Source: an optimization exercise on an open RTL-to-GDS flow (aim: small area, a short achievable clock period and few clock cycles). Production flows keep margins and buffers that such runs may drop. At most, simulation tests tie the RTL to the original design; equivalence was not proved. The series may have gaps, and a smaller design here may also do less where the tests do not look. No functional check of the RTL was part of runs 2 to 5.

## design/flow/design.v

```verilog
`timescale 1ns/1ns
module Controller(input clk, rst, start, compare, flag, output InitYin, InitW1, InitW2, InitB, InitFlag, InitAlpha, LdX1, LdX2, LdT, Select2, LdYin, LdFlag, LdAlphaT, LdW1, LdW2, LdB,ReadEn,Ready, output [1:0] Select1, Sel1, Sel2);
	reg initYin, initW1, initW2, initB, initFlag, initAlpha, ldX1, ldX2, ldT, select2, ldYin, ldFlag, ldAlphaT, ldW1, ldW2, ldB;
	reg [1:0] select1, sel1, sel2;
	reg [3:0] ns, ps;
	reg ldCnt, cntDown;
	reg readEn, ready;
	wire co;
	reg [7:0] Cout;
	always@(ps, start, co, compare, flag)begin
		ns = 4'b0;
		case(ps)
			4'b0000: begin
				ns = (start)? 4'b0001 : 4'b0000;
			  end
			4'b0001: begin
				ns = 4'b0010;
				end
			4'b0010: begin
				ns = 4'b0011;
				end
			4'b0011: begin
				ns = 4'b0100;
				end
			4'b0100: begin
				ns = 4'b0101;
				end
			4'b0101: begin
				ns = compare ? 4'b0110 : 4'b1010;
				end
			4'b0110: begin
				ns = 4'b0111;
				end
			4'b0111: begin
				ns = 4'b1000;
				end
			4'b1000: begin
				ns = 4'b1001;
				end
			4'b1001: begin
				ns = 4'b1010;
				end
			4'b1010: begin
				ns = (co == 0) ? 4'b0010 : 
				     (flag == 1) ? 4'b1011 : 
				     (flag == 0) ? 4'b0000 : 4'b1010;
				end
			4'b1011: begin
			  ns = 4'b0010;
			  end
			default: ns = 4'b0000;
		endcase
	end
	always@(ps)begin
		{initYin, initW1, initW2, initB, initFlag, ldCnt, initAlpha, ldX1, ldX2, ldT, cntDown, select2, ldYin, ldFlag, ldAlphaT, ldW1, ldW2, ldB} = 18'b0;
		readEn = 1'b0;
		ready = 1'b0;
		select1 = 2'b0;
		sel1 = 2'b0;
		sel2 = 2'b0;
		case(ps)
			4'b0000: begin
				ready = 1;
			  end
			4'b0001: begin
				initW1 = 1;
				initW2 = 1;
				initB = 1;
				initYin = 1;
				ldCnt = 1;
				initAlpha = 1;
				end
			4'b0010: begin
				ldX1 = 1;
				ldX2 = 1;
				ldT = 1;
				cntDown = 1;
				readEn = 1;
				end
			4'b0011: begin
				sel1 = 2'b00;
				sel2 = 2'b01;
				select1 = 2'b01;
				select2 = 1;
				ldYin = 1;
				end
			4'b0100: begin
				sel1 = 2'b01;
				sel2 = 2'b10;
				select1 = 2'b00;
				select2 = 1;
				ldYin = 1;
				end
			4'b0101: begin
				end
			4'b0110: begin
				sel1 = 2'b10;
				sel2 = 2'b0;
				ldAlphaT = 1;
				ldFlag = 1;
				end
			4'b0111: begin
				sel1 = 2'b11;
				sel2 = 2'b01;
				select2 = 1;
				select1 = 2'b10;
				ldW1 = 1;
				end
			4'b1000: begin
				sel1 = 2'b11;
				sel2 = 2'b10;
				select2 = 1;
				select1 = 2'b11;
				ldW2 = 1;
				end
			4'b1001: begin
				select2 = 0;
				select1 = 2'b01;
				ldB = 1;
				end
			4'b1010: begin
				end
			4'b1011: begin
			  ldCnt = 1;
			  initFlag = 1;
			  end
		endcase
	end
	always@(posedge clk,posedge rst)begin
		if(rst) ps <= 4'b0000;
		else ps <= ns;
	end
	always@(posedge clk, posedge rst)begin
	  if(rst)
	    Cout = 8'b11001000;
	  else begin
	    if(ldCnt) Cout <= 8'b11001000;
	    else if(cntDown) Cout <= Cout - 1;
	  end
  end
  assign co = ~|{Cout};
  assign InitYin = initYin;
  assign InitW1 = initW1;
  assign InitW2 = initW2;
  assign InitB = initB;
  assign InitFlag = initFlag;
  assign LdCnt = ldCnt;
  assign InitAlpha = initAlpha;
  assign LdX1 = ldX1;
  assign LdX2 = ldX2;
  assign LdT = ldT;
  assign CntDown = cntDown;
  assign Select1 = select1;
  assign Select2 = select2;
  assign LdYin = ldYin;
  assign LdFlag = ldFlag;
  assign LdAlphaT = ldAlphaT;
  assign LdW1 = ldW1;
  assign LdW2 = ldW2;
  assign LdB = ldB;
  assign Sel1 = sel1;
  assign Sel2 = sel2;
  assign ReadEn = readEn;
  assign Ready = ready;
endmodule
`timescale 1ns/1ns
module FlagReg(input clk,rst,loadData,initVal, output out);
  reg outData;
  assign out = outData;
  always@(posedge clk, posedge rst)begin
    if(rst) outData <= 1'b0;
    else
    begin
      if(initVal) outData <= 1'b0;
      else
    begin
    if (loadData) outData <= 1'b1;
    else outData <= outData;
    end
  end
  end
endmodule
`timescale 1ns/1ns
module Reg2bit(input clk,rst,loadData,initVal, input [1:0] inData, output[1:0] out);
  reg [1:0] outData;
  assign out = outData;
  always@(posedge clk, posedge rst)begin
    if(rst) outData <= 2'b0;
    else
    begin
      if(initVal) outData <= 2'b0;
      else
    begin
    if (loadData) outData <= inData;
    else outData <= outData;
    end
  end
  end
endmodule
`timescale 1ns/1ns
module Reg3bit(input clk,rst,loadData,initVal, input [2:0] inData, output[2:0] out);
  reg [2:0] outData;
  assign out = outData;
  always@(posedge clk, posedge rst)begin
    if(rst) outData <= 3'b0;
    else
    begin
      if(initVal) outData <= 3'b0;
      else
    begin
    if (loadData) outData <= inData;
    else outData <= outData;
    end
  end
  end
endmodule
`timescale 1ns/1ns
module Reg7bit(input clk,rst,loadData,initVal, input [6:0] inData, output[6:0] out);
  reg [6:0] outData;
  assign out = outData;
  always@(posedge clk, posedge rst)begin
    if(rst) outData <= 7'b0;
    else
    begin
      if(initVal) outData <= 7'b0;
      else
    begin
    if (loadData) outData <= inData;
    else outData <= outData;
    end
  end
  end
endmodule
`timescale 1ns/1ns
module Reg14bit(input clk,rst,loadData,initVal, input [13:0] inData, output[13:0] out);
  reg [13:0] outData;
  assign out = outData;
  always@(posedge clk, posedge rst)begin
    if(rst) outData <= 14'b0;
    else
    begin
      if(initVal) outData <= 14'b0;
      else
    begin
    if (loadData) outData <= inData;
    else outData <= outData;
    end
  end
  end
endmodule
`timescale 1ns/1ns
module Mux2to1(input select, input [13:0]in1,in2, output [13:0]MuxOut);
  assign MuxOut = ~select ? in1 : in2;
endmodule
`timescale 1ns/1ns
module Mux4to1(input [1:0]select, input [13:0]in1,in2,in3,in4, output [13:0]MuxOut);
  assign MuxOut = select==2'b00 ? in1 :
          select==2'b01 ? in2 :
          select==2'b10 ? in3 :
          select==2'b11 ? in4 : 14'bz;
endmodule
`timescale 1ns/1ns
module adder( input [13:0] op1, op2, output [13:0] result );
  assign result = op1 + op2;
endmodule
`timescale 1ns/1ns
module multiplier( input [13:0] op1, op2, output [13:0] result );
  wire [27:0] w;
  wire signed [13:0] operand1,operand2;
  assign operand1 = op1;
  assign operand2 = op2;
  assign w = operand1 * operand2;
  assign result = w[21:8];
endmodule
`timescale 1ns/1ns
module DataPath(input clk,rst, input [6:0] x1Data,x2Data, input [1:0] tData, input InitYin, InitW1, InitW2, InitB, InitFlag, InitAlpha, LdX1, LdX2, LdT, Select2, LdYin, LdFlag, LdAlphaT, LdW1, LdW2, LdB, input [1:0]  Select1, Sel1, Sel2, output compare, flag, output[1:0] signYin, output[13:0] w1,w2,b,Yin);
  wire [6:0] x1,x2;
  wire [1:0] t;
  wire [2:0] alpha,alphaT;
  wire [13:0] AddOut,MultOut,MultOp1,MultOp2,AddOp1,AddOp2;
  wire [13:0] castedT,castedAlphaT,castedAlpha,castedX1,castedX2;
  assign castedT = t[1] ? {4'b1111, t, 8'b0}: {4'b0, t, 8'b0};
  assign castedAlphaT = alphaT[2] ? {5'b11111, alphaT, 6'b0}: {5'b0, alphaT, 6'b0};
  assign castedAlpha = alpha[2] ? {5'b11111, alpha, 6'b0}: {5'b0, alpha, 6'b0};
  assign castedX1 = x1[6] ? {3'b111, x1, 4'b0}: {3'b0, x1, 4'b0};
  assign castedX2 = x2[6] ? {3'b111, x2, 4'b0}: {3'b0, x2, 4'b0};
  FlagReg FLAG(clk,rst,LdFlag,InitFlag, flag);
  Reg2bit T(clk,rst,LdT,1'b0,tData,t);
  Reg3bit ALPHA(clk,rst,InitAlpha,1'b0,3'b011, alpha);
  Reg3bit ALPHAT(clk,rst,LdAlphaT,1'b0,MultOut[8:6], alphaT);
  Reg7bit X1(clk,rst,LdX1,1'b0,x1Data, x1);
  Reg7bit X2(clk,rst,LdX2,1'b0,x2Data, x2);
  Reg14bit W1(clk,rst,LdW1,InitW1,AddOut, w1);
  Reg14bit W2(clk,rst,LdW2,InitW2,AddOut, w2);
  Reg14bit B (clk,rst,LdB,InitB,AddOut, b);
  Reg14bit YIN (clk,rst,LdYin,InitYin,AddOut, Yin);
  Mux4to1 MULTOP1(Sel1,w1,w2,castedT,castedAlphaT, MultOp1);
  Mux4to1 MULTOP2(Sel2,castedAlpha,castedX1,castedX2,14'b0, MultOp2);
  Mux4to1 ADDOP1(Select1,Yin,b,w1,w2, AddOp1);
  Mux2to1 ADDOP2(Select2,castedAlphaT,MultOut, AddOp2);
  multiplier MULTIPLIER(MultOp1,MultOp2, MultOut);
  adder ADDER(AddOp1,AddOp2, AddOut);
  assign compare = (Yin == 14'b0) ? 1 : (Yin[13] ^ t[1]);
  assign signYin = Yin[13] ? 2'b11 : 2'b01;  
endmodule
`timescale 1ns/1ns
module LearningMachine(input clk,rst, start, input [6:0] x1Data,x2Data, input [1:0] tData, output[1:0] signYin, output[13:0] w1,w2,b,Yin,output ReadEn, Ready);
  wire [1:0]Select1, Sel1, Sel2;
  wire  flag, InitYin, InitW1, InitW2, InitB, InitFlag, InitAlpha, LdX1, LdX2, LdT, Select2, LdYin, LdFlag, LdAlphaT, LdW1, LdW2, LdB;
  Controller controller(clk, rst, start, compare, flag, InitYin, InitW1, InitW2, InitB, InitFlag, InitAlpha, LdX1, LdX2, LdT, Select2, LdYin, LdFlag, LdAlphaT, LdW1, LdW2, LdB, ReadEn, Ready, Select1, Sel1, Sel2);
  DataPath datapath(clk,rst, x1Data,x2Data, tData, InitYin, InitW1, InitW2, InitB, InitFlag, InitAlpha, LdX1, LdX2, LdT, Select2, LdYin, LdFlag, LdAlphaT, LdW1, LdW2, LdB, Select1, Sel1, Sel2, compare, flag, signYin, w1,w2,b,Yin);
endmodule
```

## design/flow/run.sh

```bash
#!/bin/bash
# synth_recipe.tcl (not shown) runs the flow's synth.tcl, then flattens the netlist and writes it again
# the make line also repeats each setting of config.mk as NAME=value (left out here)
make -C /OpenROAD-flow-scripts/flow DESIGN_CONFIG=/design/flow/config.mk WORK_HOME=/design/flow/orfs CLKGATE_MAP_FILE= SYNTH_SCRIPT=/design/flow/synth_recipe.tcl finish
```

## design/flow/config.mk

```make
export PLATFORM = sky130hd
export DESIGN_NAME = LearningMachine
export DESIGN_NICKNAME = LearningMachine
export VERILOG_FILES = /design/flow/design.v
export SDC_FILE = /design/flow/constraint.sdc
export NUM_CORES = 4
export LEC_CHECK = 0
export CAP_MARGIN = 20
export CORE_MARGIN = 2
export CORE_UTILIZATION = 40
export SLEW_MARGIN = 20
```

## design/flow/constraint.sdc

```tcl
create_clock -name core_clock -period 12.0 [get_ports {clk}]
set_input_delay 2.4000 -clock core_clock [delete_from_list [all_inputs] [get_ports {clk}]]
set_output_delay 2.4000 -clock core_clock [all_outputs]
set_load 0.01 [all_outputs]
```

==> results.rst, run 1 <==
.. list-table::
   :header-rows: 1

   * - Metric
     - Value
   * - Initial cell density of the core
     - 40.9%
   * - Vertical extent of the die
     - ~150 µm
   * - Max-Cap Viols
     - 0
   * - Remaining design rule violation count
     - 0
   * - Total CTS buffers
     - 9
   * - Buffer count from post-CTS setup fixing
     - 0
   * - Total half-perimeter wirelength after legalization and detailed placement
     - approximately 19000 µm
   * - Flip-flop and latch count after synthesis
     - between 80 and 90
   * - Weighted congestion reported at the end of routability-driven placement
     - roughly 0.90
   * - Antenna violations before repair
     - 0
   * - Critical Path RT
     - around 12 ns
   * - Layout cell share with drive strength beyond 1
     - under 10%
   * - Worst min path class
     - reg -> reg
   * - Count of cells resized by post-cts repair
     - 0
   * - Largest clock skew in the final design
     - roughly 0.013 ns
   * - Sequential fraction of the synthesis area
     - approximately 25%
   * - Chip width
     - 154 µm
   * - Slowest Stage Delay on Critical Path
     - 0.81 ns
   * - Classification of the worst setup path
     - reg -> reg
   * - Final number of max-transition violations
     - 0
   * - RSZ-0062 raised after global routing
     - false
   * - I/O Pins
     - 79
   * - Top-count cell post-synth
     - sky130_fd_sc_hd__nand2_1
   * - Maximum clock insertion buffer count
     - 2
   * - Cell accounting for the most synthesized area
     - sky130_fd_sc_hd__dfrtp_1
   * - Routed Wire Length
     - approximately 24000 µm
   * - Count of buffers from port buffering
     - 77
   * - Post-route clock period utilization
     - 76.2%
   * - Clock tree from TritonCTS
     - done
   * - Commonest cells in the synthesized netlist
     - 195 x sky130_fd_sc_hd__nand2_1, 96 x sky130_fd_sc_hd__inv_1, 86 x sky130_fd_sc_hd__dfrtp_1
   * - Quantity of hold-fixing buffers added after cts
     - 0
   * - Iteration-0 DRC Markers
     - 475
   * - Post-Syn Instances
     - approximately 980
   * - Count of vias placed by the detailed router
     - 7184
   * - Leading cell types by total area after synthesis
     - sky130_fd_sc_hd__dfrtp_1 24%, sky130_fd_sc_hd__fa_1 19%, sky130_fd_sc_hd__ha_1 11%
   * - Largest net degree at the start of global routing
     - 62
   * - Via count of the first global-routing pass
     - slightly above 7k
   * - Level count of the clock H-tree
     - 3
   * - Clock latency of the later-clocked register in the worst-skew pair
     - between 0.3 and 0.4 ns
   * - Post-synthesis instance area
     - ~0.0090 mm²
   * - Most frequent standard cell in the layout excluding fill and tap cells
     - sky130_fd_sc_hd__nand2_1
   * - First-pass GRT wire length
     - roughly 40000 µm
   * - Number of hold-slack violations in the final timing report
     - 0
   * - Die area
     - 0.0236 mm²
   * - Number of nets with antenna violations after routing
     - 0
   * - Final Non-Filler Cells
     - around 1.3k
   * - Warning count from the yosys run
     - 10
   * - Detailed-router iteration count before antenna repair
     - 6
   * - Number of enable flip-flop cells after synthesis
     - 0
   * - Min cycle time layout
     - about 9.1 ns
   * - Post-route setup TNS
     - 0 ns
   * - Run status
     - complete, no violations
   * - Syn Area/Cell
     - just over 9 µm²
   * - Instance area after placement
     - between 0.009 and 0.01 mm²
Testbench counts for the RTL of run 1, summed over its fixed seeds: cycles 833,903.
run 1: layer usage:
layer	routed length, µm	vias to the layer above	global-route usage, %
met5	0	-	0
met3	1320	38	3.97
met2	11400	207	33.6
met4	456	0	5.24
met1	10900	3573	29.4
li1	-	3366	-
run 1: sequential cells by signal (all words and copies together) (netlist names):
signal and cells:
datapath.ALPHAT.outData 3, controller.Cout 8, datapath.X2.outData 7, controller.ps 4
datapath.FLAG.outData 1, datapath.T.outData 2, datapath.X1.outData 7, datapath.YIN.outData 14
datapath.W2.outData 14, datapath.B.outData 14, datapath.ALPHA.outData 1, datapath.W1.outData 14
run 1: final timing paths:
kind                                                    startpoint                                    to  slack [ns]  cells past startpoint
worst max-delay path                    controller.ps[3]$_DFF_PP0_  datapath.YIN.outData[13]$_DFFE_PP0P_        2.86                     33
worst min-delay path            datapath.X1.outData[1]$_DFFE_PP0P_    datapath.X1.outData[1]$_DFFE_PP0P_        0.48                      2
worst max register to register          controller.ps[3]$_DFF_PP0_  datapath.YIN.outData[13]$_DFFE_PP0P_        2.86                     33
worst min register to register  datapath.X1.outData[1]$_DFFE_PP0P_    datapath.X1.outData[1]$_DFFE_PP0P_        0.48                      2
max in group asynchronous                                      rst    datapath.W1.outData[3]$_DFFE_PP0P_        8.47                      3
min in group asynchronous                                      rst        controller.Cout[5]$_DFFE_PP0P_        2.36                      2
run 1: worst max-delay path: cells and delay by family, from the launching register on:
| kind | cells | cell delay, ns |
|---|---|---|
| AO/OA/AOI/OAI | 11 | 2.72 |
| XOR/XNOR | 3 | 0.74 |
| flip-flops | 1 | 0.81 |
| adder cells (fa/ha/maj) | 8 | 3.19 |
| AND/OR/NAND/NOR | 8 | 1.43 |
| buffers and inverters | 3 | 0.15 |
run 1: cells by family after synthesis:
kind of cell | share of synthesized area [%]
other cells | 0.0419
flops | 24.9
xor+xnor | 5.02
simple gates | 16.3
fa+ha+maj | 29.5
buf+inv | 6.02
mux | 4.60
compound gates | 13.6
run 1: final cells by class:
class,count,area (µm²)
fill,2167,11600
multi-input combinational,753,6180
sequential,89,2230
timing repair buffer,87,846
inverter,96,362
tap,280,350
clock buffer,9,225
clock inverter,7,81.3
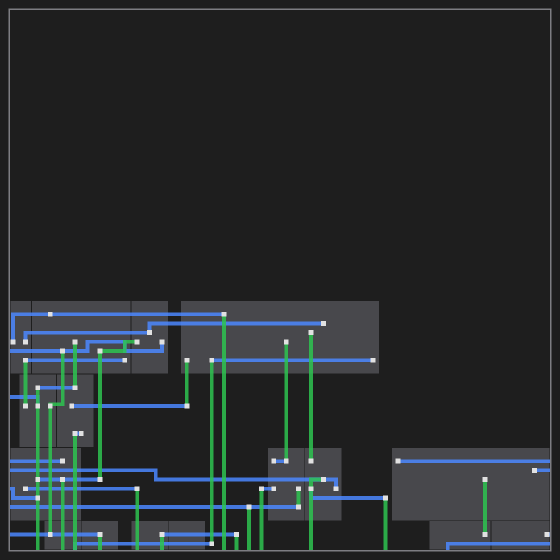
**Above:** run 1 (close-up of the layout).
Region (105, 105) to (125, 125) µm. Cells in gray, sequential cells in the stronger gray; small squares are vias.
Green is M2. Blue is M1.
Most frequent: nor2_1 (4), fa_1 (2). 9 logic cells have their middle in the window. Sequential cells in the window: 0.

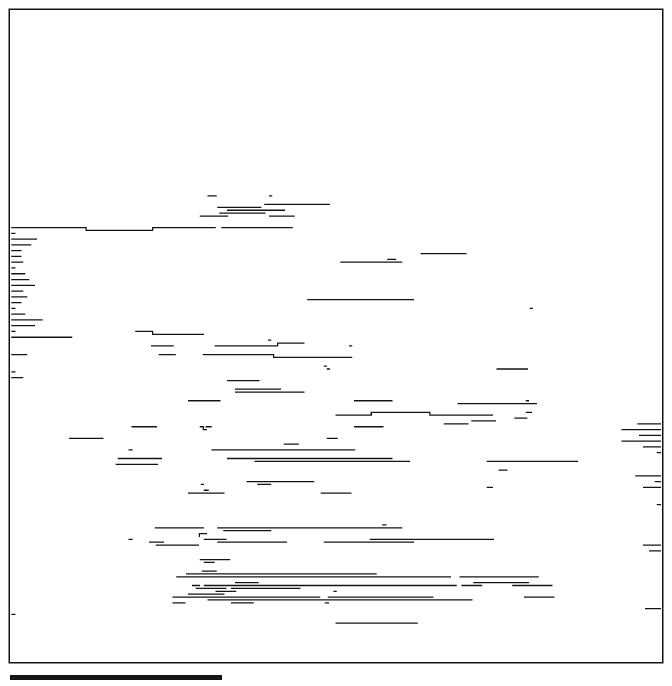
**Above:** run 1 (met3 routing).
Bar = 50 µm.
The longest straight run is 64.4 µm. The layer holds 5.5% of the routed length.

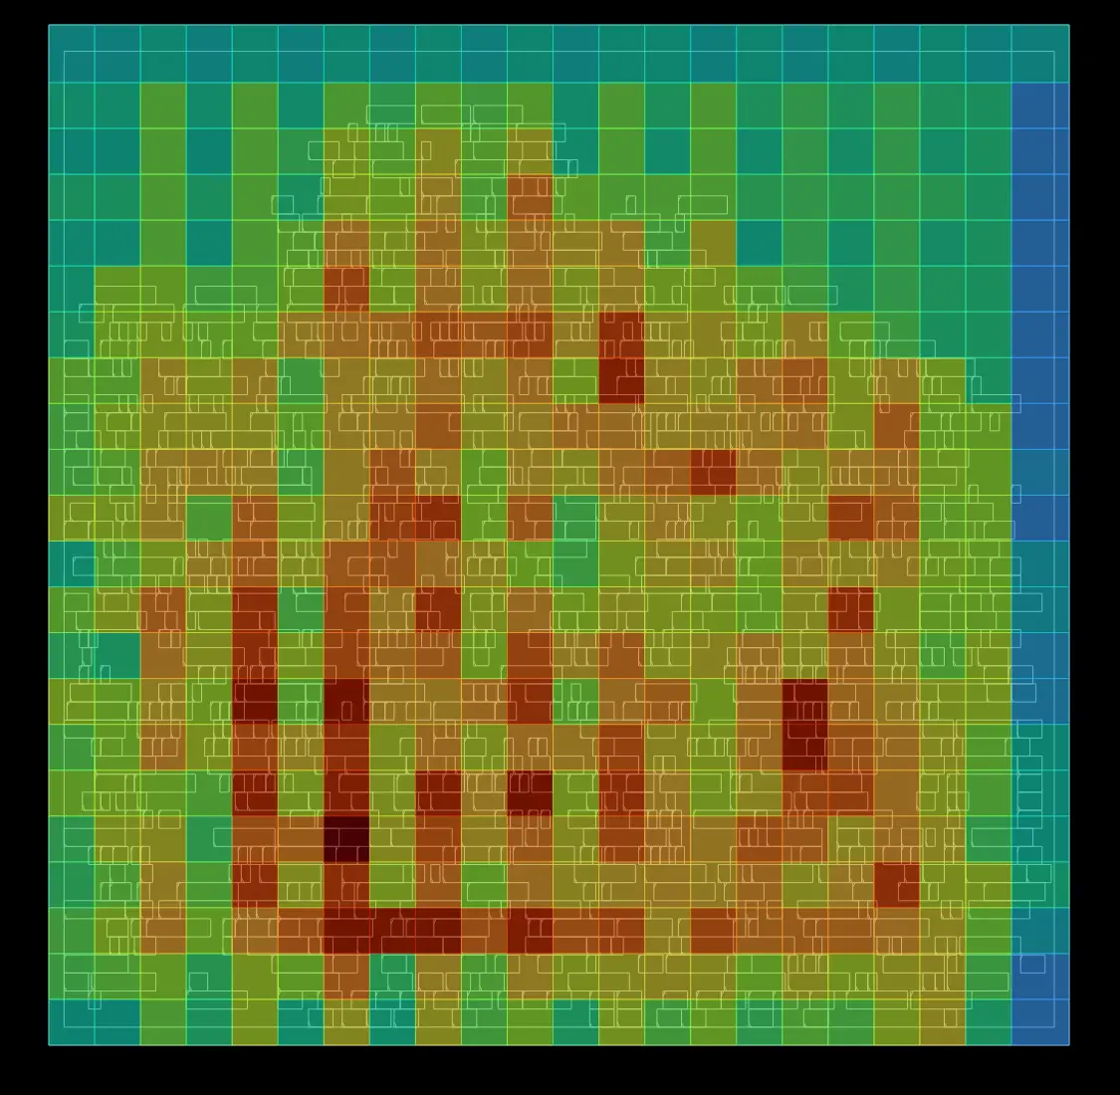
**Above:** run 1 (congestion heat map).
final cell utilization of the core: 46.9%
GR met3 Demand/Resource: 3.97%
total global-route track usage: 20.9%
global route hottest layer: met2
routed wirelength normalized by instance count: 18.2 µm

==> run 1 -> run 2 <==
--- a/design/flow/design.v
+++ b/design/flow/design.v
@@ -305,8 +305,67 @@
 endmodule
 `timescale 1ns/1ns
 module LearningMachine(input clk,rst, start, input [6:0] x1Data,x2Data, input [1:0] tData, output[1:0] signYin, output[13:0] w1,w2,b,Yin,output ReadEn, Ready);
-  wire [1:0]Select1, Sel1, Sel2;
-  wire  flag, InitYin, InitW1, InitW2, InitB, InitFlag, InitAlpha, LdX1, LdX2, LdT, Select2, LdYin, LdFlag, LdAlphaT, LdW1, LdW2, LdB;
-  Controller controller(clk, rst, start, compare, flag, InitYin, InitW1, InitW2, InitB, InitFlag, InitAlpha, LdX1, LdX2, LdT, Select2, LdYin, LdFlag, LdAlphaT, LdW1, LdW2, LdB, ReadEn, Ready, Select1, Sel1, Sel2);
-  DataPath datapath(clk,rst, x1Data,x2Data, tData, InitYin, InitW1, InitW2, InitB, InitFlag, InitAlpha, LdX1, LdX2, LdT, Select2, LdYin, LdFlag, LdAlphaT, LdW1, LdW2, LdB, Select1, Sel1, Sel2, compare, flag, signYin, w1,w2,b,Yin);
+  reg busy, rdEn, valid, xlast, flag;
+  reg [7:0] cnt;
+  reg [6:0] x1, x2;
+  reg t;
+  reg [11:0] u1, u2;
+  reg [7:0] v;
+  reg [13:0] yReg;
+  wire signed [18:0] p1 = $signed(u1) * $signed(x1);
+  wire signed [18:0] p2 = $signed(u2) * $signed(x2);
+  wire [13:0] y = {v, 6'b0} + p1[15:2] + p2[15:2];
+  wire mis = (y == 14'd0) | (y[13] ^ t);
+  wire upd = valid & mis;
+  wire [11:0] x1e = {{5{x1[6]}}, x1};
+  wire [11:0] x2e = {{5{x2[6]}}, x2};
+  wire [11:0] d1 = x1e + {x1e[10:0], 1'b0};
+  wire [11:0] d2 = x2e + {x2e[10:0], 1'b0};
+  wire [11:0] u1n = t ? u1 - d1 : u1 + d1;
+  wire [11:0] u2n = t ? u2 - d2 : u2 + d2;
+  wire [7:0]  vn  = t ? v - 8'd3 : v + 8'd3;
+  wire last = (cnt == 8'd199);
+  always @(posedge clk, posedge rst) begin
+    if (rst) begin
+      busy <= 1'b0; rdEn <= 1'b0; valid <= 1'b0; xlast <= 1'b0; flag <= 1'b0;
+      cnt <= 8'd0; x1 <= 7'd0; x2 <= 7'd0; t <= 1'b0;
+      u1 <= 12'd0; u2 <= 12'd0; v <= 8'd0; yReg <= 14'd0;
+    end else begin
+      yReg <= y;
+      if (!busy) begin
+        if (start) begin
+          busy <= 1'b1; rdEn <= 1'b1; valid <= 1'b0; xlast <= 1'b0; flag <= 1'b0;
+          cnt <= 8'd0; u1 <= 12'd0; u2 <= 12'd0; v <= 8'd0;
+        end
+      end else begin
+        valid <= rdEn;
+        if (rdEn) begin
+          x1 <= x1Data; x2 <= x2Data; t <= tData[1];
+          xlast <= last;
+          cnt <= last ? 8'd0 : cnt + 8'd1;
+        end
+        if (upd) begin
+          u1 <= u1n; u2 <= u2n; v <= vn;
+        end
+        if (rdEn && last) begin
+          flag <= 1'b0;
+          rdEn <= flag | upd;
+        end else if (!rdEn && xlast) begin
+          if (valid) begin
+            rdEn <= mis;
+            busy <= mis;
+          end
+        end else if (upd && !xlast) begin
+          flag <= 1'b1;
+        end
+      end
+    end
+  end
+  assign w1 = {u1, 2'b00};
+  assign w2 = {u2, 2'b00};
+  assign b = {v, 6'b0};
+  assign Yin = yReg;
+  assign signYin = {yReg[13], 1'b1};
+  assign ReadEn = rdEn;
+  assign Ready = ~busy;
 endmodule
==> run 2 against run 1 <==
Effect of this change: global-route usage fell by 2.8 points; fmax rose by 8.2%; first-iteration DRC count fell by 21%; critical endpoint is now v[7]$_DFFE_PP0P_; non-clock buffer count fell by 17; setup slack improved by 0.70 ns; cell count rose by 19%; synthesized area rose by 19%; synthesized cell count rose by 21%; die area rose by 19%; critical path type unchanged; worst hold slack improved by 0.018 ns.
==> results.rst, run 2 <==
.. list-table::
   :header-rows: 1

   * - Metric
     - Value
   * - Global route total overflow
     - 0
   * - Number of enable flip-flop cells after synthesis
     - 0 (unchanged)
   * - Regs by FF count
     - yReg x14, u1 x12, u2 x12
   * - Post-Syn Instances
     - 1182 (+21%)
   * - Leading cell types by total area after synthesis
     - sky130_fd_sc_hd__fa_1 22%, sky130_fd_sc_hd__dfrtp_1 17%, sky130_fd_sc_hd__ha_1 15%
   * - Syn Area/Cell
     - 9.04 µm² (-1.4%)
   * - Final Non-Filler Cells
     - 1566 (+19%)
   * - First-pass GRT wire length
     - 41200 µm (+5.3%)
   * - Total global-route track usage
     - 18.1% (-2.8 points)
   * - Level count of the clock H-tree
     - 3 (unchanged)
   * - Chip width
     - 167 µm (+9.0%)
   * - Placement Rows
     - 59
   * - Largest net degree at the start of global routing
     - 75 (+21%)
   * - Weighted congestion reported at the end of routability-driven placement
     - 0.812 (-9.5%)
   * - Via count of the first global-routing pass
     - 8152 (+15%)
   * - Number of nets with antenna violations after routing
     - 0 (unchanged)
   * - Fmax
     - roughly 120 MHz
   * - Buffer count from post-CTS setup fixing
     - 0 (unchanged)
   * - Count of buffers from port buffering
     - 66 (-14%)
   * - CP top delay family
     - adder cells
   * - Flip-flop count of the largest register, all copies and words added
     - 14
   * - Max-Cap Viols
     - 0 (unchanged)
   * - Count of cells resized by post-cts repair
     - 0 (unchanged)
   * - Most frequent standard cell in the layout excluding fill and tap cells
     - sky130_fd_sc_hd__inv_1
   * - Quantity of hold-fixing buffers added after cts
     - 0 (unchanged)
   * - Run status
     - complete, no violations
   * - Detailed-router iteration count before antenna repair
     - 16 (+10)
   * - Initial cell density of the core
     - 40.9% (about the same)
   * - Yosys cell types
     - 54
   * - Count of vias placed by the detailed router
     - 7912 (+10%)
   * - Cell accounting for the most synthesized area
     - sky130_fd_sc_hd__fa_1
   * - Post-synthesis instance area
     - 0.0107 mm² (+19%)
   * - Number of hold-slack violations in the final timing report
     - 0 (unchanged)
   * - Buffers plus inverters on the worst setup path
     - 5 (+2)
   * - Classification of the worst setup path
     - reg -> reg
   * - Flip-flop and latch count after synthesis
     - 74 (-17%)
   * - Sequential fraction of the synthesis area
     - 17.3% (-7.6 points)
   * - Fillers
     - 2574 (+19%)
   * - Post-route setup TNS
     - 0 ns (unchanged)
   * - Layout cell share with drive strength beyond 1
     - 3.90% (-2.3 points)
   * - Commonest cells in the synthesized netlist
     - 185 x sky130_fd_sc_hd__inv_1, 125 x sky130_fd_sc_hd__ha_1, 119 x sky130_fd_sc_hd__fa_1
   * - Number of placed instances with taps included
     - around 1.6k
   * - Iteration-0 DRC Markers
     - 377 (-21%)
   * - Warning count from the yosys run
     - 2 (-8)
   * - Min cycle time layout
     - 8.45 ns (-0.695 ns)
   * - Instance area after placement
     - 0.0116 mm² (+16%)
   * - Clock latency of the later-clocked register in the worst-skew pair
     - 0.35 ns (-0.02 ns)
   * - Remaining design rule violation count
     - 0 (unchanged)
   * - Routed Wire Length
     - 23900 µm (-0.61%)
   * - Antenna violations before repair
     - 0 (unchanged)
   * - Maximum clock insertion buffer count
     - 2 (unchanged)
   * - Top-count cell post-synth
     - sky130_fd_sc_hd__inv_1
   * - Worst min path class
     - reg -> reg
   * - Biggest register
     - yReg
   * - Die area
     - 0.0280 mm² (+19%)
   * - I/O Pins
     - 79 (unchanged)
   * - Total half-perimeter wirelength after legalization and detailed placement
     - 18400 µm (-3.9%)
   * - Vertical extent of the die
     - 167 µm (+9.0%)
   * - RSZ-0062 raised after global routing
     - false
   * - Slowest Stage Delay on Critical Path
     - 0.63 ns (-0.18 ns)
   * - Clock tree from TritonCTS
     - done
   * - Critical Path RT
     - 12.27 ns (-0.03 ns)
   * - Final number of max-transition violations
     - 0 (unchanged)
   * - Total CTS buffers
     - 9 (unchanged)
   * - Post-route clock period utilization
     - 70.4% (-5.8 points)
   * - Largest clock skew in the final design
     - 0.0104 ns (-0.00221 ns)
-- run 2: cell types whose count changed after synthesis, sizes merged, moves of 35 or more --
cell   previous run  this run
and2             12       101
nand2           195        58
fa               84       119
nand3             7        42
inv              96       185
ha               76       125
xnor2            32        70
-- run 2: routing by layer --
layer / part of all wire [%] / wire (µm) / GRT usage (%)
met1: 50 / 11900 / 25.7
met2: 46 / 11000 / 29.7
met3: 3.0 / 723 / 2.29
met4: 1.4 / 329 / 4.20
met5: 0 / 0 / 0
-- run 2: cell type report --
class                           count  area [µm²]  share of cell area [%]
Multi-Input combinational cell    885        7950                    66.7
Tap cell                          335         419                    3.52
Clock buffer                        9         225                    1.89
Sequential cell                    74        1850                    15.5
Timing Repair Buffer               70         694                    5.82
Clock inverter                      7        82.6                   0.693
Inverter                          186         699                    5.87
-- run 2: logic make-up after synthesis --
family | after synthesis | share of synthesized area [%]
AND/OR/NAND/NOR | 341 | 16.9
adder cells (fa/ha/maj) | 244 | 36.9
buffers and inverters | 232 | 8.64
AO/OA/AOI/OAI | 180 | 10.8
XOR/XNOR | 93 | 7.62
flip-flops | 74 | 17.3
multiplexers | 16 | 1.71
other | 2 | 0.0703
-- run 2: per-stage QoR --
stage          hold slack (ns)
3_3_place_gp             0.478
4_1_cts                  0.510
5_1_grt                  0.534
3_5_place_dp             0.496
6_report                 0.501
2_1_floorplan            0.445
-- run 2: path summary, 6_finish.rpt --
| kind | start | endpoint | slack, ns | cells after the start |
|---|---|---|---|---|
| worst min-delay path | cnt[7]$_DFFE_PP0P_ | cnt[7]$_DFFE_PP0P_ | 0.50 | 1 |
| min in group asynchronous | rst | cnt[1]$_DFFE_PP0P_ | 2.55 | 3 |
| worst max-delay path | x2[2]$_DFFE_PP0P_ | v[7]$_DFFE_PP0P_ | 3.55 | 33 |
| max in group asynchronous | rst | yReg[3]$_DFF_PP0_ | 8.93 | 3 |
| worst max register to register | x2[2]$_DFFE_PP0P_ | v[7]$_DFFE_PP0P_ | 3.55 | 33 |
| worst min register to register | cnt[7]$_DFFE_PP0P_ | cnt[7]$_DFFE_PP0P_ | 0.50 | 1 |
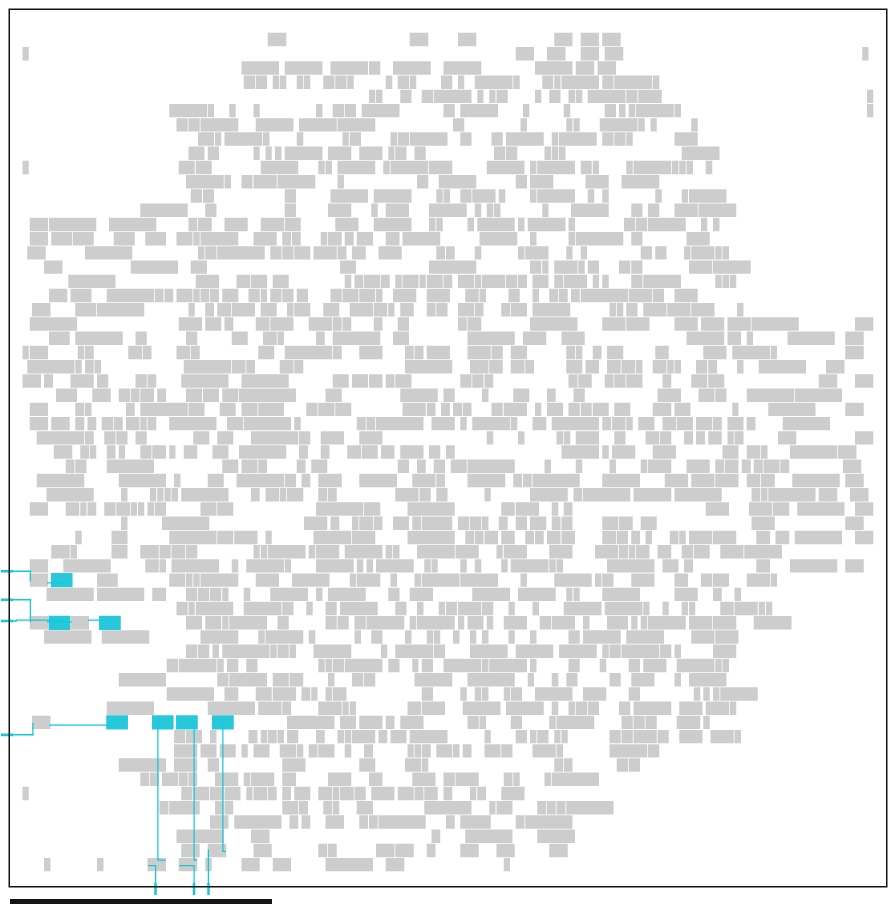
**Above:** run 2 (nets reached from selected ports).
Bar = 50 µm.
Cyan is x2Data, bits 7, direction input, end cells 7, buffers 7, wire 151 µm.

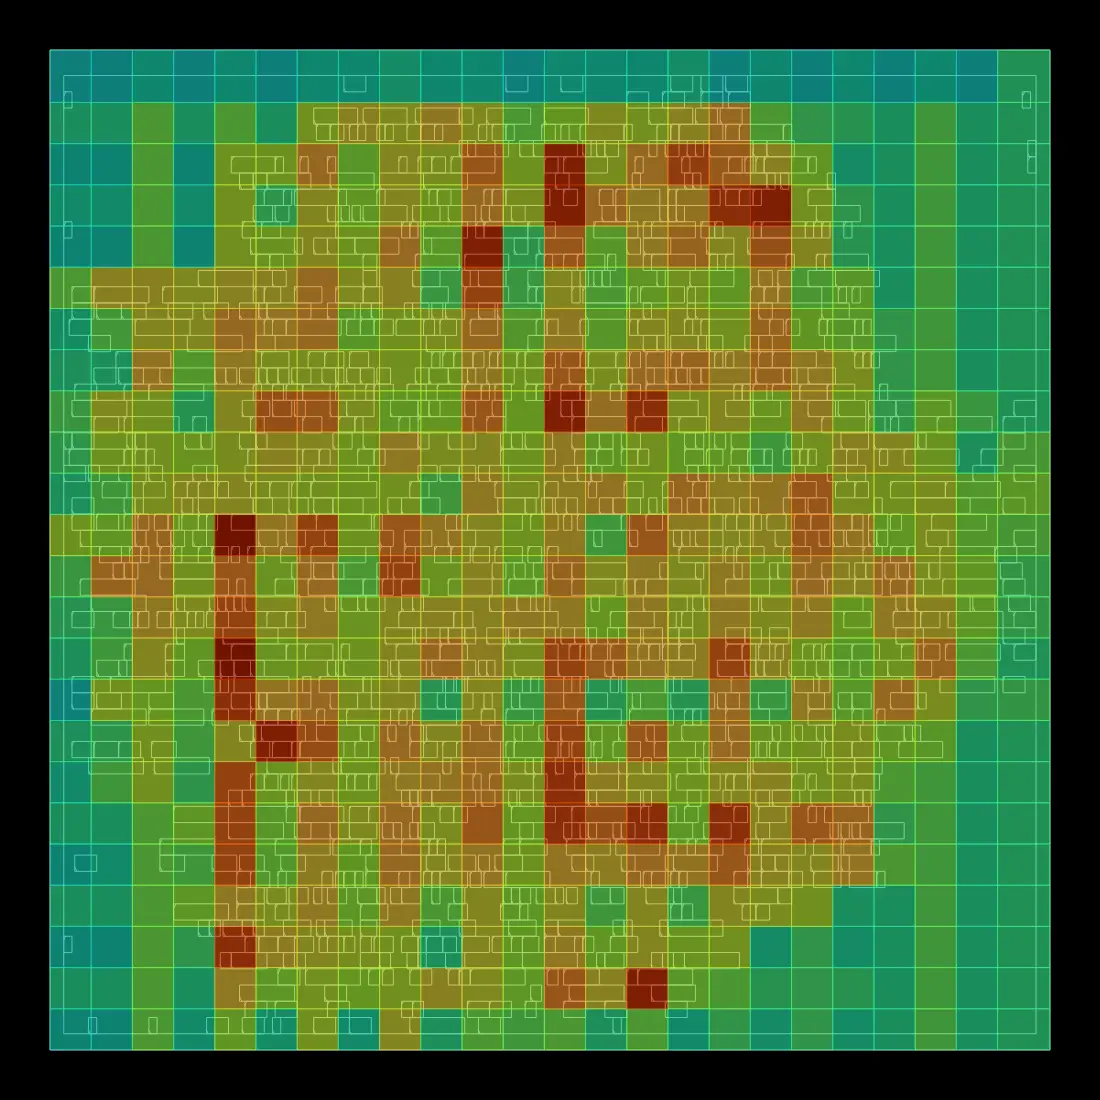
**Above:** run 2 (congestion heat map).
final cell utilization of the core: 45.6%
GR met3 Demand/Resource: 2.29%
met1 Usage GRT: 25.7%
routed wirelength normalized by instance count: 15.3 µm

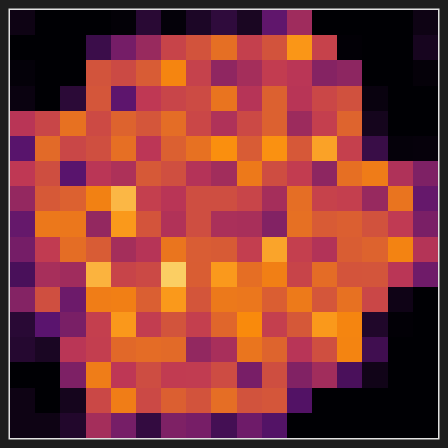
**Above:** run 2 (cell density map).
The die is cut into 17 by 17 equal tiles; black is low, pale yellow is high, 0 to 100% covered.
The densest ninth of the die: center. 17% of the tiles are nearly empty. The fullest tile reaches 89%.

## Run 3: files that changed since run 2, shown whole
==> design/flow/design.v <==
`timescale 1ns/1ns
module Controller(input clk, rst, start, compare, flag, output InitYin, InitW1, InitW2, InitB, InitFlag, InitAlpha, LdX1, LdX2, LdT, Select2, LdYin, LdFlag, LdAlphaT, LdW1, LdW2, LdB,ReadEn,Ready, output [1:0] Select1, Sel1, Sel2);
	reg initYin, initW1, initW2, initB, initFlag, initAlpha, ldX1, ldX2, ldT, select2, ldYin, ldFlag, ldAlphaT, ldW1, ldW2, ldB;
	reg [1:0] select1, sel1, sel2;
	reg [3:0] ns, ps;
	reg ldCnt, cntDown;
	reg readEn, ready;
	wire co;
	reg [7:0] Cout;
	always@(ps, start, co, compare, flag)begin
		ns = 4'b0;
		case(ps)
			4'b0000: begin
				ns = (start)? 4'b0001 : 4'b0000;
			  end
			4'b0001: begin
				ns = 4'b0010;
				end
			4'b0010: begin
				ns = 4'b0011;
				end
			4'b0011: begin
				ns = 4'b0100;
				end
			4'b0100: begin
				ns = 4'b0101;
				end
			4'b0101: begin
				ns = compare ? 4'b0110 : 4'b1010;
				end
			4'b0110: begin
				ns = 4'b0111;
				end
			4'b0111: begin
				ns = 4'b1000;
				end
			4'b1000: begin
				ns = 4'b1001;
				end
			4'b1001: begin
				ns = 4'b1010;
				end
			4'b1010: begin
				ns = (co == 0) ? 4'b0010 : 
				     (flag == 1) ? 4'b1011 : 
				     (flag == 0) ? 4'b0000 : 4'b1010;
				end
			4'b1011: begin
			  ns = 4'b0010;
			  end
			default: ns = 4'b0000;
		endcase
	end
	always@(ps)begin
		{initYin, initW1, initW2, initB, initFlag, ldCnt, initAlpha, ldX1, ldX2, ldT, cntDown, select2, ldYin, ldFlag, ldAlphaT, ldW1, ldW2, ldB} = 18'b0;
		readEn = 1'b0;
		ready = 1'b0;
		select1 = 2'b0;
		sel1 = 2'b0;
		sel2 = 2'b0;
		case(ps)
			4'b0000: begin
				ready = 1;
			  end
			4'b0001: begin
				initW1 = 1;
				initW2 = 1;
				initB = 1;
				initYin = 1;
				ldCnt = 1;
				initAlpha = 1;
				end
			4'b0010: begin
				ldX1 = 1;
				ldX2 = 1;
				ldT = 1;
				cntDown = 1;
				readEn = 1;
				end
			4'b0011: begin
				sel1 = 2'b00;
				sel2 = 2'b01;
				select1 = 2'b01;
				select2 = 1;
				ldYin = 1;
				end
			4'b0100: begin
				sel1 = 2'b01;
				sel2 = 2'b10;
				select1 = 2'b00;
				select2 = 1;
				ldYin = 1;
				end
			4'b0101: begin
				end
			4'b0110: begin
				sel1 = 2'b10;
				sel2 = 2'b0;
				ldAlphaT = 1;
				ldFlag = 1;
				end
			4'b0111: begin
				sel1 = 2'b11;
				sel2 = 2'b01;
				select2 = 1;
				select1 = 2'b10;
				ldW1 = 1;
				end
			4'b1000: begin
				sel1 = 2'b11;
				sel2 = 2'b10;
				select2 = 1;
				select1 = 2'b11;
				ldW2 = 1;
				end
			4'b1001: begin
				select2 = 0;
				select1 = 2'b01;
				ldB = 1;
				end
			4'b1010: begin
				end
			4'b1011: begin
			  ldCnt = 1;
			  initFlag = 1;
			  end
		endcase
	end
	always@(posedge clk,posedge rst)begin
		if(rst) ps <= 4'b0000;
		else ps <= ns;
	end
	always@(posedge clk, posedge rst)begin
	  if(rst)
	    Cout = 8'b11001000;
	  else begin
	    if(ldCnt) Cout <= 8'b11001000;
	    else if(cntDown) Cout <= Cout - 1;
	  end
  end
  assign co = ~|{Cout};
  assign InitYin = initYin;
  assign InitW1 = initW1;
  assign InitW2 = initW2;
  assign InitB = initB;
  assign InitFlag = initFlag;
  assign LdCnt = ldCnt;
  assign InitAlpha = initAlpha;
  assign LdX1 = ldX1;
  assign LdX2 = ldX2;
  assign LdT = ldT;
  assign CntDown = cntDown;
  assign Select1 = select1;
  assign Select2 = select2;
  assign LdYin = ldYin;
  assign LdFlag = ldFlag;
  assign LdAlphaT = ldAlphaT;
  assign LdW1 = ldW1;
  assign LdW2 = ldW2;
  assign LdB = ldB;
  assign Sel1 = sel1;
  assign Sel2 = sel2;
  assign ReadEn = readEn;
  assign Ready = ready;
endmodule
`timescale 1ns/1ns
module FlagReg(input clk,rst,loadData,initVal, output out);
  reg outData;
  assign out = outData;
  always@(posedge clk, posedge rst)begin
    if(rst) outData <= 1'b0;
    else
    begin
      if(initVal) outData <= 1'b0;
      else
    begin
    if (loadData) outData <= 1'b1;
    else outData <= outData;
    end
  end
  end
endmodule
`timescale 1ns/1ns
module Reg2bit(input clk,rst,loadData,initVal, input [1:0] inData, output[1:0] out);
  reg [1:0] outData;
  assign out = outData;
  always@(posedge clk, posedge rst)begin
    if(rst) outData <= 2'b0;
    else
    begin
      if(initVal) outData <= 2'b0;
      else
    begin
    if (loadData) outData <= inData;
    else outData <= outData;
    end
  end
  end
endmodule
`timescale 1ns/1ns
module Reg3bit(input clk,rst,loadData,initVal, input [2:0] inData, output[2:0] out);
  reg [2:0] outData;
  assign out = outData;
  always@(posedge clk, posedge rst)begin
    if(rst) outData <= 3'b0;
    else
    begin
      if(initVal) outData <= 3'b0;
      else
    begin
    if (loadData) outData <= inData;
    else outData <= outData;
    end
  end
  end
endmodule
`timescale 1ns/1ns
module Reg7bit(input clk,rst,loadData,initVal, input [6:0] inData, output[6:0] out);
  reg [6:0] outData;
  assign out = outData;
  always@(posedge clk, posedge rst)begin
    if(rst) outData <= 7'b0;
    else
    begin
      if(initVal) outData <= 7'b0;
      else
    begin
    if (loadData) outData <= inData;
    else outData <= outData;
    end
  end
  end
endmodule
`timescale 1ns/1ns
module Reg14bit(input clk,rst,loadData,initVal, input [13:0] inData, output[13:0] out);
  reg [13:0] outData;
  assign out = outData;
  always@(posedge clk, posedge rst)begin
    if(rst) outData <= 14'b0;
    else
    begin
      if(initVal) outData <= 14'b0;
      else
    begin
    if (loadData) outData <= inData;
    else outData <= outData;
    end
  end
  end
endmodule
`timescale 1ns/1ns
module Mux2to1(input select, input [13:0]in1,in2, output [13:0]MuxOut);
  assign MuxOut = ~select ? in1 : in2;
endmodule
`timescale 1ns/1ns
module Mux4to1(input [1:0]select, input [13:0]in1,in2,in3,in4, output [13:0]MuxOut);
  assign MuxOut = select==2'b00 ? in1 :
          select==2'b01 ? in2 :
          select==2'b10 ? in3 :
          select==2'b11 ? in4 : 14'bz;
endmodule
`timescale 1ns/1ns
module adder( input [13:0] op1, op2, output [13:0] result );
  assign result = op1 + op2;
endmodule
`timescale 1ns/1ns
module multiplier( input [13:0] op1, op2, output [13:0] result );
  wire [27:0] w;
  wire signed [13:0] operand1,operand2;
  assign operand1 = op1;
  assign operand2 = op2;
  assign w = operand1 * operand2;
  assign result = w[21:8];
endmodule
`timescale 1ns/1ns
module DataPath(input clk,rst, input [6:0] x1Data,x2Data, input [1:0] tData, input InitYin, InitW1, InitW2, InitB, InitFlag, InitAlpha, LdX1, LdX2, LdT, Select2, LdYin, LdFlag, LdAlphaT, LdW1, LdW2, LdB, input [1:0]  Select1, Sel1, Sel2, output compare, flag, output[1:0] signYin, output[13:0] w1,w2,b,Yin);
  wire [6:0] x1,x2;
  wire [1:0] t;
  wire [2:0] alpha,alphaT;
  wire [13:0] AddOut,MultOut,MultOp1,MultOp2,AddOp1,AddOp2;
  wire [13:0] castedT,castedAlphaT,castedAlpha,castedX1,castedX2;
  assign castedT = t[1] ? {4'b1111, t, 8'b0}: {4'b0, t, 8'b0};
  assign castedAlphaT = alphaT[2] ? {5'b11111, alphaT, 6'b0}: {5'b0, alphaT, 6'b0};
  assign castedAlpha = alpha[2] ? {5'b11111, alpha, 6'b0}: {5'b0, alpha, 6'b0};
  assign castedX1 = x1[6] ? {3'b111, x1, 4'b0}: {3'b0, x1, 4'b0};
  assign castedX2 = x2[6] ? {3'b111, x2, 4'b0}: {3'b0, x2, 4'b0};
  FlagReg FLAG(clk,rst,LdFlag,InitFlag, flag);
  Reg2bit T(clk,rst,LdT,1'b0,tData,t);
  Reg3bit ALPHA(clk,rst,InitAlpha,1'b0,3'b011, alpha);
  Reg3bit ALPHAT(clk,rst,LdAlphaT,1'b0,MultOut[8:6], alphaT);
  Reg7bit X1(clk,rst,LdX1,1'b0,x1Data, x1);
  Reg7bit X2(clk,rst,LdX2,1'b0,x2Data, x2);
  Reg14bit W1(clk,rst,LdW1,InitW1,AddOut, w1);
  Reg14bit W2(clk,rst,LdW2,InitW2,AddOut, w2);
  Reg14bit B (clk,rst,LdB,InitB,AddOut, b);
  Reg14bit YIN (clk,rst,LdYin,InitYin,AddOut, Yin);
  Mux4to1 MULTOP1(Sel1,w1,w2,castedT,castedAlphaT, MultOp1);
  Mux4to1 MULTOP2(Sel2,castedAlpha,castedX1,castedX2,14'b0, MultOp2);
  Mux4to1 ADDOP1(Select1,Yin,b,w1,w2, AddOp1);
  Mux2to1 ADDOP2(Select2,castedAlphaT,MultOut, AddOp2);
  multiplier MULTIPLIER(MultOp1,MultOp2, MultOut);
  adder ADDER(AddOp1,AddOp2, AddOut);
  assign compare = (Yin == 14'b0) ? 1 : (Yin[13] ^ t[1]);
  assign signYin = Yin[13] ? 2'b11 : 2'b01;  
endmodule
`timescale 1ns/1ns
module LearningMachine(input clk,rst, start, input [6:0] x1Data,x2Data, input [1:0] tData, output[1:0] signYin, output[13:0] w1,w2,b,Yin,output ReadEn, Ready);
  reg busy, rdEn, valid, xlast, flag;
  reg [7:0] cnt;
  reg [6:0] x1, x2;
  reg t;
  reg [11:0] u1, u2;
  reg [7:0] v;
  reg [13:0] yReg;
  wire bo1;
  wire bt2;
  wire n3;
  wire n4;
  wire n5;
  wire n6;
  wire n7;
  wire n8;
  wire n9;
  wire n10;
  wire n11;
  wire n12;
  wire n13;
  wire n14;
  wire n15;
  wire bo16;
  wire bt17;
  wire n18;
  wire n19;
  wire n20;
  wire n21;
  wire n22;
  wire n23;
  wire n24;
  wire n25;
  wire n26;
  wire n27;
  wire n28;
  wire n29;
  wire n30;
  wire bo31;
  wire bt32;
  wire n33;
  wire n34;
  wire n35;
  wire n36;
  wire n37;
  wire n38;
  wire n39;
  wire n40;
  wire n41;
  wire n42;
  wire n43;
  wire n44;
  wire bo45;
  wire bt46;
  wire n47;
  wire n48;
  wire n49;
  wire n50;
  wire n51;
  wire n52;
  wire n53;
  wire n54;
  wire n55;
  wire n56;
  wire n57;
  wire n58;
  wire n59;
  wire n60;
  wire bo61;
  wire bt62;
  wire n63;
  wire n64;
  wire n65;
  wire n66;
  wire n67;
  wire n68;
  wire n69;
  wire n70;
  wire n71;
  wire n72;
  wire n73;
  wire n74;
  wire n75;
  wire bo76;
  wire bt77;
  wire n78;
  wire n79;
  wire n80;
  wire n81;
  wire n82;
  wire n83;
  wire n84;
  wire n85;
  wire n86;
  wire n87;
  wire n88;
  wire n89;
  wire n90;
  wire bo91;
  wire bt92;
  wire n93;
  wire n94;
  wire n95;
  wire n96;
  wire n97;
  wire n98;
  wire n99;
  wire n100;
  wire n101;
  wire n102;
  wire n103;
  wire n104;
  wire bo105;
  wire bt106;
  wire n107;
  wire n108;
  wire n109;
  wire n110;
  wire n111;
  wire n112;
  wire n113;
  wire n114;
  wire n115;
  wire n116;
  wire n117;
  wire n118;
  wire n119;
  wire n120;
  wire s121;
  wire c122;
  wire s123;
  wire c124;
  wire s125;
  wire c126;
  wire s127;
  wire c128;
  wire s129;
  wire c130;
  wire s131;
  wire c132;
  wire s133;
  wire c134;
  wire s135;
  wire c136;
  wire s137;
  wire c138;
  wire s139;
  wire c140;
  wire s141;
  wire c142;
  wire s143;
  wire c144;
  wire s145;
  wire c146;
  wire s147;
  wire c148;
  wire s149;
  wire c150;
  wire s151;
  wire c152;
  wire s153;
  wire c154;
  wire s155;
  wire c156;
  wire s157;
  wire c158;
  wire s159;
  wire c160;
  wire s161;
  wire c162;
  wire s163;
  wire c164;
  wire s165;
  wire c166;
  wire s167;
  wire c168;
  wire s169;
  wire c170;
  wire s171;
  wire c172;
  wire s173;
  wire c174;
  wire s175;
  wire c176;
  wire s177;
  wire c178;
  wire s179;
  wire c180;
  wire s181;
  wire c182;
  wire s183;
  wire c184;
  wire s185;
  wire c186;
  wire s187;
  wire c188;
  wire s189;
  wire c190;
  wire s191;
  wire c192;
  wire s193;
  wire c194;
  wire s195;
  wire c196;
  wire s197;
  wire c198;
  wire s199;
  wire c200;
  wire s201;
  wire c202;
  wire s203;
  wire c204;
  wire s205;
  wire c206;
  wire s207;
  wire c208;
  wire s209;
  wire c210;
  wire s211;
  wire c212;
  wire s213;
  wire c214;
  wire s215;
  wire c216;
  wire s217;
  wire c218;
  wire s219;
  wire c220;
  wire s221;
  wire c222;
  wire s223;
  wire c224;
  wire s225;
  wire c226;
  wire s227;
  wire c228;
  wire s229;
  wire c230;
  wire s231;
  wire c232;
  wire s233;
  wire c234;
  wire s235;
  wire c236;
  wire s237;
  wire c238;
  wire s239;
  wire c240;
  wire s241;
  wire c242;
  wire s243;
  wire c244;
  wire s245;
  wire c246;
  wire s247;
  wire c248;
  wire s249;
  wire c250;
  wire s251;
  wire c252;
  wire s253;
  wire c254;
  wire s255;
  wire c256;
  wire s257;
  wire c258;
  wire s259;
  wire c260;
  wire s261;
  wire c262;
  wire s263;
  wire c264;
  wire s265;
  wire c266;
  wire s267;
  wire c268;
  wire s269;
  wire c270;
  wire s271;
  wire c272;
  wire s273;
  wire c274;
  wire s275;
  wire c276;
  wire s277;
  wire c278;
  wire s279;
  wire c280;
  wire s281;
  wire c282;
  wire s283;
  wire c284;
  wire s285;
  wire c286;
  wire s287;
  wire c288;
  wire s289;
  wire c290;
  assign bo1 = x1[0] ^ 1'b0;
  assign bt2 = (x1[1] & ~x1[0] & ~1'b0) | (~x1[1] & x1[0] & 1'b0);
  assign n3 = ((bo1 & u1[0]) | (bt2 & 1'b0)) ^ x1[1];
  assign n4 = ((bo1 & u1[1]) | (bt2 & u1[0])) ^ x1[1];
  assign n5 = ((bo1 & u1[2]) | (bt2 & u1[1])) ^ x1[1];
  assign n6 = ((bo1 & u1[3]) | (bt2 & u1[2])) ^ x1[1];
  assign n7 = ((bo1 & u1[4]) | (bt2 & u1[3])) ^ x1[1];
  assign n8 = ((bo1 & u1[5]) | (bt2 & u1[4])) ^ x1[1];
  assign n9 = ((bo1 & u1[6]) | (bt2 & u1[5])) ^ x1[1];
  assign n10 = ((bo1 & u1[7]) | (bt2 & u1[6])) ^ x1[1];
  assign n11 = ((bo1 & u1[8]) | (bt2 & u1[7])) ^ x1[1];
  assign n12 = ((bo1 & u1[9]) | (bt2 & u1[8])) ^ x1[1];
  assign n13 = ((bo1 & u1[10]) | (bt2 & u1[9])) ^ x1[1];
  assign n14 = ((bo1 & u1[11]) | (bt2 & u1[10])) ^ x1[1];
  assign n15 = ~(((bo1 & u1[11]) | (bt2 & u1[11])) ^ x1[1]);
  assign bo16 = x1[2] ^ x1[1];
  assign bt17 = (x1[3] & ~x1[2] & ~x1[1]) | (~x1[3] & x1[2] & x1[1]);
  assign n18 = ((bo16 & u1[0]) | (bt17 & 1'b0)) ^ x1[3];
  assign n19 = ((bo16 & u1[1]) | (bt17 & u1[0])) ^ x1[3];
  assign n20 = ((bo16 & u1[2]) | (bt17 & u1[1])) ^ x1[3];
  assign n21 = ((bo16 & u1[3]) | (bt17 & u1[2])) ^ x1[3];
  assign n22 = ((bo16 & u1[4]) | (bt17 & u1[3])) ^ x1[3];
  assign n23 = ((bo16 & u1[5]) | (bt17 & u1[4])) ^ x1[3];
  assign n24 = ((bo16 & u1[6]) | (bt17 & u1[5])) ^ x1[3];
  assign n25 = ((bo16 & u1[7]) | (bt17 & u1[6])) ^ x1[3];
  assign n26 = ((bo16 & u1[8]) | (bt17 & u1[7])) ^ x1[3];
  assign n27 = ((bo16 & u1[9]) | (bt17 & u1[8])) ^ x1[3];
  assign n28 = ((bo16 & u1[10]) | (bt17 & u1[9])) ^ x1[3];
  assign n29 = ((bo16 & u1[11]) | (bt17 & u1[10])) ^ x1[3];
  assign n30 = ~(((bo16 & u1[11]) | (bt17 & u1[11])) ^ x1[3]);
  assign bo31 = x1[4] ^ x1[3];
  assign bt32 = (x1[5] & ~x1[4] & ~x1[3]) | (~x1[5] & x1[4] & x1[3]);
  assign n33 = ((bo31 & u1[0]) | (bt32 & 1'b0)) ^ x1[5];
  assign n34 = ((bo31 & u1[1]) | (bt32 & u1[0])) ^ x1[5];
  assign n35 = ((bo31 & u1[2]) | (bt32 & u1[1])) ^ x1[5];
  assign n36 = ((bo31 & u1[3]) | (bt32 & u1[2])) ^ x1[5];
  assign n37 = ((bo31 & u1[4]) | (bt32 & u1[3])) ^ x1[5];
  assign n38 = ((bo31 & u1[5]) | (bt32 & u1[4])) ^ x1[5];
  assign n39 = ((bo31 & u1[6]) | (bt32 & u1[5])) ^ x1[5];
  assign n40 = ((bo31 & u1[7]) | (bt32 & u1[6])) ^ x1[5];
  assign n41 = ((bo31 & u1[8]) | (bt32 & u1[7])) ^ x1[5];
  assign n42 = ((bo31 & u1[9]) | (bt32 & u1[8])) ^ x1[5];
  assign n43 = ((bo31 & u1[10]) | (bt32 & u1[9])) ^ x1[5];
  assign n44 = ((bo31 & u1[11]) | (bt32 & u1[10])) ^ x1[5];
  assign bo45 = x1[6] ^ x1[5];
  assign bt46 = (x1[6] & ~x1[6] & ~x1[5]) | (~x1[6] & x1[6] & x1[5]);
  assign n47 = ((bo45 & u1[0]) | (bt46 & 1'b0)) ^ x1[6];
  assign n48 = ((bo45 & u1[1]) | (bt46 & u1[0])) ^ x1[6];
  assign n49 = ((bo45 & u1[2]) | (bt46 & u1[1])) ^ x1[6];
  assign n50 = ((bo45 & u1[3]) | (bt46 & u1[2])) ^ x1[6];
  assign n51 = ((bo45 & u1[4]) | (bt46 & u1[3])) ^ x1[6];
  assign n52 = ((bo45 & u1[5]) | (bt46 & u1[4])) ^ x1[6];
  assign n53 = ((bo45 & u1[6]) | (bt46 & u1[5])) ^ x1[6];
  assign n54 = ((bo45 & u1[7]) | (bt46 & u1[6])) ^ x1[6];
  assign n55 = ((bo45 & u1[8]) | (bt46 & u1[7])) ^ x1[6];
  assign n56 = ((bo45 & u1[9]) | (bt46 & u1[8])) ^ x1[6];
  assign n57 = n3 ^ x1[1];
  assign n58 = n3 & x1[1];
  assign n59 = n4 ^ n58;
  assign n60 = n4 & n58;
  assign bo61 = x2[0] ^ 1'b0;
  assign bt62 = (x2[1] & ~x2[0] & ~1'b0) | (~x2[1] & x2[0] & 1'b0);
  assign n63 = ((bo61 & u2[0]) | (bt62 & 1'b0)) ^ x2[1];
  assign n64 = ((bo61 & u2[1]) | (bt62 & u2[0])) ^ x2[1];
  assign n65 = ((bo61 & u2[2]) | (bt62 & u2[1])) ^ x2[1];
  assign n66 = ((bo61 & u2[3]) | (bt62 & u2[2])) ^ x2[1];
  assign n67 = ((bo61 & u2[4]) | (bt62 & u2[3])) ^ x2[1];
  assign n68 = ((bo61 & u2[5]) | (bt62 & u2[4])) ^ x2[1];
  assign n69 = ((bo61 & u2[6]) | (bt62 & u2[5])) ^ x2[1];
  assign n70 = ((bo61 & u2[7]) | (bt62 & u2[6])) ^ x2[1];
  assign n71 = ((bo61 & u2[8]) | (bt62 & u2[7])) ^ x2[1];
  assign n72 = ((bo61 & u2[9]) | (bt62 & u2[8])) ^ x2[1];
  assign n73 = ((bo61 & u2[10]) | (bt62 & u2[9])) ^ x2[1];
  assign n74 = ((bo61 & u2[11]) | (bt62 & u2[10])) ^ x2[1];
  assign n75 = ~(((bo61 & u2[11]) | (bt62 & u2[11])) ^ x2[1]);
  assign bo76 = x2[2] ^ x2[1];
  assign bt77 = (x2[3] & ~x2[2] & ~x2[1]) | (~x2[3] & x2[2] & x2[1]);
  assign n78 = ((bo76 & u2[0]) | (bt77 & 1'b0)) ^ x2[3];
  assign n79 = ((bo76 & u2[1]) | (bt77 & u2[0])) ^ x2[3];
  assign n80 = ((bo76 & u2[2]) | (bt77 & u2[1])) ^ x2[3];
  assign n81 = ((bo76 & u2[3]) | (bt77 & u2[2])) ^ x2[3];
  assign n82 = ((bo76 & u2[4]) | (bt77 & u2[3])) ^ x2[3];
  assign n83 = ((bo76 & u2[5]) | (bt77 & u2[4])) ^ x2[3];
  assign n84 = ((bo76 & u2[6]) | (bt77 & u2[5])) ^ x2[3];
  assign n85 = ((bo76 & u2[7]) | (bt77 & u2[6])) ^ x2[3];
  assign n86 = ((bo76 & u2[8]) | (bt77 & u2[7])) ^ x2[3];
  assign n87 = ((bo76 & u2[9]) | (bt77 & u2[8])) ^ x2[3];
  assign n88 = ((bo76 & u2[10]) | (bt77 & u2[9])) ^ x2[3];
  assign n89 = ((bo76 & u2[11]) | (bt77 & u2[10])) ^ x2[3];
  assign n90 = ~(((bo76 & u2[11]) | (bt77 & u2[11])) ^ x2[3]);
  assign bo91 = x2[4] ^ x2[3];
  assign bt92 = (x2[5] & ~x2[4] & ~x2[3]) | (~x2[5] & x2[4] & x2[3]);
  assign n93 = ((bo91 & u2[0]) | (bt92 & 1'b0)) ^ x2[5];
  assign n94 = ((bo91 & u2[1]) | (bt92 & u2[0])) ^ x2[5];
  assign n95 = ((bo91 & u2[2]) | (bt92 & u2[1])) ^ x2[5];
  assign n96 = ((bo91 & u2[3]) | (bt92 & u2[2])) ^ x2[5];
  assign n97 = ((bo91 & u2[4]) | (bt92 & u2[3])) ^ x2[5];
  assign n98 = ((bo91 & u2[5]) | (bt92 & u2[4])) ^ x2[5];
  assign n99 = ((bo91 & u2[6]) | (bt92 & u2[5])) ^ x2[5];
  assign n100 = ((bo91 & u2[7]) | (bt92 & u2[6])) ^ x2[5];
  assign n101 = ((bo91 & u2[8]) | (bt92 & u2[7])) ^ x2[5];
  assign n102 = ((bo91 & u2[9]) | (bt92 & u2[8])) ^ x2[5];
  assign n103 = ((bo91 & u2[10]) | (bt92 & u2[9])) ^ x2[5];
  assign n104 = ((bo91 & u2[11]) | (bt92 & u2[10])) ^ x2[5];
  assign bo105 = x2[6] ^ x2[5];
  assign bt106 = (x2[6] & ~x2[6] & ~x2[5]) | (~x2[6] & x2[6] & x2[5]);
  assign n107 = ((bo105 & u2[0]) | (bt106 & 1'b0)) ^ x2[6];
  assign n108 = ((bo105 & u2[1]) | (bt106 & u2[0])) ^ x2[6];
  assign n109 = ((bo105 & u2[2]) | (bt106 & u2[1])) ^ x2[6];
  assign n110 = ((bo105 & u2[3]) | (bt106 & u2[2])) ^ x2[6];
  assign n111 = ((bo105 & u2[4]) | (bt106 & u2[3])) ^ x2[6];
  assign n112 = ((bo105 & u2[5]) | (bt106 & u2[4])) ^ x2[6];
  assign n113 = ((bo105 & u2[6]) | (bt106 & u2[5])) ^ x2[6];
  assign n114 = ((bo105 & u2[7]) | (bt106 & u2[6])) ^ x2[6];
  assign n115 = ((bo105 & u2[8]) | (bt106 & u2[7])) ^ x2[6];
  assign n116 = ((bo105 & u2[9]) | (bt106 & u2[8])) ^ x2[6];
  assign n117 = n63 ^ x2[1];
  assign n118 = n63 & x2[1];
  assign n119 = n64 ^ n118;
  assign n120 = n64 & n118;
  assign s121 = n9 ^ n22;
  assign c122 = n9 & n22;
  assign s123 = n5 ^ n18 ^ x1[3];
  assign c124 = (n5 & n18) | (n5 & x1[3]) | (n18 & x1[3]);
  assign s125 = n7 ^ n20 ^ n33;
  assign c126 = (n7 & n20) | (n7 & n33) | (n20 & n33);
  assign s127 = n8 ^ n21;
  assign c128 = n8 & n21;
  assign s129 = s121 ^ n35 ^ n47;
  assign c130 = (s121 & n35) | (s121 & n47) | (n35 & n47);
  assign s131 = x1[6] ^ n69 ^ n82;
  assign c132 = (x1[6] & n69) | (x1[6] & n82) | (n69 & n82);
  assign s133 = c122 ^ n10 ^ n23;
  assign c134 = (c122 & n10) | (c122 & n23) | (n10 & n23);
  assign s135 = n36 ^ n48 ^ n70;
  assign c136 = (n36 & n48) | (n36 & n70) | (n48 & n70);
  assign s137 = n83 ^ n96;
  assign c138 = n83 & n96;
  assign s139 = n11 ^ n24 ^ n37;
  assign c140 = (n11 & n24) | (n11 & n37) | (n24 & n37);
  assign s141 = n49 ^ n71 ^ n84;
  assign c142 = (n49 & n71) | (n49 & n84) | (n71 & n84);
  assign s143 = n97 ^ n109 ^ v[0];
  assign c144 = (n97 & n109) | (n97 & v[0]) | (n109 & v[0]);
  assign s145 = n12 ^ n25 ^ n38;
  assign c146 = (n12 & n25) | (n12 & n38) | (n25 & n38);
  assign s147 = n50 ^ n72 ^ n85;
  assign c148 = (n50 & n72) | (n50 & n85) | (n72 & n85);
  assign s149 = n98 ^ n110 ^ v[1];
  assign c150 = (n98 & n110) | (n98 & v[1]) | (n110 & v[1]);
  assign s151 = n13 ^ n26 ^ n39;
  assign c152 = (n13 & n26) | (n13 & n39) | (n26 & n39);
  assign s153 = n51 ^ n73 ^ n86;
  assign c154 = (n51 & n73) | (n51 & n86) | (n73 & n86);
  assign s155 = n99 ^ n111 ^ v[2];
  assign c156 = (n99 & n111) | (n99 & v[2]) | (n111 & v[2]);
  assign s157 = n14 ^ n27 ^ n40;
  assign c158 = (n14 & n27) | (n14 & n40) | (n27 & n40);
  assign s159 = n52 ^ n74 ^ n87;
  assign c160 = (n52 & n74) | (n52 & n87) | (n74 & n87);
  assign s161 = n100 ^ n112 ^ v[3];
  assign c162 = (n100 & n112) | (n100 & v[3]) | (n112 & v[3]);
  assign s163 = n15 ^ n28 ^ n41;
  assign c164 = (n15 & n28) | (n15 & n41) | (n28 & n41);
  assign s165 = n53 ^ n75 ^ n88;
  assign c166 = (n53 & n75) | (n53 & n88) | (n75 & n88);
  assign s167 = n101 ^ n113 ^ v[4];
  assign c168 = (n101 & n113) | (n101 & v[4]) | (n113 & v[4]);
  assign s169 = n29 ^ n42 ^ n54;
  assign c170 = (n29 & n42) | (n29 & n54) | (n42 & n54);
  assign s171 = n89 ^ n102 ^ n114;
  assign c172 = (n89 & n102) | (n89 & n114) | (n102 & n114);
  assign s173 = v[5] ^ 1'b1;
  assign c174 = v[5] & 1'b1;
  assign s175 = n30 ^ n43 ^ n55;
  assign c176 = (n30 & n43) | (n30 & n55) | (n43 & n55);
  assign s177 = n90 ^ n103 ^ n115;
  assign c178 = (n90 & n103) | (n90 & n115) | (n103 & n115);
  assign s179 = v[6] ^ 1'b1;
  assign c180 = v[6] & 1'b1;
  assign s181 = n44 ^ n56 ^ n104;
  assign c182 = (n44 & n56) | (n44 & n104) | (n56 & n104);
  assign s183 = s123 ^ n60 ^ n65;
  assign c184 = (s123 & n60) | (s123 & n65) | (n60 & n65);
  assign s185 = c124 ^ n6 ^ n19;
  assign c186 = (c124 & n6) | (c124 & n19) | (n6 & n19);
  assign s187 = s125 ^ x1[5] ^ n67;
  assign c188 = (s125 & x1[5]) | (s125 & n67) | (x1[5] & n67);
  assign s189 = n80 ^ n93;
  assign c190 = n80 & n93;
  assign s191 = c126 ^ s127 ^ n34;
  assign c192 = (c126 & s127) | (c126 & n34) | (s127 & n34);
  assign s193 = n68 ^ n81 ^ n94;
  assign c194 = (n68 & n81) | (n68 & n94) | (n81 & n94);
  assign s195 = c128 ^ s129 ^ s131;
  assign c196 = (c128 & s129) | (c128 & s131) | (s129 & s131);
  assign s197 = n95 ^ n107 ^ x2[6];
  assign c198 = (n95 & n107) | (n95 & x2[6]) | (n107 & x2[6]);
  assign s199 = c130 ^ c132 ^ s133;
  assign c200 = (c130 & c132) | (c130 & s133) | (c132 & s133);
  assign s201 = s135 ^ s137 ^ n108;
  assign c202 = (s135 & s137) | (s135 & n108) | (s137 & n108);
  assign s203 = c134 ^ c136 ^ c138;
  assign c204 = (c134 & c136) | (c134 & c138) | (c136 & c138);
  assign s205 = s139 ^ s141 ^ s143;
  assign c206 = (s139 & s141) | (s139 & s143) | (s141 & s143);
  assign s207 = c140 ^ c142 ^ c144;
  assign c208 = (c140 & c142) | (c140 & c144) | (c142 & c144);
  assign s209 = s145 ^ s147 ^ s149;
  assign c210 = (s145 & s147) | (s145 & s149) | (s147 & s149);
  assign s211 = c146 ^ c148 ^ c150;
  assign c212 = (c146 & c148) | (c146 & c150) | (c148 & c150);
  assign s213 = s151 ^ s153 ^ s155;
  assign c214 = (s151 & s153) | (s151 & s155) | (s153 & s155);
  assign s215 = c152 ^ c154 ^ c156;
  assign c216 = (c152 & c154) | (c152 & c156) | (c154 & c156);
  assign s217 = s157 ^ s159 ^ s161;
  assign c218 = (s157 & s159) | (s157 & s161) | (s159 & s161);
  assign s219 = c158 ^ c160 ^ c162;
  assign c220 = (c158 & c160) | (c158 & c162) | (c160 & c162);
  assign s221 = s163 ^ s165 ^ s167;
  assign c222 = (s163 & s165) | (s163 & s167) | (s165 & s167);
  assign s223 = c164 ^ c166 ^ c168;
  assign c224 = (c164 & c166) | (c164 & c168) | (c166 & c168);
  assign s225 = s169 ^ s171 ^ s173;
  assign c226 = (s169 & s171) | (s169 & s173) | (s171 & s173);
  assign s227 = c170 ^ c172 ^ c174;
  assign c228 = (c170 & c172) | (c170 & c174) | (c172 & c174);
  assign s229 = s175 ^ s177 ^ s179;
  assign c230 = (s175 & s177) | (s175 & s179) | (s177 & s179);
  assign s231 = c176 ^ c178 ^ c180;
  assign c232 = (c176 & c178) | (c176 & c180) | (c178 & c180);
  assign s233 = s181 ^ n116 ^ v[7];
  assign c234 = (s181 & n116) | (s181 & v[7]) | (n116 & v[7]);
  assign s235 = s183 ^ n78;
  assign c236 = s183 & n78;
  assign s237 = c184 ^ s185 ^ n66;
  assign c238 = (c184 & s185) | (c184 & n66) | (s185 & n66);
  assign s239 = c186 ^ s187 ^ s189;
  assign c240 = (c186 & s187) | (c186 & s189) | (s187 & s189);
  assign s241 = c188 ^ c190 ^ s191;
  assign c242 = (c188 & c190) | (c188 & s191) | (c190 & s191);
  assign s243 = c192 ^ c194 ^ s195;
  assign c244 = (c192 & c194) | (c192 & s195) | (c194 & s195);
  assign s245 = c196 ^ c198 ^ s199;
  assign c246 = (c196 & c198) | (c196 & s199) | (c198 & s199);
  assign s247 = c200 ^ c202 ^ s203;
  assign c248 = (c200 & c202) | (c200 & s203) | (c202 & s203);
  assign s249 = c204 ^ c206 ^ s207;
  assign c250 = (c204 & c206) | (c204 & s207) | (c206 & s207);
  assign s251 = c208 ^ c210 ^ s211;
  assign c252 = (c208 & c210) | (c208 & s211) | (c210 & s211);
  assign s253 = c212 ^ c214 ^ s215;
  assign c254 = (c212 & c214) | (c212 & s215) | (c214 & s215);
  assign s255 = c216 ^ c218 ^ s219;
  assign c256 = (c216 & c218) | (c216 & s219) | (c218 & s219);
  assign s257 = c220 ^ c222 ^ s223;
  assign c258 = (c220 & c222) | (c220 & s223) | (c222 & s223);
  assign s259 = c224 ^ c226 ^ s227;
  assign c260 = (c224 & c226) | (c224 & s227) | (c226 & s227);
  assign s261 = c228 ^ c230 ^ s231;
  assign c262 = (c228 & c230) | (c228 & s231) | (c230 & s231);
  assign s263 = s235 ^ x2[3];
  assign c264 = s235 & x2[3];
  assign s265 = c236 ^ s237 ^ n79;
  assign c266 = (c236 & s237) | (c236 & n79) | (s237 & n79);
  assign s267 = c238 ^ s239 ^ x2[5];
  assign c268 = (c238 & s239) | (c238 & x2[5]) | (s239 & x2[5]);
  assign s269 = c240 ^ s241 ^ s193;
  assign c270 = (c240 & s241) | (c240 & s193) | (s241 & s193);
  assign s271 = c242 ^ s243 ^ s197;
  assign c272 = (c242 & s243) | (c242 & s197) | (s243 & s197);
  assign s273 = c244 ^ s245 ^ s201;
  assign c274 = (c244 & s245) | (c244 & s201) | (s245 & s201);
  assign s275 = c246 ^ s247 ^ s205;
  assign c276 = (c246 & s247) | (c246 & s205) | (s247 & s205);
  assign s277 = c248 ^ s249 ^ s209;
  assign c278 = (c248 & s249) | (c248 & s209) | (s249 & s209);
  assign s279 = c250 ^ s251 ^ s213;
  assign c280 = (c250 & s251) | (c250 & s213) | (s251 & s213);
  assign s281 = c252 ^ s253 ^ s217;
  assign c282 = (c252 & s253) | (c252 & s217) | (s253 & s217);
  assign s283 = c254 ^ s255 ^ s221;
  assign c284 = (c254 & s255) | (c254 & s221) | (s255 & s221);
  assign s285 = c256 ^ s257 ^ s225;
  assign c286 = (c256 & s257) | (c256 & s225) | (s257 & s225);
  assign s287 = c258 ^ s259 ^ s229;
  assign c288 = (c258 & s259) | (c258 & s229) | (s259 & s229);
  assign s289 = c260 ^ s261 ^ s233;
  assign c290 = (c260 & s261) | (c260 & s233) | (s261 & s233);
  wire [13:0] ya = {c288, c286, c284, c282, c280, c278, c276, c274, c272, c270, c268, c266, c264, s263};
  wire [13:0] yb = {s289, s287, s285, s283, s281, s279, s277, s275, s273, s271, s269, s267, s265, n120};
  wire [13:0] y = ya + yb;
  wire [13:0] zx = ya ^ yb ^ {ya[12:0] | yb[12:0], 1'b0};
  wire yzero = ~|zx;
  wire mis = yzero | (y[13] ^ t);
  wire upd = valid & mis;
  wire [11:0] x1e = {{5{x1[6]}}, x1};
  wire [11:0] x2e = {{5{x2[6]}}, x2};
  wire [11:0] d1 = x1e + {x1e[10:0], 1'b0};
  wire [11:0] d2 = x2e + {x2e[10:0], 1'b0};
  wire [11:0] u1n = u1 + (d1 ^ {12{t}}) + {11'd0, t};
  wire [11:0] u2n = u2 + (d2 ^ {12{t}}) + {11'd0, t};
  wire [7:0]  vn  = t ? v - 8'd3 : v + 8'd3;
  wire last = (cnt == 8'd199);
  always @(posedge clk, posedge rst) begin
    if (rst) begin
      busy <= 1'b0; rdEn <= 1'b0; valid <= 1'b0; xlast <= 1'b0; flag <= 1'b0;
      cnt <= 8'd0; x1 <= 7'd0; x2 <= 7'd0; t <= 1'b0;
      u1 <= 12'd0; u2 <= 12'd0; v <= 8'd0; yReg <= 14'd0;
    end else begin
      yReg <= y;
      if (!busy) begin
        if (start) begin
          busy <= 1'b1; rdEn <= 1'b1; valid <= 1'b0; xlast <= 1'b0; flag <= 1'b0;
          cnt <= 8'd0; u1 <= 12'd0; u2 <= 12'd0; v <= 8'd0;
        end
      end else begin
        valid <= rdEn;
        if (rdEn) begin
          x1 <= x1Data; x2 <= x2Data; t <= tData[1];
          xlast <= last;
          cnt <= last ? 8'd0 : cnt + 8'd1;
        end
        if (upd) begin
          u1 <= u1n; u2 <= u2n; v <= vn;
        end
        if (rdEn && last) begin
          flag <= 1'b0;
          rdEn <= flag | upd;
        end else if (!rdEn && xlast) begin
          if (valid) begin
            rdEn <= mis;
            busy <= mis;
          end
        end else if (upd && !xlast) begin
          flag <= 1'b1;
        end
      end
    end
  end
  assign w1 = {u1, 2'b00};
  assign w2 = {u2, 2'b00};
  assign b = {v, 6'b0};
  assign Yin = yReg;
  assign signYin = {yReg[13], 1'b1};
  assign ReadEn = rdEn;
  assign Ready = ~busy;
endmodule
==> design/flow/config.mk <==
export PLATFORM = sky130hd
export DESIGN_NAME = LearningMachine
export DESIGN_NICKNAME = LearningMachine
export VERILOG_FILES = /design/flow/design.v
export SDC_FILE = /design/flow/constraint.sdc
export NUM_CORES = 4
export LEC_CHECK = 0
export ABC_CLOCK_PERIOD_IN_PS = 5000
export CAP_MARGIN = 20
export CORE_MARGIN = 2
export CORE_UTILIZATION = 40
export SETUP_SLACK_MARGIN = 5
export SLEW_MARGIN = 20
==> run 3 against run 2 <==
Effect of this change: still clean on timing, DRC and antenna; sequential share of layout area rose by 2.3 points; register-to-register slack improved by 1.8 ns; count of clock-buffer cells in the layout did not move; synthesized area fell by 14%; fmax rose by 26%.
==> results.rst, run 3 <==
.. list-table::
   :header-rows: 1

   * - Metric
     - Value
   * - Placement Setup Slack
     - between 4 and 5 ns
   * - Number of enable flip-flop cells after synthesis
     - 0 (unchanged)
   * - Clock latency of the later-clocked register in the worst-skew pair
     - 0.36 ns (about the same)
   * - Clock tree from TritonCTS
     - done
   * - Total clock sinks
     - between 70 and 80
   * - Detailed-router iteration count before antenna repair
     - 5 (-11)
   * - Top-count cell post-synth
     - sky130_fd_sc_hd__inv_1
   * - CP top delay family
     - adder cells
   * - Flip-flop count of the largest register, all copies and words added
     - 14 (unchanged)
   * - Via count of the first global-routing pass
     - 6818 (-16%)
   * - Count of cells resized by post-cts repair
     - 8 (+8)
   * - Total global-route track usage
     - 19.1% (+0.93 points)
   * - Post-synthesis instance area
     - 0.00924 mm² (-14%)
   * - Chip width
     - 156 µm (-6.9%)
   * - Critical Path Sink Type
     - flip-flop
   * - I/O Pins
     - 79 (unchanged)
   * - Relative slew margins
     - 29.0%
   * - Combinational family with the most area after synthesis
     - adder cells
   * - Area delta synth->final
     - 12.9%
   * - Layout cell share with drive strength beyond 1
     - 8.02% (+4.1 points)
   * - Total half-perimeter wirelength after legalization and detailed placement
     - 16600 µm (-9.7%)
   * - Largest clock skew in the final design
     - 0.0106 ns (+0.000188 ns)
   * - Number of placed instances with taps included
     - 1274 (-18%)
   * - Fin worst setup slack
     - roughly 5.3 ns
   * - Initial cell density of the core
     - 40.8% (-0.090 points)
   * - Biggest register
     - yReg
   * - Global route hottest layer
     - met2
   * - Total core area
     - roughly 0.023 mm²
   * - Commonest cells after routing, fill and taps aside
     - 123 x sky130_fd_sc_hd__inv_1, 118 x sky130_fd_sc_hd__xnor2_1, 79 x sky130_fd_sc_hd__ha_1
   * - Highest signal layer in the routed design
     - met4
   * - Post-Syn Instances
     - 984 (-17%)
   * - Area fraction of the dominant cell type after synthesis
     - 20.0%
   * - Final number of max-transition violations
     - 0 (unchanged)
   * - Classification of the worst setup path
     - reg -> reg
   * - Commonest cells in the synthesized netlist
     - 124 x sky130_fd_sc_hd__inv_1, 118 x sky130_fd_sc_hd__xnor2_1, 82 x sky130_fd_sc_hd__ha_1
   * - Worst-path clk slew
     - roughly 0.070 ns
   * - Buffers plus inverters on the worst setup path
     - 4 (-1)
   * - Critical Path RT
     - 12.24 ns (-0.03 ns)
   * - Regs by FF count
     - yReg x14, u1 x12, u2 x12
   * - Cell occurring most often along the worst timing path
     - sky130_fd_sc_hd__fa_1
   * - Global route total overflow
     - 0 (unchanged)
   * - Iteration-0 DRC Markers
     - 393 (+4.2%)
   * - Post-synthesis mux area share
     - 5.69% (+4.0 points)
   * - Met1 WL
     - 10700 µm (-10%)
   * - XOR/XNOR Fraction of Synth Area
     - 14.6% (+6.9 points)
   * - Max stage delay cell, worst path
     - sky130_fd_sc_hd__fa_1
   * - Level count of the clock H-tree
     - 3 (unchanged)
   * - Flip-flop and latch count after synthesis
     - 74 (unchanged)
   * - Synthesized-area fraction occupied by adder cells
     - 27.6% (-9.3 points)
   * - Number of setup violations in the final report
     - 0
   * - Max-Cap Viols
     - 0 (unchanged)
   * - Syn Area/Cell
     - 9.39 µm² (+3.8%)
   * - Yosys cell types
     - 62 (+15%)
   * - Synthesized-area fraction occupied by ao, oa, aoi and oai cells
     - 15.2% (+4.4 points)
   * - Post-route setup TNS
     - 0 ns (unchanged)
   * - Cell at the root of the clock tree
     - sky130_fd_sc_hd__clkbuf_16
   * - Buffer count from post-CTS setup fixing
     - 3 (+3)
   * - Run status
     - complete, no violations
   * - Kind of start point of the critical path
     - flip-flop
   * - Remaining design rule violation count
     - 0 (unchanged)
   * - Count of buffers from port buffering
     - 66 (unchanged)
   * - NumNets Final
     - approximately 1.2k
   * - Largest net degree at the start of global routing
     - 75 (unchanged)
   * - Warning count from the yosys run
     - 2 (unchanged)
   * - Cell accounting for the most synthesized area
     - sky130_fd_sc_hd__dfrtp_1
   * - Slowest Stage Delay on Critical Path
     - 0.60 ns (-0.03 ns)
   * - First-pass GRT wire length
     - 36200 µm (-12%)
   * - Placement Rows
     - 55 (-6.8%)
   * - Area share of and/or/nand/nor cells after synthesis
     - 7.38% (-9.5 points)
   * - Quantity of hold-fixing buffers added after cts
     - 0 (unchanged)
   * - Amount of wire on met2 after detailed routing
     - 10100 µm (-7.8%)
   * - Cells along the critical path
     - buf_4 -> ha_1 -> mux2_4 -> a22oi_2 -> xnor2_1 -> ha_1 -> inv_1 -> fa_1 -> fa_1 -> fa_1 -> inv_1 -> fa_1 -> ha_2 -> and2_4 -> a221o_1 -> a221oi_2 -> nand2_2 -> a311oi_2 -> o22ai_2 -> or2_4 -> buf_12 -> nand2_1 -> mux2_2
   * - Sequential fraction of the synthesis area
     - 20.0% (+2.7 points)
   * - Final Non-Filler Cells
     - 1295 (-17%)
   * - Async set or reset register ratio after synthesis
     - 100%
   * - Leading cell types by total area after synthesis
     - sky130_fd_sc_hd__dfrtp_1 20%, sky130_fd_sc_hd__fa_1 16%, sky130_fd_sc_hd__xnor2_1 11%
   * - Antenna violations before repair
     - 0 (unchanged)
   * - Instance area after placement
     - 0.00996 mm² (-14%)
   * - Worst min path class
     - reg -> reg
   * - Post-route clock period utilization
     - 55.8% (-15 points)
   * - Min cycle time layout
     - 6.69 ns (-1.75 ns)
   * - Critical path fanouts, max
     - 46
   * - Most frequent standard cell in the layout excluding fill and tap cells
     - sky130_fd_sc_hd__inv_1
   * - Final cell utilization of the core
     - 46.1% (+0.47 points)
   * - Most instantiated flip-flop cell in the synthesis netlist
     - sky130_fd_sc_hd__dfrtp_1
   * - Routed Wire Length
     - 22200 µm (-7.1%)
   * - Number of nets with antenna violations after routing
     - 0 (unchanged)
   * - Maximum clock insertion buffer count
     - 2 (unchanged)
   * - Fmax
     - 149 MHz (+26%)
   * - Finished Cell Area
     - 0.0104 mm²
   * - Vertical extent of the die
     - 156 µm (-6.9%)
   * - Count of vias placed by the detailed router
     - 6909 (-13%)
   * - Hold_ws
     - 0.500 ns (-0.00184 ns)
   * - Routed vias/inst
     - between 5 and 6
   * - Total CTS buffers
     - 9 (unchanged)
   * - Number of hold-slack violations in the final timing report
     - 0 (unchanged)
   * - RSZ-0062 raised after global routing
     - false
   * - DR WL met3
     - 746 µm (+3.2%)
   * - Die area
     - 0.0243 mm² (-13%)
   * - Weighted congestion reported at the end of routability-driven placement
     - 0.845 (+4.0%)
run 3: cell types whose count changed after synthesis, sizes merged, moves of 18 or more:
cell,previous run,this run
and2,101,4
a22oi,1,65
inv,185,126
xnor2,70,118
fa,119,76
ha,125,82
nand2,58,26
clkbuf,24,49
nor2,51,27
mux2,15,33
nand2b,19,1
run 3: worst paths after layout:
path,from,to,slack [ns],depth (start not counted)
min in group asynchronous,rst,cnt[7]$_DFFE_PP0P_,2.42,3
setup / recovery,x1[3]$_DFFE_PP0P_,u2[4]$_DFFE_PP0P_,5.31,23
setup reg to reg,x1[3]$_DFFE_PP0P_,u2[4]$_DFFE_PP0P_,5.31,23
hold / removal,cnt[7]$_DFFE_PP0P_,cnt[7]$_DFFE_PP0P_,0.50,1
max in group asynchronous,rst,x1[3]$_DFFE_PP0P_,8.95,4
hold reg to reg,cnt[7]$_DFFE_PP0P_,cnt[7]$_DFFE_PP0P_,0.50,1
run 3: layout make-up:
class,count,area (µm²)
Tap cell,285,357
Inverter,127,479
Clock buffer,9,225
Fill cell,2156,12200
Timing Repair Buffer,79,798
Sequential cell,74,1860
Clock inverter,7,125
Multi-Input combinational cell,714,6590
run 3: worst register-to-register path, stage by stage (launching register included):
cell and delay [ns]:
sky130_fd_sc_hd__dfrtp_4 0.51, sky130_fd_sc_hd__buf_4 0.16, sky130_fd_sc_hd__ha_1 0.17, sky130_fd_sc_hd__mux2_4 0.34, sky130_fd_sc_hd__a22oi_2 0.15, sky130_fd_sc_hd__xnor2_1 0.14, sky130_fd_sc_hd__ha_1 0.16, sky130_fd_sc_hd__inv_1 0.06
sky130_fd_sc_hd__fa_1 0.45, sky130_fd_sc_hd__fa_1 0.48, sky130_fd_sc_hd__fa_1 0.60, sky130_fd_sc_hd__inv_1 0.07, sky130_fd_sc_hd__fa_1 0.53, sky130_fd_sc_hd__ha_2 0.32, sky130_fd_sc_hd__and2_4 0.18, sky130_fd_sc_hd__a221o_1 0.35
sky130_fd_sc_hd__a221oi_2 0.30, sky130_fd_sc_hd__nand2_2 0.13, sky130_fd_sc_hd__a311oi_2 0.30, sky130_fd_sc_hd__o22ai_2 0.18, sky130_fd_sc_hd__or2_4 0.30, sky130_fd_sc_hd__buf_12 0.18, sky130_fd_sc_hd__nand2_1 0.18, sky130_fd_sc_hd__mux2_2 0.34
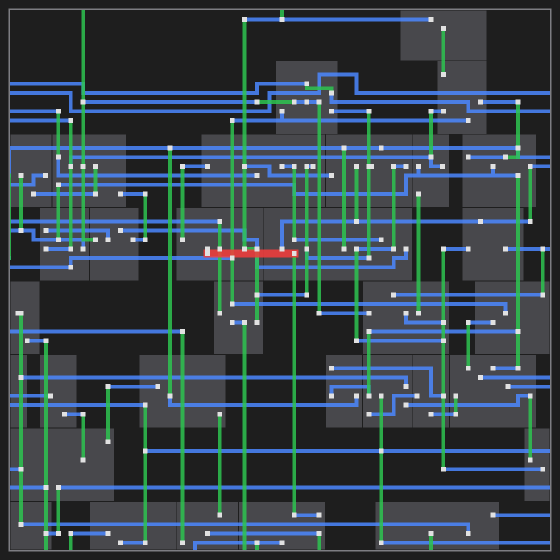
**Above:** run 3 (close-up of the layout).
Region (107, 107) to (127, 127) µm. Cells in gray, sequential cells in the stronger gray; small squares are vias.
Green is M2. Red is M3. Blue is M1.
Sequential cells in the window: 0. Most frequent: xnor2_1 (4), nor2_1 (3), o21ai_0 (3). 29 logic cells have their middle in the window.

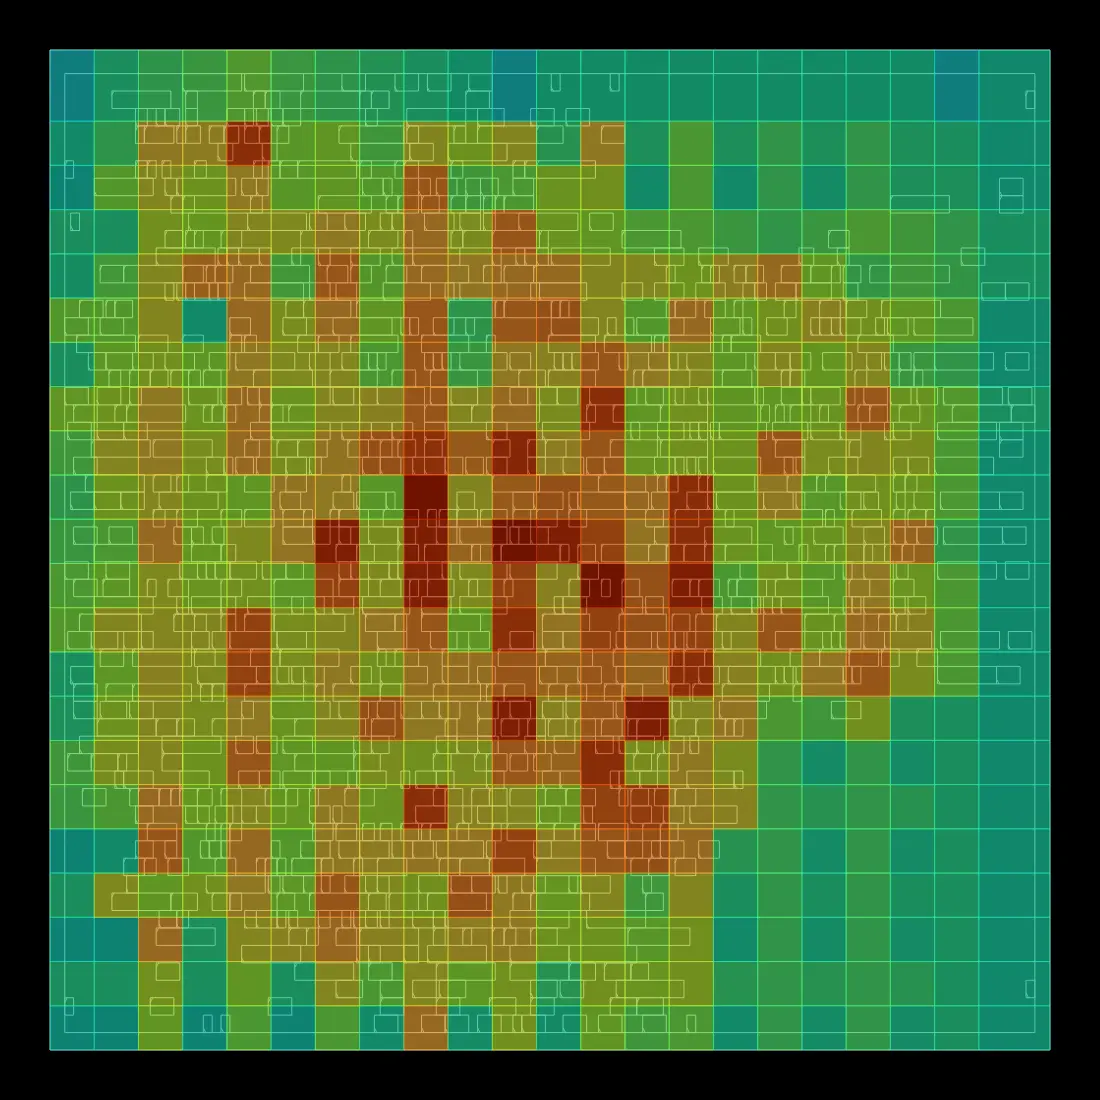
**Above:** run 3 (congestion heat map).
routed wirelength normalized by instance count: 17.2 µm
met1 Usage GRT: 26.7%
GR met3 Demand/Resource: 2.08%
global routing usage on met2: 30.2%

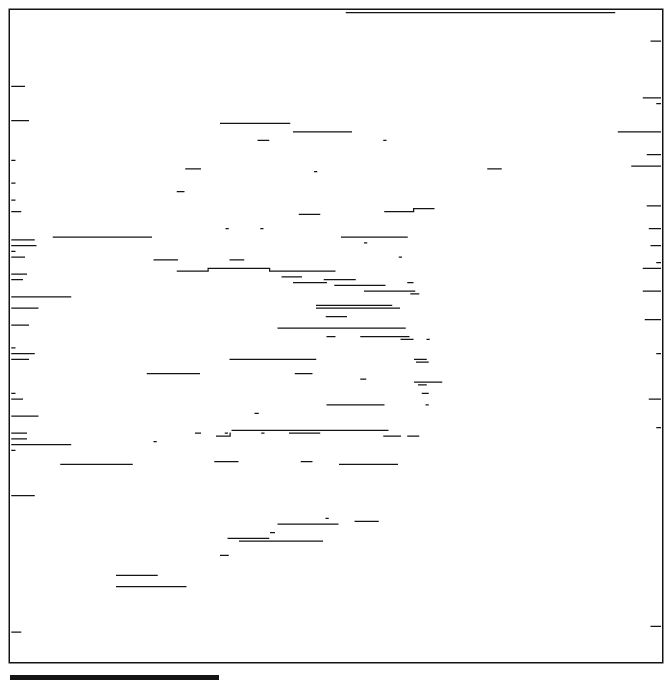
**Above:** run 3 (met3 routing).
Bar = 50 µm.
The longest straight run is 64.2 µm. 87 nets have wire on it. The wires run mostly horizontal.

==> run 3 -> run 4 <==
--- a/design/flow/config.mk
+++ b/design/flow/config.mk
@@ -5,9 +5,7 @@
 export SDC_FILE = /design/flow/constraint.sdc
 export NUM_CORES = 4
 export LEC_CHECK = 0
-export ABC_CLOCK_PERIOD_IN_PS = 5000
 export CAP_MARGIN = 20
 export CORE_MARGIN = 2
 export CORE_UTILIZATION = 40
-export SETUP_SLACK_MARGIN = 5
 export SLEW_MARGIN = 20
==> run 4 against run 3 <==
Effect of this change: utilization fell by 0.37 points; synthesized area unchanged; first-iteration DRC count down 11%; critical endpoint is now u1[11]$_DFFE_PP0P_; highest routed layer unchanged.
==> results.rst, run 4 <==
.. list-table::
   :header-rows: 1

   * - Metric
     - Value
   * - Post-route clock period utilization
     - 66.5% (+11 points)
   * - Max stage delay cell, worst path
     - sky130_fd_sc_hd__dfrtp_1
   * - Cell occurring most often along the worst timing path
     - sky130_fd_sc_hd__fa_1
   * - Cell at the root of the clock tree
     - sky130_fd_sc_hd__clkbuf_16
   * - Kind of start point of the critical path
     - flip-flop
   * - Leading cell types by total area after synthesis
     - sky130_fd_sc_hd__dfrtp_1 20%, sky130_fd_sc_hd__fa_1 16%, sky130_fd_sc_hd__xnor2_1 11%
   * - Cell accounting for the most synthesized area
     - sky130_fd_sc_hd__dfrtp_1
   * - Number of placed instances with taps included
     - 1274 (unchanged)
   * - Fillers
     - 2163 (+0.32%)
   * - Die area
     - 0.0243 mm² (unchanged)
   * - Number of nets with antenna violations after routing
     - 0 (unchanged)
   * - Number of enable flip-flop cells after synthesis
     - 0 (unchanged)
   * - Area fraction of the dominant cell type after synthesis
     - 20.0% (unchanged)
   * - Post-synthesis instance area
     - 0.00924 mm² (unchanged)
   * - Yosys cell types
     - 62 (unchanged)
   * - HP Start
     - cnt[7]$_DFFE_PP0P_
   * - Critical Path Sink Type
     - flip-flop
   * - Run status
     - complete, no violations
   * - Count of cells resized by post-cts repair
     - 0 (-8)
   * - Total half-perimeter wirelength after legalization and detailed placement
     - 16600 µm (unchanged)
   * - Biggest register
     - yReg
   * - Worst-case hold path end point
     - cnt[7]$_DFFE_PP0P_
   * - Critical path fanouts, max
     - 46 (unchanged)
   * - Largest clock skew in the final design
     - 0.00993 ns (-0.000628 ns)
   * - Finished Cell Area
     - 0.0103 mm² (-0.80%)
   * - Layout cell share with drive strength beyond 1
     - 6.65% (-1.4 points)
   * - Post-Syn Instances
     - 984 (unchanged)
   * - Sequential fraction of the synthesis area
     - 20.0% (unchanged)
   * - Synthesized-area fraction occupied by ao, oa, aoi and oai cells
     - 15.2% (unchanged)
   * - Remaining design rule violation count
     - 0 (unchanged)
   * - Relative slew margins
     - 44.3% (+15 points)
   * - Antenna violations before repair
     - 0 (unchanged)
   * - Flip-flop count of the largest register, all copies and words added
     - 14 (unchanged)
   * - Hold_ws
     - 0.505 ns (+0.00520 ns)
   * - Flip-flop and latch count after synthesis
     - 74 (unchanged)
   * - Initial cell density of the core
     - 40.8% (unchanged)
   * - Routed Wire Length
     - 22000 µm (-1.1%)
   * - Synthesized-area fraction occupied by adder cells
     - 27.6% (unchanged)
   * - Final number of max-transition violations
     - 0 (unchanged)
   * - Number of setup violations in the final report
     - 0 (unchanged)
   * - Min cycle time layout
     - 7.98 ns (+1.29 ns)
   * - Area delta synth->final
     - 12.0%
   * - Area share of and/or/nand/nor cells after synthesis
     - 7.38% (unchanged)
   * - Level count of the clock H-tree
     - 3 (unchanged)
   * - NumNets Final
     - 1179 (-0.25%)
   * - Clock latency of the later-clocked register in the worst-skew pair
     - 0.36 ns (about the same)
   * - Count of vias placed by the detailed router
     - 6864 (-0.65%)
   * - Weighted congestion reported at the end of routability-driven placement
     - 0.845 (unchanged)
   * - Vertical extent of the die
     - 156 µm (unchanged)
   * - Total clock sinks
     - 74 (unchanged)
   * - Top-count cell post-synth
     - sky130_fd_sc_hd__inv_1
   * - Critical Path RT
     - 12.25 ns (about the same)
   * - Async set or reset register ratio after synthesis
     - 100% (unchanged)
   * - Most instantiated flip-flop cell in the synthesis netlist
     - sky130_fd_sc_hd__dfrtp_1
   * - Global route total overflow
     - 0 (unchanged)
   * - Chip width
     - 156 µm (unchanged)
## run 4: cell count changes in the layout (fill, tap and decap cells not counted), sizes merged
| cell | change |
|---|---|
| buf | -3 |
## run 4: kinds of logic after synthesis
family	after synthesis
simple gates	137
fa+ha+maj	158
xor+xnor	152
buf+inv	205
other cells	2
compound gates	208
flops	74
mux	48
## run 4: layer usage
metal | track usage, % | wire [µm] | part of all wire (%) | up-vias
met1 | 26.6 | 10600 | 48 | 3360
met4 | 7.82 | 696 | 3.2 | 0
li1 | - | - | - | 3314
met2 | 30.0 | 9910 | 45 | 152
met5 | 0 | 0 | 0 | -
met3 | 2.08 | 741 | 3.4 | 38
## run 4: final cells by class
type                            count  area [µm²]  share of cell area (%)
Timing Repair Buffer               76         763                    7.37
Multi-Input combinational cell    714        6550                    63.3
Inverter                          127         478                    4.62
Tap cell                          285         357                    3.45
Clock inverter                      7         125                    1.21
Clock buffer                        9         225                    2.18
Sequential cell                    74        1850                    17.9
## run 4: how the worst max path moves through the flow
stage | slack (ns) | end | cells after the start | from
2_1_floorplan | 5.64 | u2[11]$_DFFE_PP0P_ | 24 | x1[3]$_DFFE_PP0P_
3_3_place_gp | 4.13 | u1[11]$_DFFE_PP0P_ | 23 | x1[3]$_DFFE_PP0P_
3_5_place_dp | 4.07 | u1[11]$_DFFE_PP0P_ | 23 | x1[3]$_DFFE_PP0P_
4_1_cts | 4.06 | u1[11]$_DFFE_PP0P_ | 23 | x1[3]$_DFFE_PP0P_
5_1_grt | 3.54 | u1[11]$_DFFE_PP0P_ | 23 | x1[3]$_DFFE_PP0P_
6_report | 4.02 | u1[11]$_DFFE_PP0P_ | 23 | x1[3]$_DFFE_PP0P_
## run 4: worst max-delay path: cells and delay by family, from the launching register on
kind | cells | cell delay [ns]
AOI/OAI and AO/OA | 6 | 1.50
muxes | 2 | 0.74
xor gates and xnor gates | 1 | 0.15
DFF | 1 | 0.82
and+or+nand+nor | 3 | 0.73
buffers and inverters | 4 | 1.04
adders and majority gates | 7 | 2.86
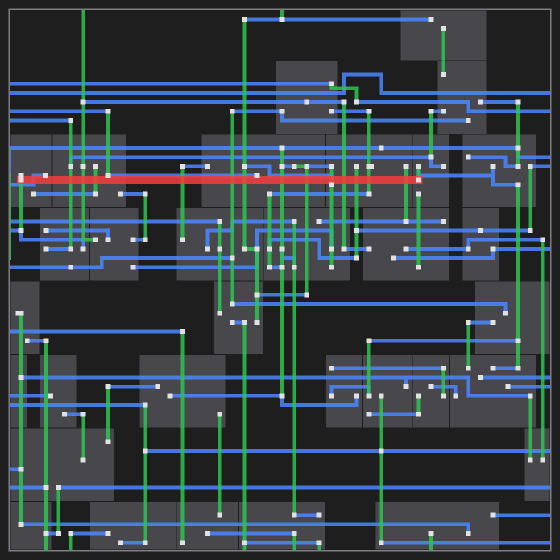
**Above:** run 4 (close-up of the layout).
Region (107, 107) to (127, 127) µm. Cells in gray, sequential cells in the stronger gray; small squares are vias.
Blue is M1. Green is M2. Red is M3.
Most frequent: xnor2_1 (4), nor2_1 (3), o21ai_0 (3). 29 logic cells have their middle in the window. Sequential cells in the window: 0.

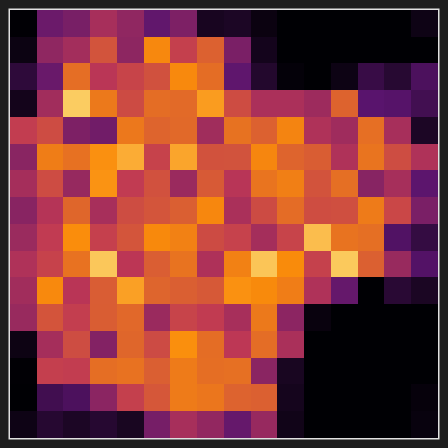
**Above:** run 4 (cell density map).
The die is cut into 16 by 16 equal tiles; black is low, pale yellow is high, 0 to 100% covered.
5.5% of the tiles are over 75% full. The fullest tile reaches 89%. 16% of the tiles are nearly empty. The mean over all tiles is 41%. The emptiest ninth of the die: lower right.

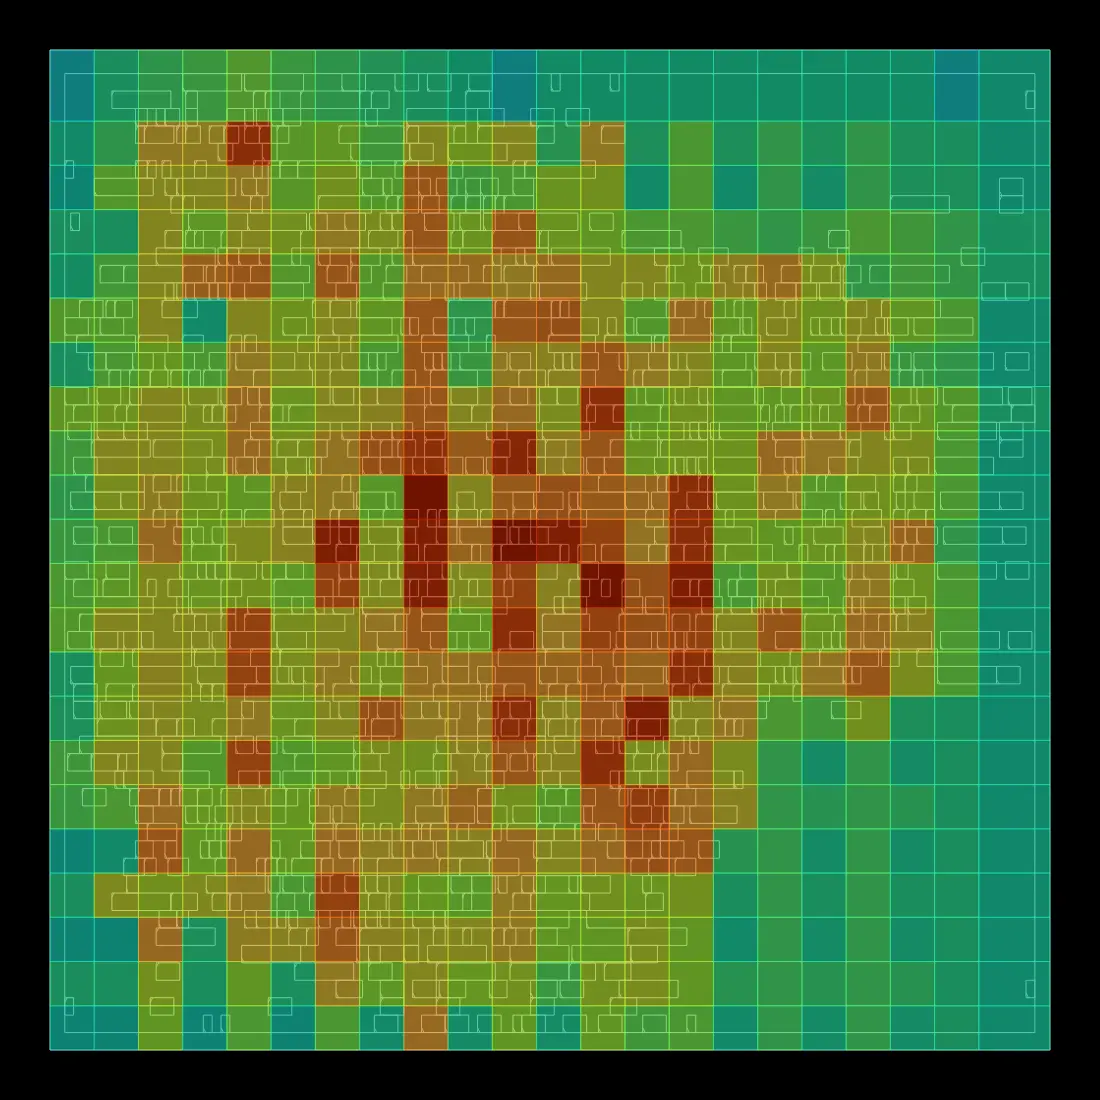
**Above:** run 4 (congestion heat map).
routed wirelength normalized by instance count: 17.0 µm
total global-route track usage: 19.0%

## Run 5: large edit since run 4, in outline
design/flow/design.v: 953 -> 1171 lines; modules unchanged: 11
  LearningMachine: edited, 647 -> 865 lines
--- a/design/flow/config.mk
+++ b/design/flow/config.mk
@@ -6,6 +6,8 @@
 export NUM_CORES = 4
 export LEC_CHECK = 0
+export ABC_CLOCK_PERIOD_IN_PS = 5000
 export CAP_MARGIN = 20
 export CORE_MARGIN = 2
 export CORE_UTILIZATION = 40
+export SETUP_SLACK_MARGIN = 5
 export SLEW_MARGIN = 20
==> run 5 against run 4 <==
Effect of this change: still clean on timing, DRC and antenna; synthesized cell count increased by 7.2%; register-to-register slack better by 1.8 ns; first-iteration DRC count up 3.4%; utilization fell by 0.80 points; worst hold slack got worse by 0.018 ns; count of clock-buffer cells in the layout is 3 higher; final area rose by 4.9%; largest cell class unchanged; fmax rose by 28%; critical path depth is 4 lower; via count grew 2.7%.
==> results.rst, run 5 <==
.. list-table::
   :header-rows: 1

   * - Metric
     - Value
   * - Routed Wire Length
     - 22600 µm (+2.8%)
   * - Layout cell share with drive strength beyond 1
     - 5.12% (-1.5 points)
   * - Global route hottest layer
     - met2
   * - Max stage delay cell, worst path
     - sky130_fd_sc_hd__dfxtp_1
   * - Hold_ws
     - 0.486 ns (-0.0184 ns)
   * - Number of enable flip-flop cells after synthesis
     - 0 (unchanged)
   * - Total half-perimeter wirelength after legalization and detailed placement
     - 17500 µm (+5.4%)
   * - Weighted congestion reported at the end of routability-driven placement
     - 0.858 (+1.5%)
   * - Post-Syn Instances
     - 1055 (+7.2%)
   * - Run status
     - complete, no violations
   * - Remaining design rule violation count
     - 0 (unchanged)
   * - Kind of start point of the critical path
     - flip-flop
   * - Critical path fanouts, max
     - 45 (-2.2%)
   * - Die area
     - 0.0257 mm² (+5.7%)
   * - GR met3 Demand/Resource
     - 3.51% (+1.4 points)
   * - Flip-flop and latch count after synthesis
     - 86 (+16%)
   * - Yosys cell types
     - 57 (-8.1%)
   * - Clock latency of the later-clocked register in the worst-skew pair
     - 0.36 ns (about the same)
   * - Area delta synth->final
     - 11.0%
   * - Critical Path RT
     - 12.23 ns (-0.02 ns)
   * - Sequential fraction of the synthesis area
     - 20.1% (+0.064 points)
   * - Number of nets with antenna violations after routing
     - 0 (unchanged)
   * - Global routing usage on met2
     - 30.9% (+0.90 points)
   * - Top-count cell post-synth
     - sky130_fd_sc_hd__xnor2_1
   * - Most instantiated flip-flop cell in the synthesis netlist
     - sky130_fd_sc_hd__dfrtp_1
   * - Worst-case hold path end point
     - cnt[1]$_SDFFE_PN0P_
   * - Global route total overflow
     - 0 (unchanged)
   * - Vertical extent of the die
     - 160 µm (+2.8%)
   * - Area fraction of the dominant cell type after synthesis
     - 15.1% (-4.9 points)
   * - Post-route clock period utilization
     - 51.8% (-15 points)
   * - Final number of max-transition violations
     - 0 (unchanged)
   * - Total clock sinks
     - 86 (+16%)
   * - Biggest register
     - yReg
   * - Min cycle time layout
     - 6.21 ns (-1.76 ns)
   * - Finished Cell Area
     - 0.0109 mm² (+4.9%)
   * - NumNets Final
     - 1254 (+6.4%)
   * - Flip-flop count of the largest register, all copies and words added
     - 14 (unchanged)
   * - Chip width
     - 160 µm (+2.8%)
   * - Relative slew margins
     - 29.2% (-15 points)
-- run 5: cell types whose count changed after synthesis, sizes merged, moves of 21 or more --
| cell | delta |
|---|---|
| dfrtp | -25 |
| xor2 | +40 |
| nand2 | +40 |
| xnor2 | +21 |
| nand3 | -27 |
| dfxtp | +37 |
-- run 5: cell type report --
| class | instances | area [µm²] |
|---|---|---|
| clock buffer | 12 | 268 |
| fill | 2339 | 13300 |
| timing repair buffer | 70 | 691 |
| sequential | 86 | 1970 |
| inverter | 121 | 454 |
| clock inverter | 4 | 26.3 |
| tap | 324 | 405 |
| multi-input combinational | 781 | 7050 |
-- run 5: critical path, delay by kind of cell (launching register included) --
kind	cells	cell delay [ns]
xor+xnor	1	0.20
buf+inv	4	0.47
mux	1	0.38
flops	1	0.72
compound gates	8	1.86
fa+ha+maj	5	2.44
-- run 5: worst max path at each step --
stage | startpoint | endpoint | slack (ns) | cells past startpoint
2_1_floorplan | x2[3]$_DFF_P_ | u2[4]$_DFFE_PP0P_ | 6.47 | 19
3_3_place_gp | o1[0]$_DFF_P_ | v[7]$_DFFE_PP0P_ | 5.91 | 20
3_5_place_dp | o1[0]$_DFF_P_ | u2[2]$_DFFE_PP0P_ | 5.80 | 19
4_1_cts | o1[0]$_DFF_P_ | u2[2]$_DFFE_PP0P_ | 5.76 | 19
5_1_grt | o1[0]$_DFF_P_ | u2[2]$_DFFE_PP0P_ | 5.42 | 19
6_report | o1[0]$_DFF_P_ | u2[2]$_DFFE_PP0P_ | 5.79 | 19
-- run 5: logic make-up after synthesis --
kind of cell	synth area share, %
AO/OA/AOI/OAI	14.3
XOR/XNOR	19.3
adder cells (fa/ha/maj)	26.9
buffers and inverters	8.30
flip-flops	20.1
multiplexers	3.01
other	0.0768
AND/OR/NAND/NOR	8.03
-- run 5: per-stage QoR --
step                cells  setup slack, ns
floorplan            1064             6.47
global placement     1382             5.91
detailed placement   1382             5.80
CTS                  1398             5.76
global route         1398             5.42
finish               1398             5.79
-- run 5: per-layer routing --
metal,vias up,wire length (µm)
li1,3480,-
met1,3391,10500
met2,163,10500
met3,18,1230
met4,0,365
met5,-,0
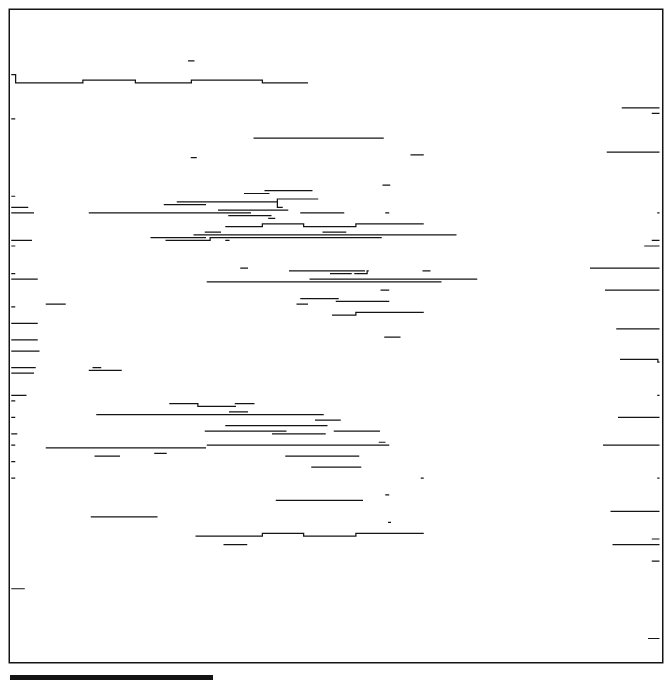
**Above:** run 5 (met3 routing).
Bar = 50 µm.
The longest straight run is 64.4 µm. 84 nets have wire on it. The wires run mostly horizontal.

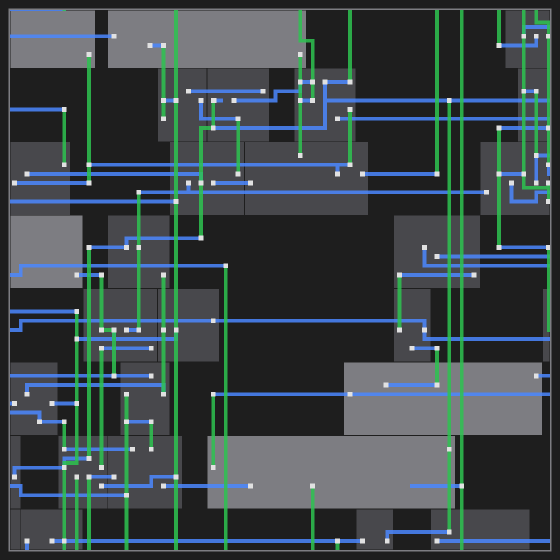
**Above:** run 5 (close-up of the layout).
Region (110, 110) to (130, 130) µm. Cells in gray, sequential cells in the stronger gray; small squares are vias.
Blue is M1. Green is M2.
Netlist names of flops here include cnt (2), rdEn (1). 24 logic cells have their middle in the window. Sequential cells in the window: 3.

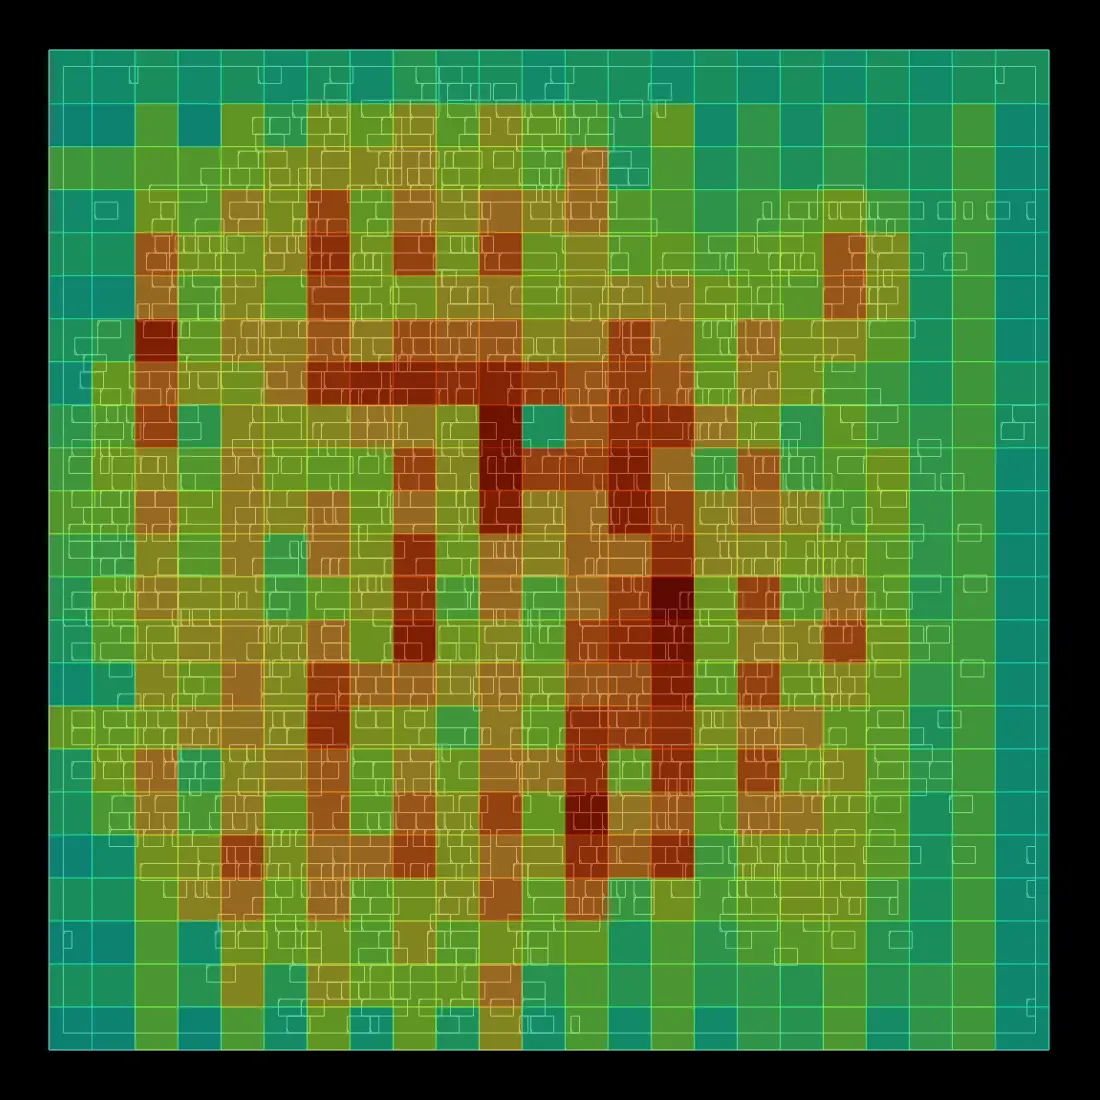
**Above:** run 5 (congestion heat map).
total global-route track usage: 18.5%
routed wirelength normalized by instance count: 16.2 µm

--- run 6: outline of the changes from run 5 ---
design/flow/design.v: 1171 -> 1045 lines; modules unchanged: 11
  LearningMachine: edited, 865 -> 731 lines
  LM_fa: new, 4 lines
  LM_ha: new, 4 lines
==> module LM_ha as of run 6 <==
module LM_ha(input a, b, output s, co);
  assign s = a ^ b;
  assign co = a & b;
endmodule
==> module LM_fa as of run 6 <==
module LM_fa(input a, b, c, output s, co);
  assign s = a ^ b ^ c;
  assign co = (a & b) | (a & c) | (b & c);
endmodule
==> design/flow/flow/run.sh (new file) <==
#!/bin/bash
set -euo pipefail
bash standard.sh SETUP_SLACK_MARGIN=7.5 'BUFFER_PORTS_ARGS=-buffer_cell sky130_fd_sc_hd__buf_1' finish > standard_make.log 2>&1
==> design/flow/standard.sh (new file) <==
#!/bin/bash
# synth_recipe.tcl (not shown) runs the flow's synth.tcl, then flattens the netlist and writes it again
# the make line also repeats each setting of config.mk as NAME=value (left out here)
make -C /OpenROAD-flow-scripts/flow DESIGN_CONFIG=/design/flow/config.mk WORK_HOME=/design/flow/orfs CLKGATE_MAP_FILE= SYNTH_SCRIPT=/design/flow/synth_recipe.tcl "${@:-finish}"
--- a/design/flow/config.mk
+++ b/design/flow/config.mk
@@ -12,2 +12,4 @@
 export SETUP_SLACK_MARGIN = 5
 export SLEW_MARGIN = 20
+export SYNTH_HIERARCHICAL = 1
+export SYNTH_MINIMUM_KEEP_SIZE = 0
removed: design/flow/run.sh
==> run 6 against run 5 <==
Effect of this change: still clean on timing, DRC and antenna; cell count fell by 6.2%; global-route usage up 0.94 points; critical path depth unchanged; via count decreased by 3.7%; critical endpoint is now u1[7]$_DFFE_PP0P_.
==> results.rst, run 6 <==
.. list-table::
   :header-rows: 1

   * - Metric
     - Value
   * - Highest signal layer in the routed design
     - met4
   * - Flip-flop and latch count after synthesis
     - 86 (unchanged)
   * - Yosys cell types
     - 58 (+1.8%)
   * - I/O Pins
     - 79
   * - Post-Syn Instances
     - 934 (-11%)
   * - Remaining design rule violation count
     - 0 (unchanged)
   * - Number of nets with antenna violations after routing
     - 0 (unchanged)
   * - Fmax
     - ~200 MHz
   * - Min cycle time layout
     - 5.07 ns (-1.14 ns)
   * - Worst-case hold path end point
     - flag$_SDFFE_PN0P_
   * - Area taken by multi-input logic gates
     - 0.00741 mm² (+5.2%)
   * - Kind of start point of the critical path
     - flip-flop
   * - Most frequent standard cell in the layout excluding fill and tap cells
     - sky130_fd_sc_hd__xnor2_1
   * - Number of enable flip-flop cells after synthesis
     - 0 (unchanged)
   * - Flip-flop count of the largest register, all copies and words added
     - 14 (unchanged)
   * - Combined flip-flop and latch cell area
     - 0.00204 mm² (+3.6%)
   * - Post-route setup TNS
     - 0 ns
   * - Die area
     - 0.0250 mm² (-3.0%)
   * - Critical path arrival
     - roughly 5.3 ns
   * - Final number of max-transition violations
     - 0 (unchanged)
   * - Total clock sinks
     - 86 (unchanged)
   * - Iteration-0 DRC Markers
     - roughly 370
   * - Worst Tran Pin Value
     - about 0.98 ns
   * - Post-synthesis instance area
     - between 0.009 and 0.01 mm²
   * - Critical Path RT
     - 12.24 ns (about the same)
   * - Met1 Usage GRT
     - a little over a quarter
   * - Chip width
     - 158 µm (-1.5%)
   * - Number of cells on the worst reg-to-reg path
     - 19
   * - Quantity of hold-fixing buffers added after cts
     - 0
   * - Maximum clock insertion buffer count
     - 2
   * - Global routing usage on met2
     - 31.4% (+0.57 points)
   * - Buffer count from post-CTS setup fixing
     - 30
   * - Leading cell types by total area after synthesis
     - sky130_fd_sc_hd__fa_1 22%, sky130_fd_sc_hd__dfrtp_1 13%, sky130_fd_sc_hd__ha_1 12%
   * - Worst min path class
     - reg -> reg
   * - Final Non-Filler Cells
     - 1311 (-6.2%)
   * - DR WL met3
     - 866 µm (-29%)
   * - Critical Path Sink Type
     - flip-flop
   * - Global route total overflow
     - 0 (unchanged)
   * - Most instantiated flip-flop cell in the synthesis netlist
     - sky130_fd_sc_hd__dfrtp_1
   * - Syn Area/Cell
     - roughly 10 µm²
   * - Routed vias/inst
     - approximately 5.2
   * - Vertical extent of the die
     - 158 µm (-1.5%)
   * - Number of hold-slack violations in the final timing report
     - 0
   * - Placement Rows
     - 56
   * - Cell accounting for the most synthesized area
     - sky130_fd_sc_hd__fa_1
   * - Count of buffers from port buffering
     - 66
   * - Count of vias placed by the detailed router
     - 6793
   * - Area delta synth->final
     - 15.7%
   * - Routed Wire Length
     - 22900 µm (+1.4%)
   * - Regs by FF count
     - yReg x14, u1 x12, u2 x12
   * - Initial cell density of the core
     - between 40% and 50%
   * - Number of setup violations in the final report
     - 0
   * - First-pass GRT wire length
     - 37100 µm
   * - Biggest register
     - yReg
   * - Detailed-router iteration count before antenna repair
     - 5
   * - Warning count from the yosys run
     - 8
   * - Met1 WL
     - 10700 µm (+1.9%)
   * - Largest clock skew in the final design
     - 0.0108 ns
   * - Instance area after placement
     - around 0.010 mm²
   * - R2R Setup Slk
     - roughly 6.9 ns
   * - Top-count cell post-synth
     - sky130_fd_sc_hd__xnor2_1
   * - Fillers
     - 2205 (-5.7%)
   * - Area fraction of the dominant cell type after synthesis
     - 21.7% (+6.6 points)
   * - Number of placed instances with taps included
     - 1259 (-8.9%)
   * - Sequential fraction of the synthesis area
     - 20.7% (+0.64 points)
   * - Count of cells resized by post-cts repair
     - 81
   * - Buffers plus inverters on the worst setup path
     - 4 (unchanged)
   * - Slowest Stage Delay on Critical Path
     - about 0.54 ns
   * - Run status
     - complete, no violations
   * - Max stage delay cell, worst path
     - sky130_fd_sc_hd__fa_1
   * - HP Start
     - flag$_SDFFE_PN0P_
   * - Layout cell share with drive strength beyond 1
     - 18.4% (+13 points)
   * - Critical path fanouts, max
     - 7 (-84%)
   * - Antenna violations before repair
     - 0
   * - Worst-path clk slew
     - approximately 0.070 ns
   * - Classification of the worst setup path
     - reg -> reg
   * - End of the worst register-to-register path
     - u1[7]$_DFFE_PP0P_
   * - CP top delay family
     - adder cells
   * - RSZ-0062 raised after global routing
     - true
   * - Commonest cells after routing, fill and taps aside
     - 118 x sky130_fd_sc_hd__xnor2_1, 83 x sky130_fd_sc_hd__fa_1, 81 x sky130_fd_sc_hd__nand2_1
   * - Amount of wire on met2 after detailed routing
     - 10700 µm (+2.2%)
   * - Total core area
     - approximately 0.023 mm²
   * - Level count of the clock H-tree
     - 3
   * - Largest net degree at the start of global routing
     - 50
   * - Relative slew margins
     - 34.4% (+5.2 points)
   * - Clock latency of the later-clocked register in the worst-skew pair
     - 0.36 ns (about the same)
   * - Weighted congestion reported at the end of routability-driven placement
     - 0.834 (-2.7%)
   * - Cell at the root of the clock tree
     - sky130_fd_sc_hd__clkbuf_16
   * - Clock tree from TritonCTS
     - done
   * - Post-route clock period utilization
     - 42.3% (-9.5 points)
   * - Max-Cap Viols
     - 0
   * - Async set or reset register ratio after synthesis
     - 57.0%
   * - Commonest cells in the synthesized netlist
     - 121 x sky130_fd_sc_hd__xnor2_1, 103 x sky130_fd_sc_hd__fa_1, 90 x sky130_fd_sc_hd__ha_1
   * - Cells along the critical path
     - buf_4 -> a22oi_2 -> xnor2_2 -> fa_2 -> fa_1 -> fa_2 -> fa_1 -> inv_2 -> ha_4 -> o211ai_1 -> a211oi_2 -> o21ai_2 -> and4_4 -> nor3_4 -> mux2_4 -> nor2b_4 -> buf_4 -> buf_12 -> mux2i_1
   * - Source of the worst register-to-register timing path
     - u1[3]$_DFFE_PP0P_
   * - Total CTS buffers
     - 9
   * - Finished Cell Area
     - 0.0110 mm² (+1.1%)
   * - Via count of the first global-routing pass
     - ~6.9k
   * - Total half-perimeter wirelength after legalization and detailed placement
     - 16600 µm (-5.1%)
   * - NumNets Final
     - 1199 (-4.4%)
   * - Global route hottest layer
     - met2
Testbench counts for the RTL of run 6, summed over its fixed seeds: cycles 145,544.
run 6: through the flow:
step                setup slack (ns)  hold WS [ns]  util, %
finish                          6.93         0.486     46.9
CTS                             6.94         0.481     46.4
global route                    6.71         0.504     46.9
floorplan                       7.12         0.437        -
detailed placement              6.10         0.463     42.9
global placement                6.13         0.459     42.9
run 6: per-module statistics from Yosys, one instance, submodules excluded:
module,flip-flops and latches,cells inside,copies in the design
LM_fa,0,1,99
LM_ha,0,1,35
LearningMachine,86,800,1
run 6: worst register-to-register path: cells and delay by family (launching register included):
family | cells | cell delay [ns]
AO/OA/AOI/OAI | 4 | 0.67
buffers and inverters | 4 | 0.51
flip-flops | 1 | 0.46
AND/OR/NAND/NOR | 3 | 0.45
multiplexers | 2 | 0.47
XOR/XNOR | 1 | 0.15
adder cells (fa/ha/maj) | 5 | 2.25
run 6: how the worst max path moves through the flow:
stage | endpoint | cells after the start | startpoint | slack [ns]
6_report | u1[7]$_DFFE_PP0P_ | 19 | u1[3]$_DFFE_PP0P_ | 6.93
3_5_place_dp | u1[7]$_DFFE_PP0P_ | 15 | x1[3]$_DFF_P_ | 6.10
3_3_place_gp | u1[4]$_DFFE_PP0P_ | 16 | x1[3]$_DFF_P_ | 6.13
5_1_grt | u2[6]$_DFFE_PP0P_ | 17 | u1[6]$_DFFE_PP0P_ | 6.71
2_1_floorplan | v[0]$_DFFE_PP0P_ | 19 | u2[6]$_DFFE_PP0P_ | 7.12
4_1_cts | u2[6]$_DFFE_PP0P_ | 19 | u1[1]$_DFFE_PP0P_ | 6.94
run 6: logic make-up after synthesis:
logic type               synth area share (%)
buffers and inverters                    5.71
adder cells (fa/ha/maj)                  33.6
AND/OR/NAND/NOR                          7.69
flip-flops                               20.7
AO/OA/AOI/OAI                            11.9
XOR/XNOR                                 15.8
multiplexers                             4.51
other                                  0.0792
run 6: layout make-up:
cell class                      instances  area share [%]
Clock buffer                           10            2.28
Clock inverter                          6           0.673
Inverter                               42            1.44
Multi-Input combinational cell        742            67.5
Sequential cell                        86            18.6
Tap cell                              319            3.64
Timing Repair Buffer                  106            5.88
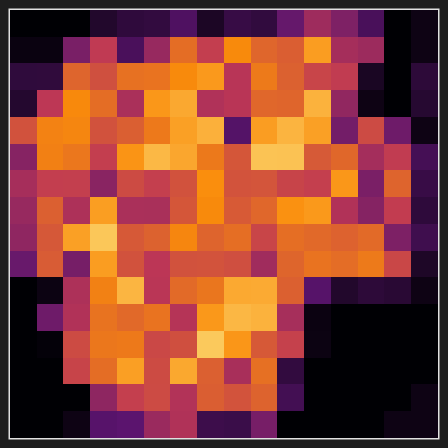
**Above:** run 6 (cell density map).
The die is cut into 16 by 16 equal tiles; black is low, pale yellow is high, 0 to 100% covered.
The emptiest ninth of the die: lower right. The densest ninth of the die: center. 15% of the tiles are nearly empty. 13% of the tiles are over 75% full. The fullest tile reaches 88%.

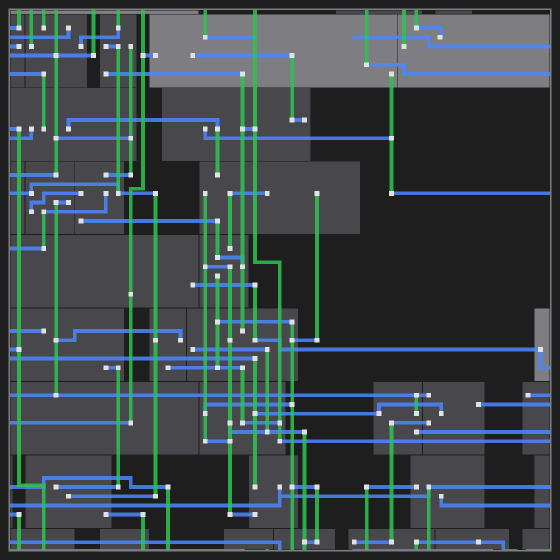
**Above:** run 6 (close-up of the layout).
Region (108, 108) to (128, 128) µm. Cells in gray, sequential cells in the stronger gray; small squares are vias.
Blue is M1. Green is M2.
20 logic cells have their middle in the window. Netlist names of flops here include cnt (1), yReg (1). Sequential cells in the window: 2.

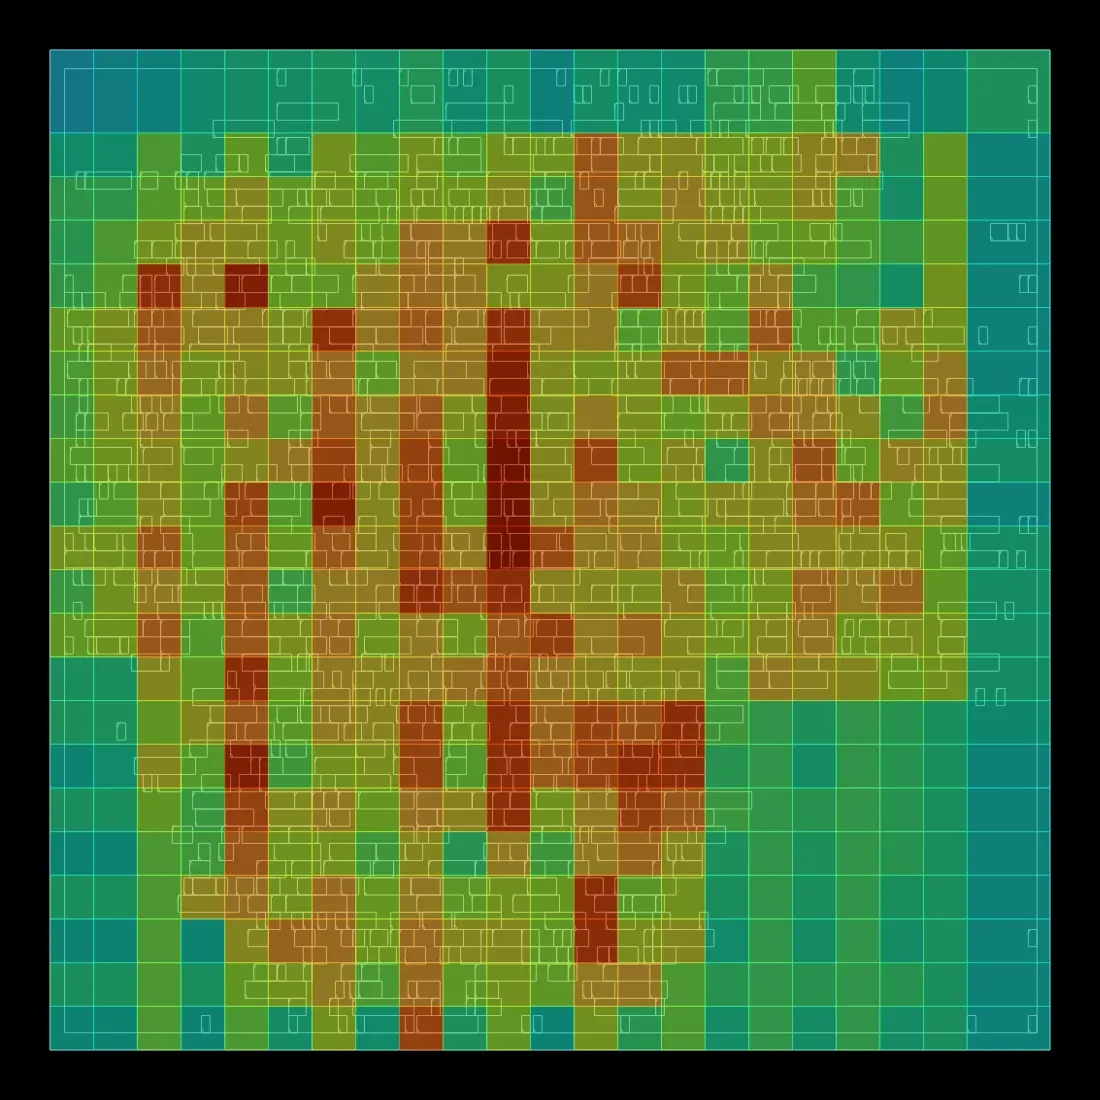
**Above:** run 6 (congestion heat map).
GR met3 Demand/Resource: 3.04%
routed wirelength normalized by instance count: 17.5 µm
total global-route track usage: 19.5%
final cell utilization of the core: 46.9%

==> re-timing with driven ports <==
How much do the figures lean on ideal ports? The routed layouts below were timed once more, with nothing changed but the port constraints. Step 1, drivers: a clkbuf_16 drives clk and a buf_2 each remaining input, both assumed. Step 2 adds t to the input delays and takes it off the output delays; t is the mean of the earliest and latest rising clock arrival at the registers after step 1. Input paths then give back, and output paths get back, about the clock's delay inside the block. a / b / c = ideal ports / drivers / drivers and shift; a / b = the first two.
| run | t (ns) | slack for setup (ns) | slew at the worst register clock pin (ns) | pins driven straight from the clock port |
|---|---|---|---|---|
| run 1 | 0.400 | 2.859 / 2.859 / 2.859 | 0.08 / 0.08 | 1 |
| run 2 | 0.393 | 3.554 / 3.554 / 3.554 | 0.07 / 0.07 | 1 |
| run 3 | 0.397 | 5.309 / 5.309 / 5.309 | 0.07 / 0.07 | 1 |
| run 4 | 0.397 | 4.023 / 4.023 / 4.023 | 0.07 / 0.07 | 1 |
| run 5 | 0.398 | 5.786 / 5.786 / 5.786 | 0.07 / 0.07 | 1 |
| run 6 | 0.401 | 6.928 / 6.928 / 6.928 | 0.08 / 0.08 | 1 |
After both steps setup and hold are still met in every run listed.
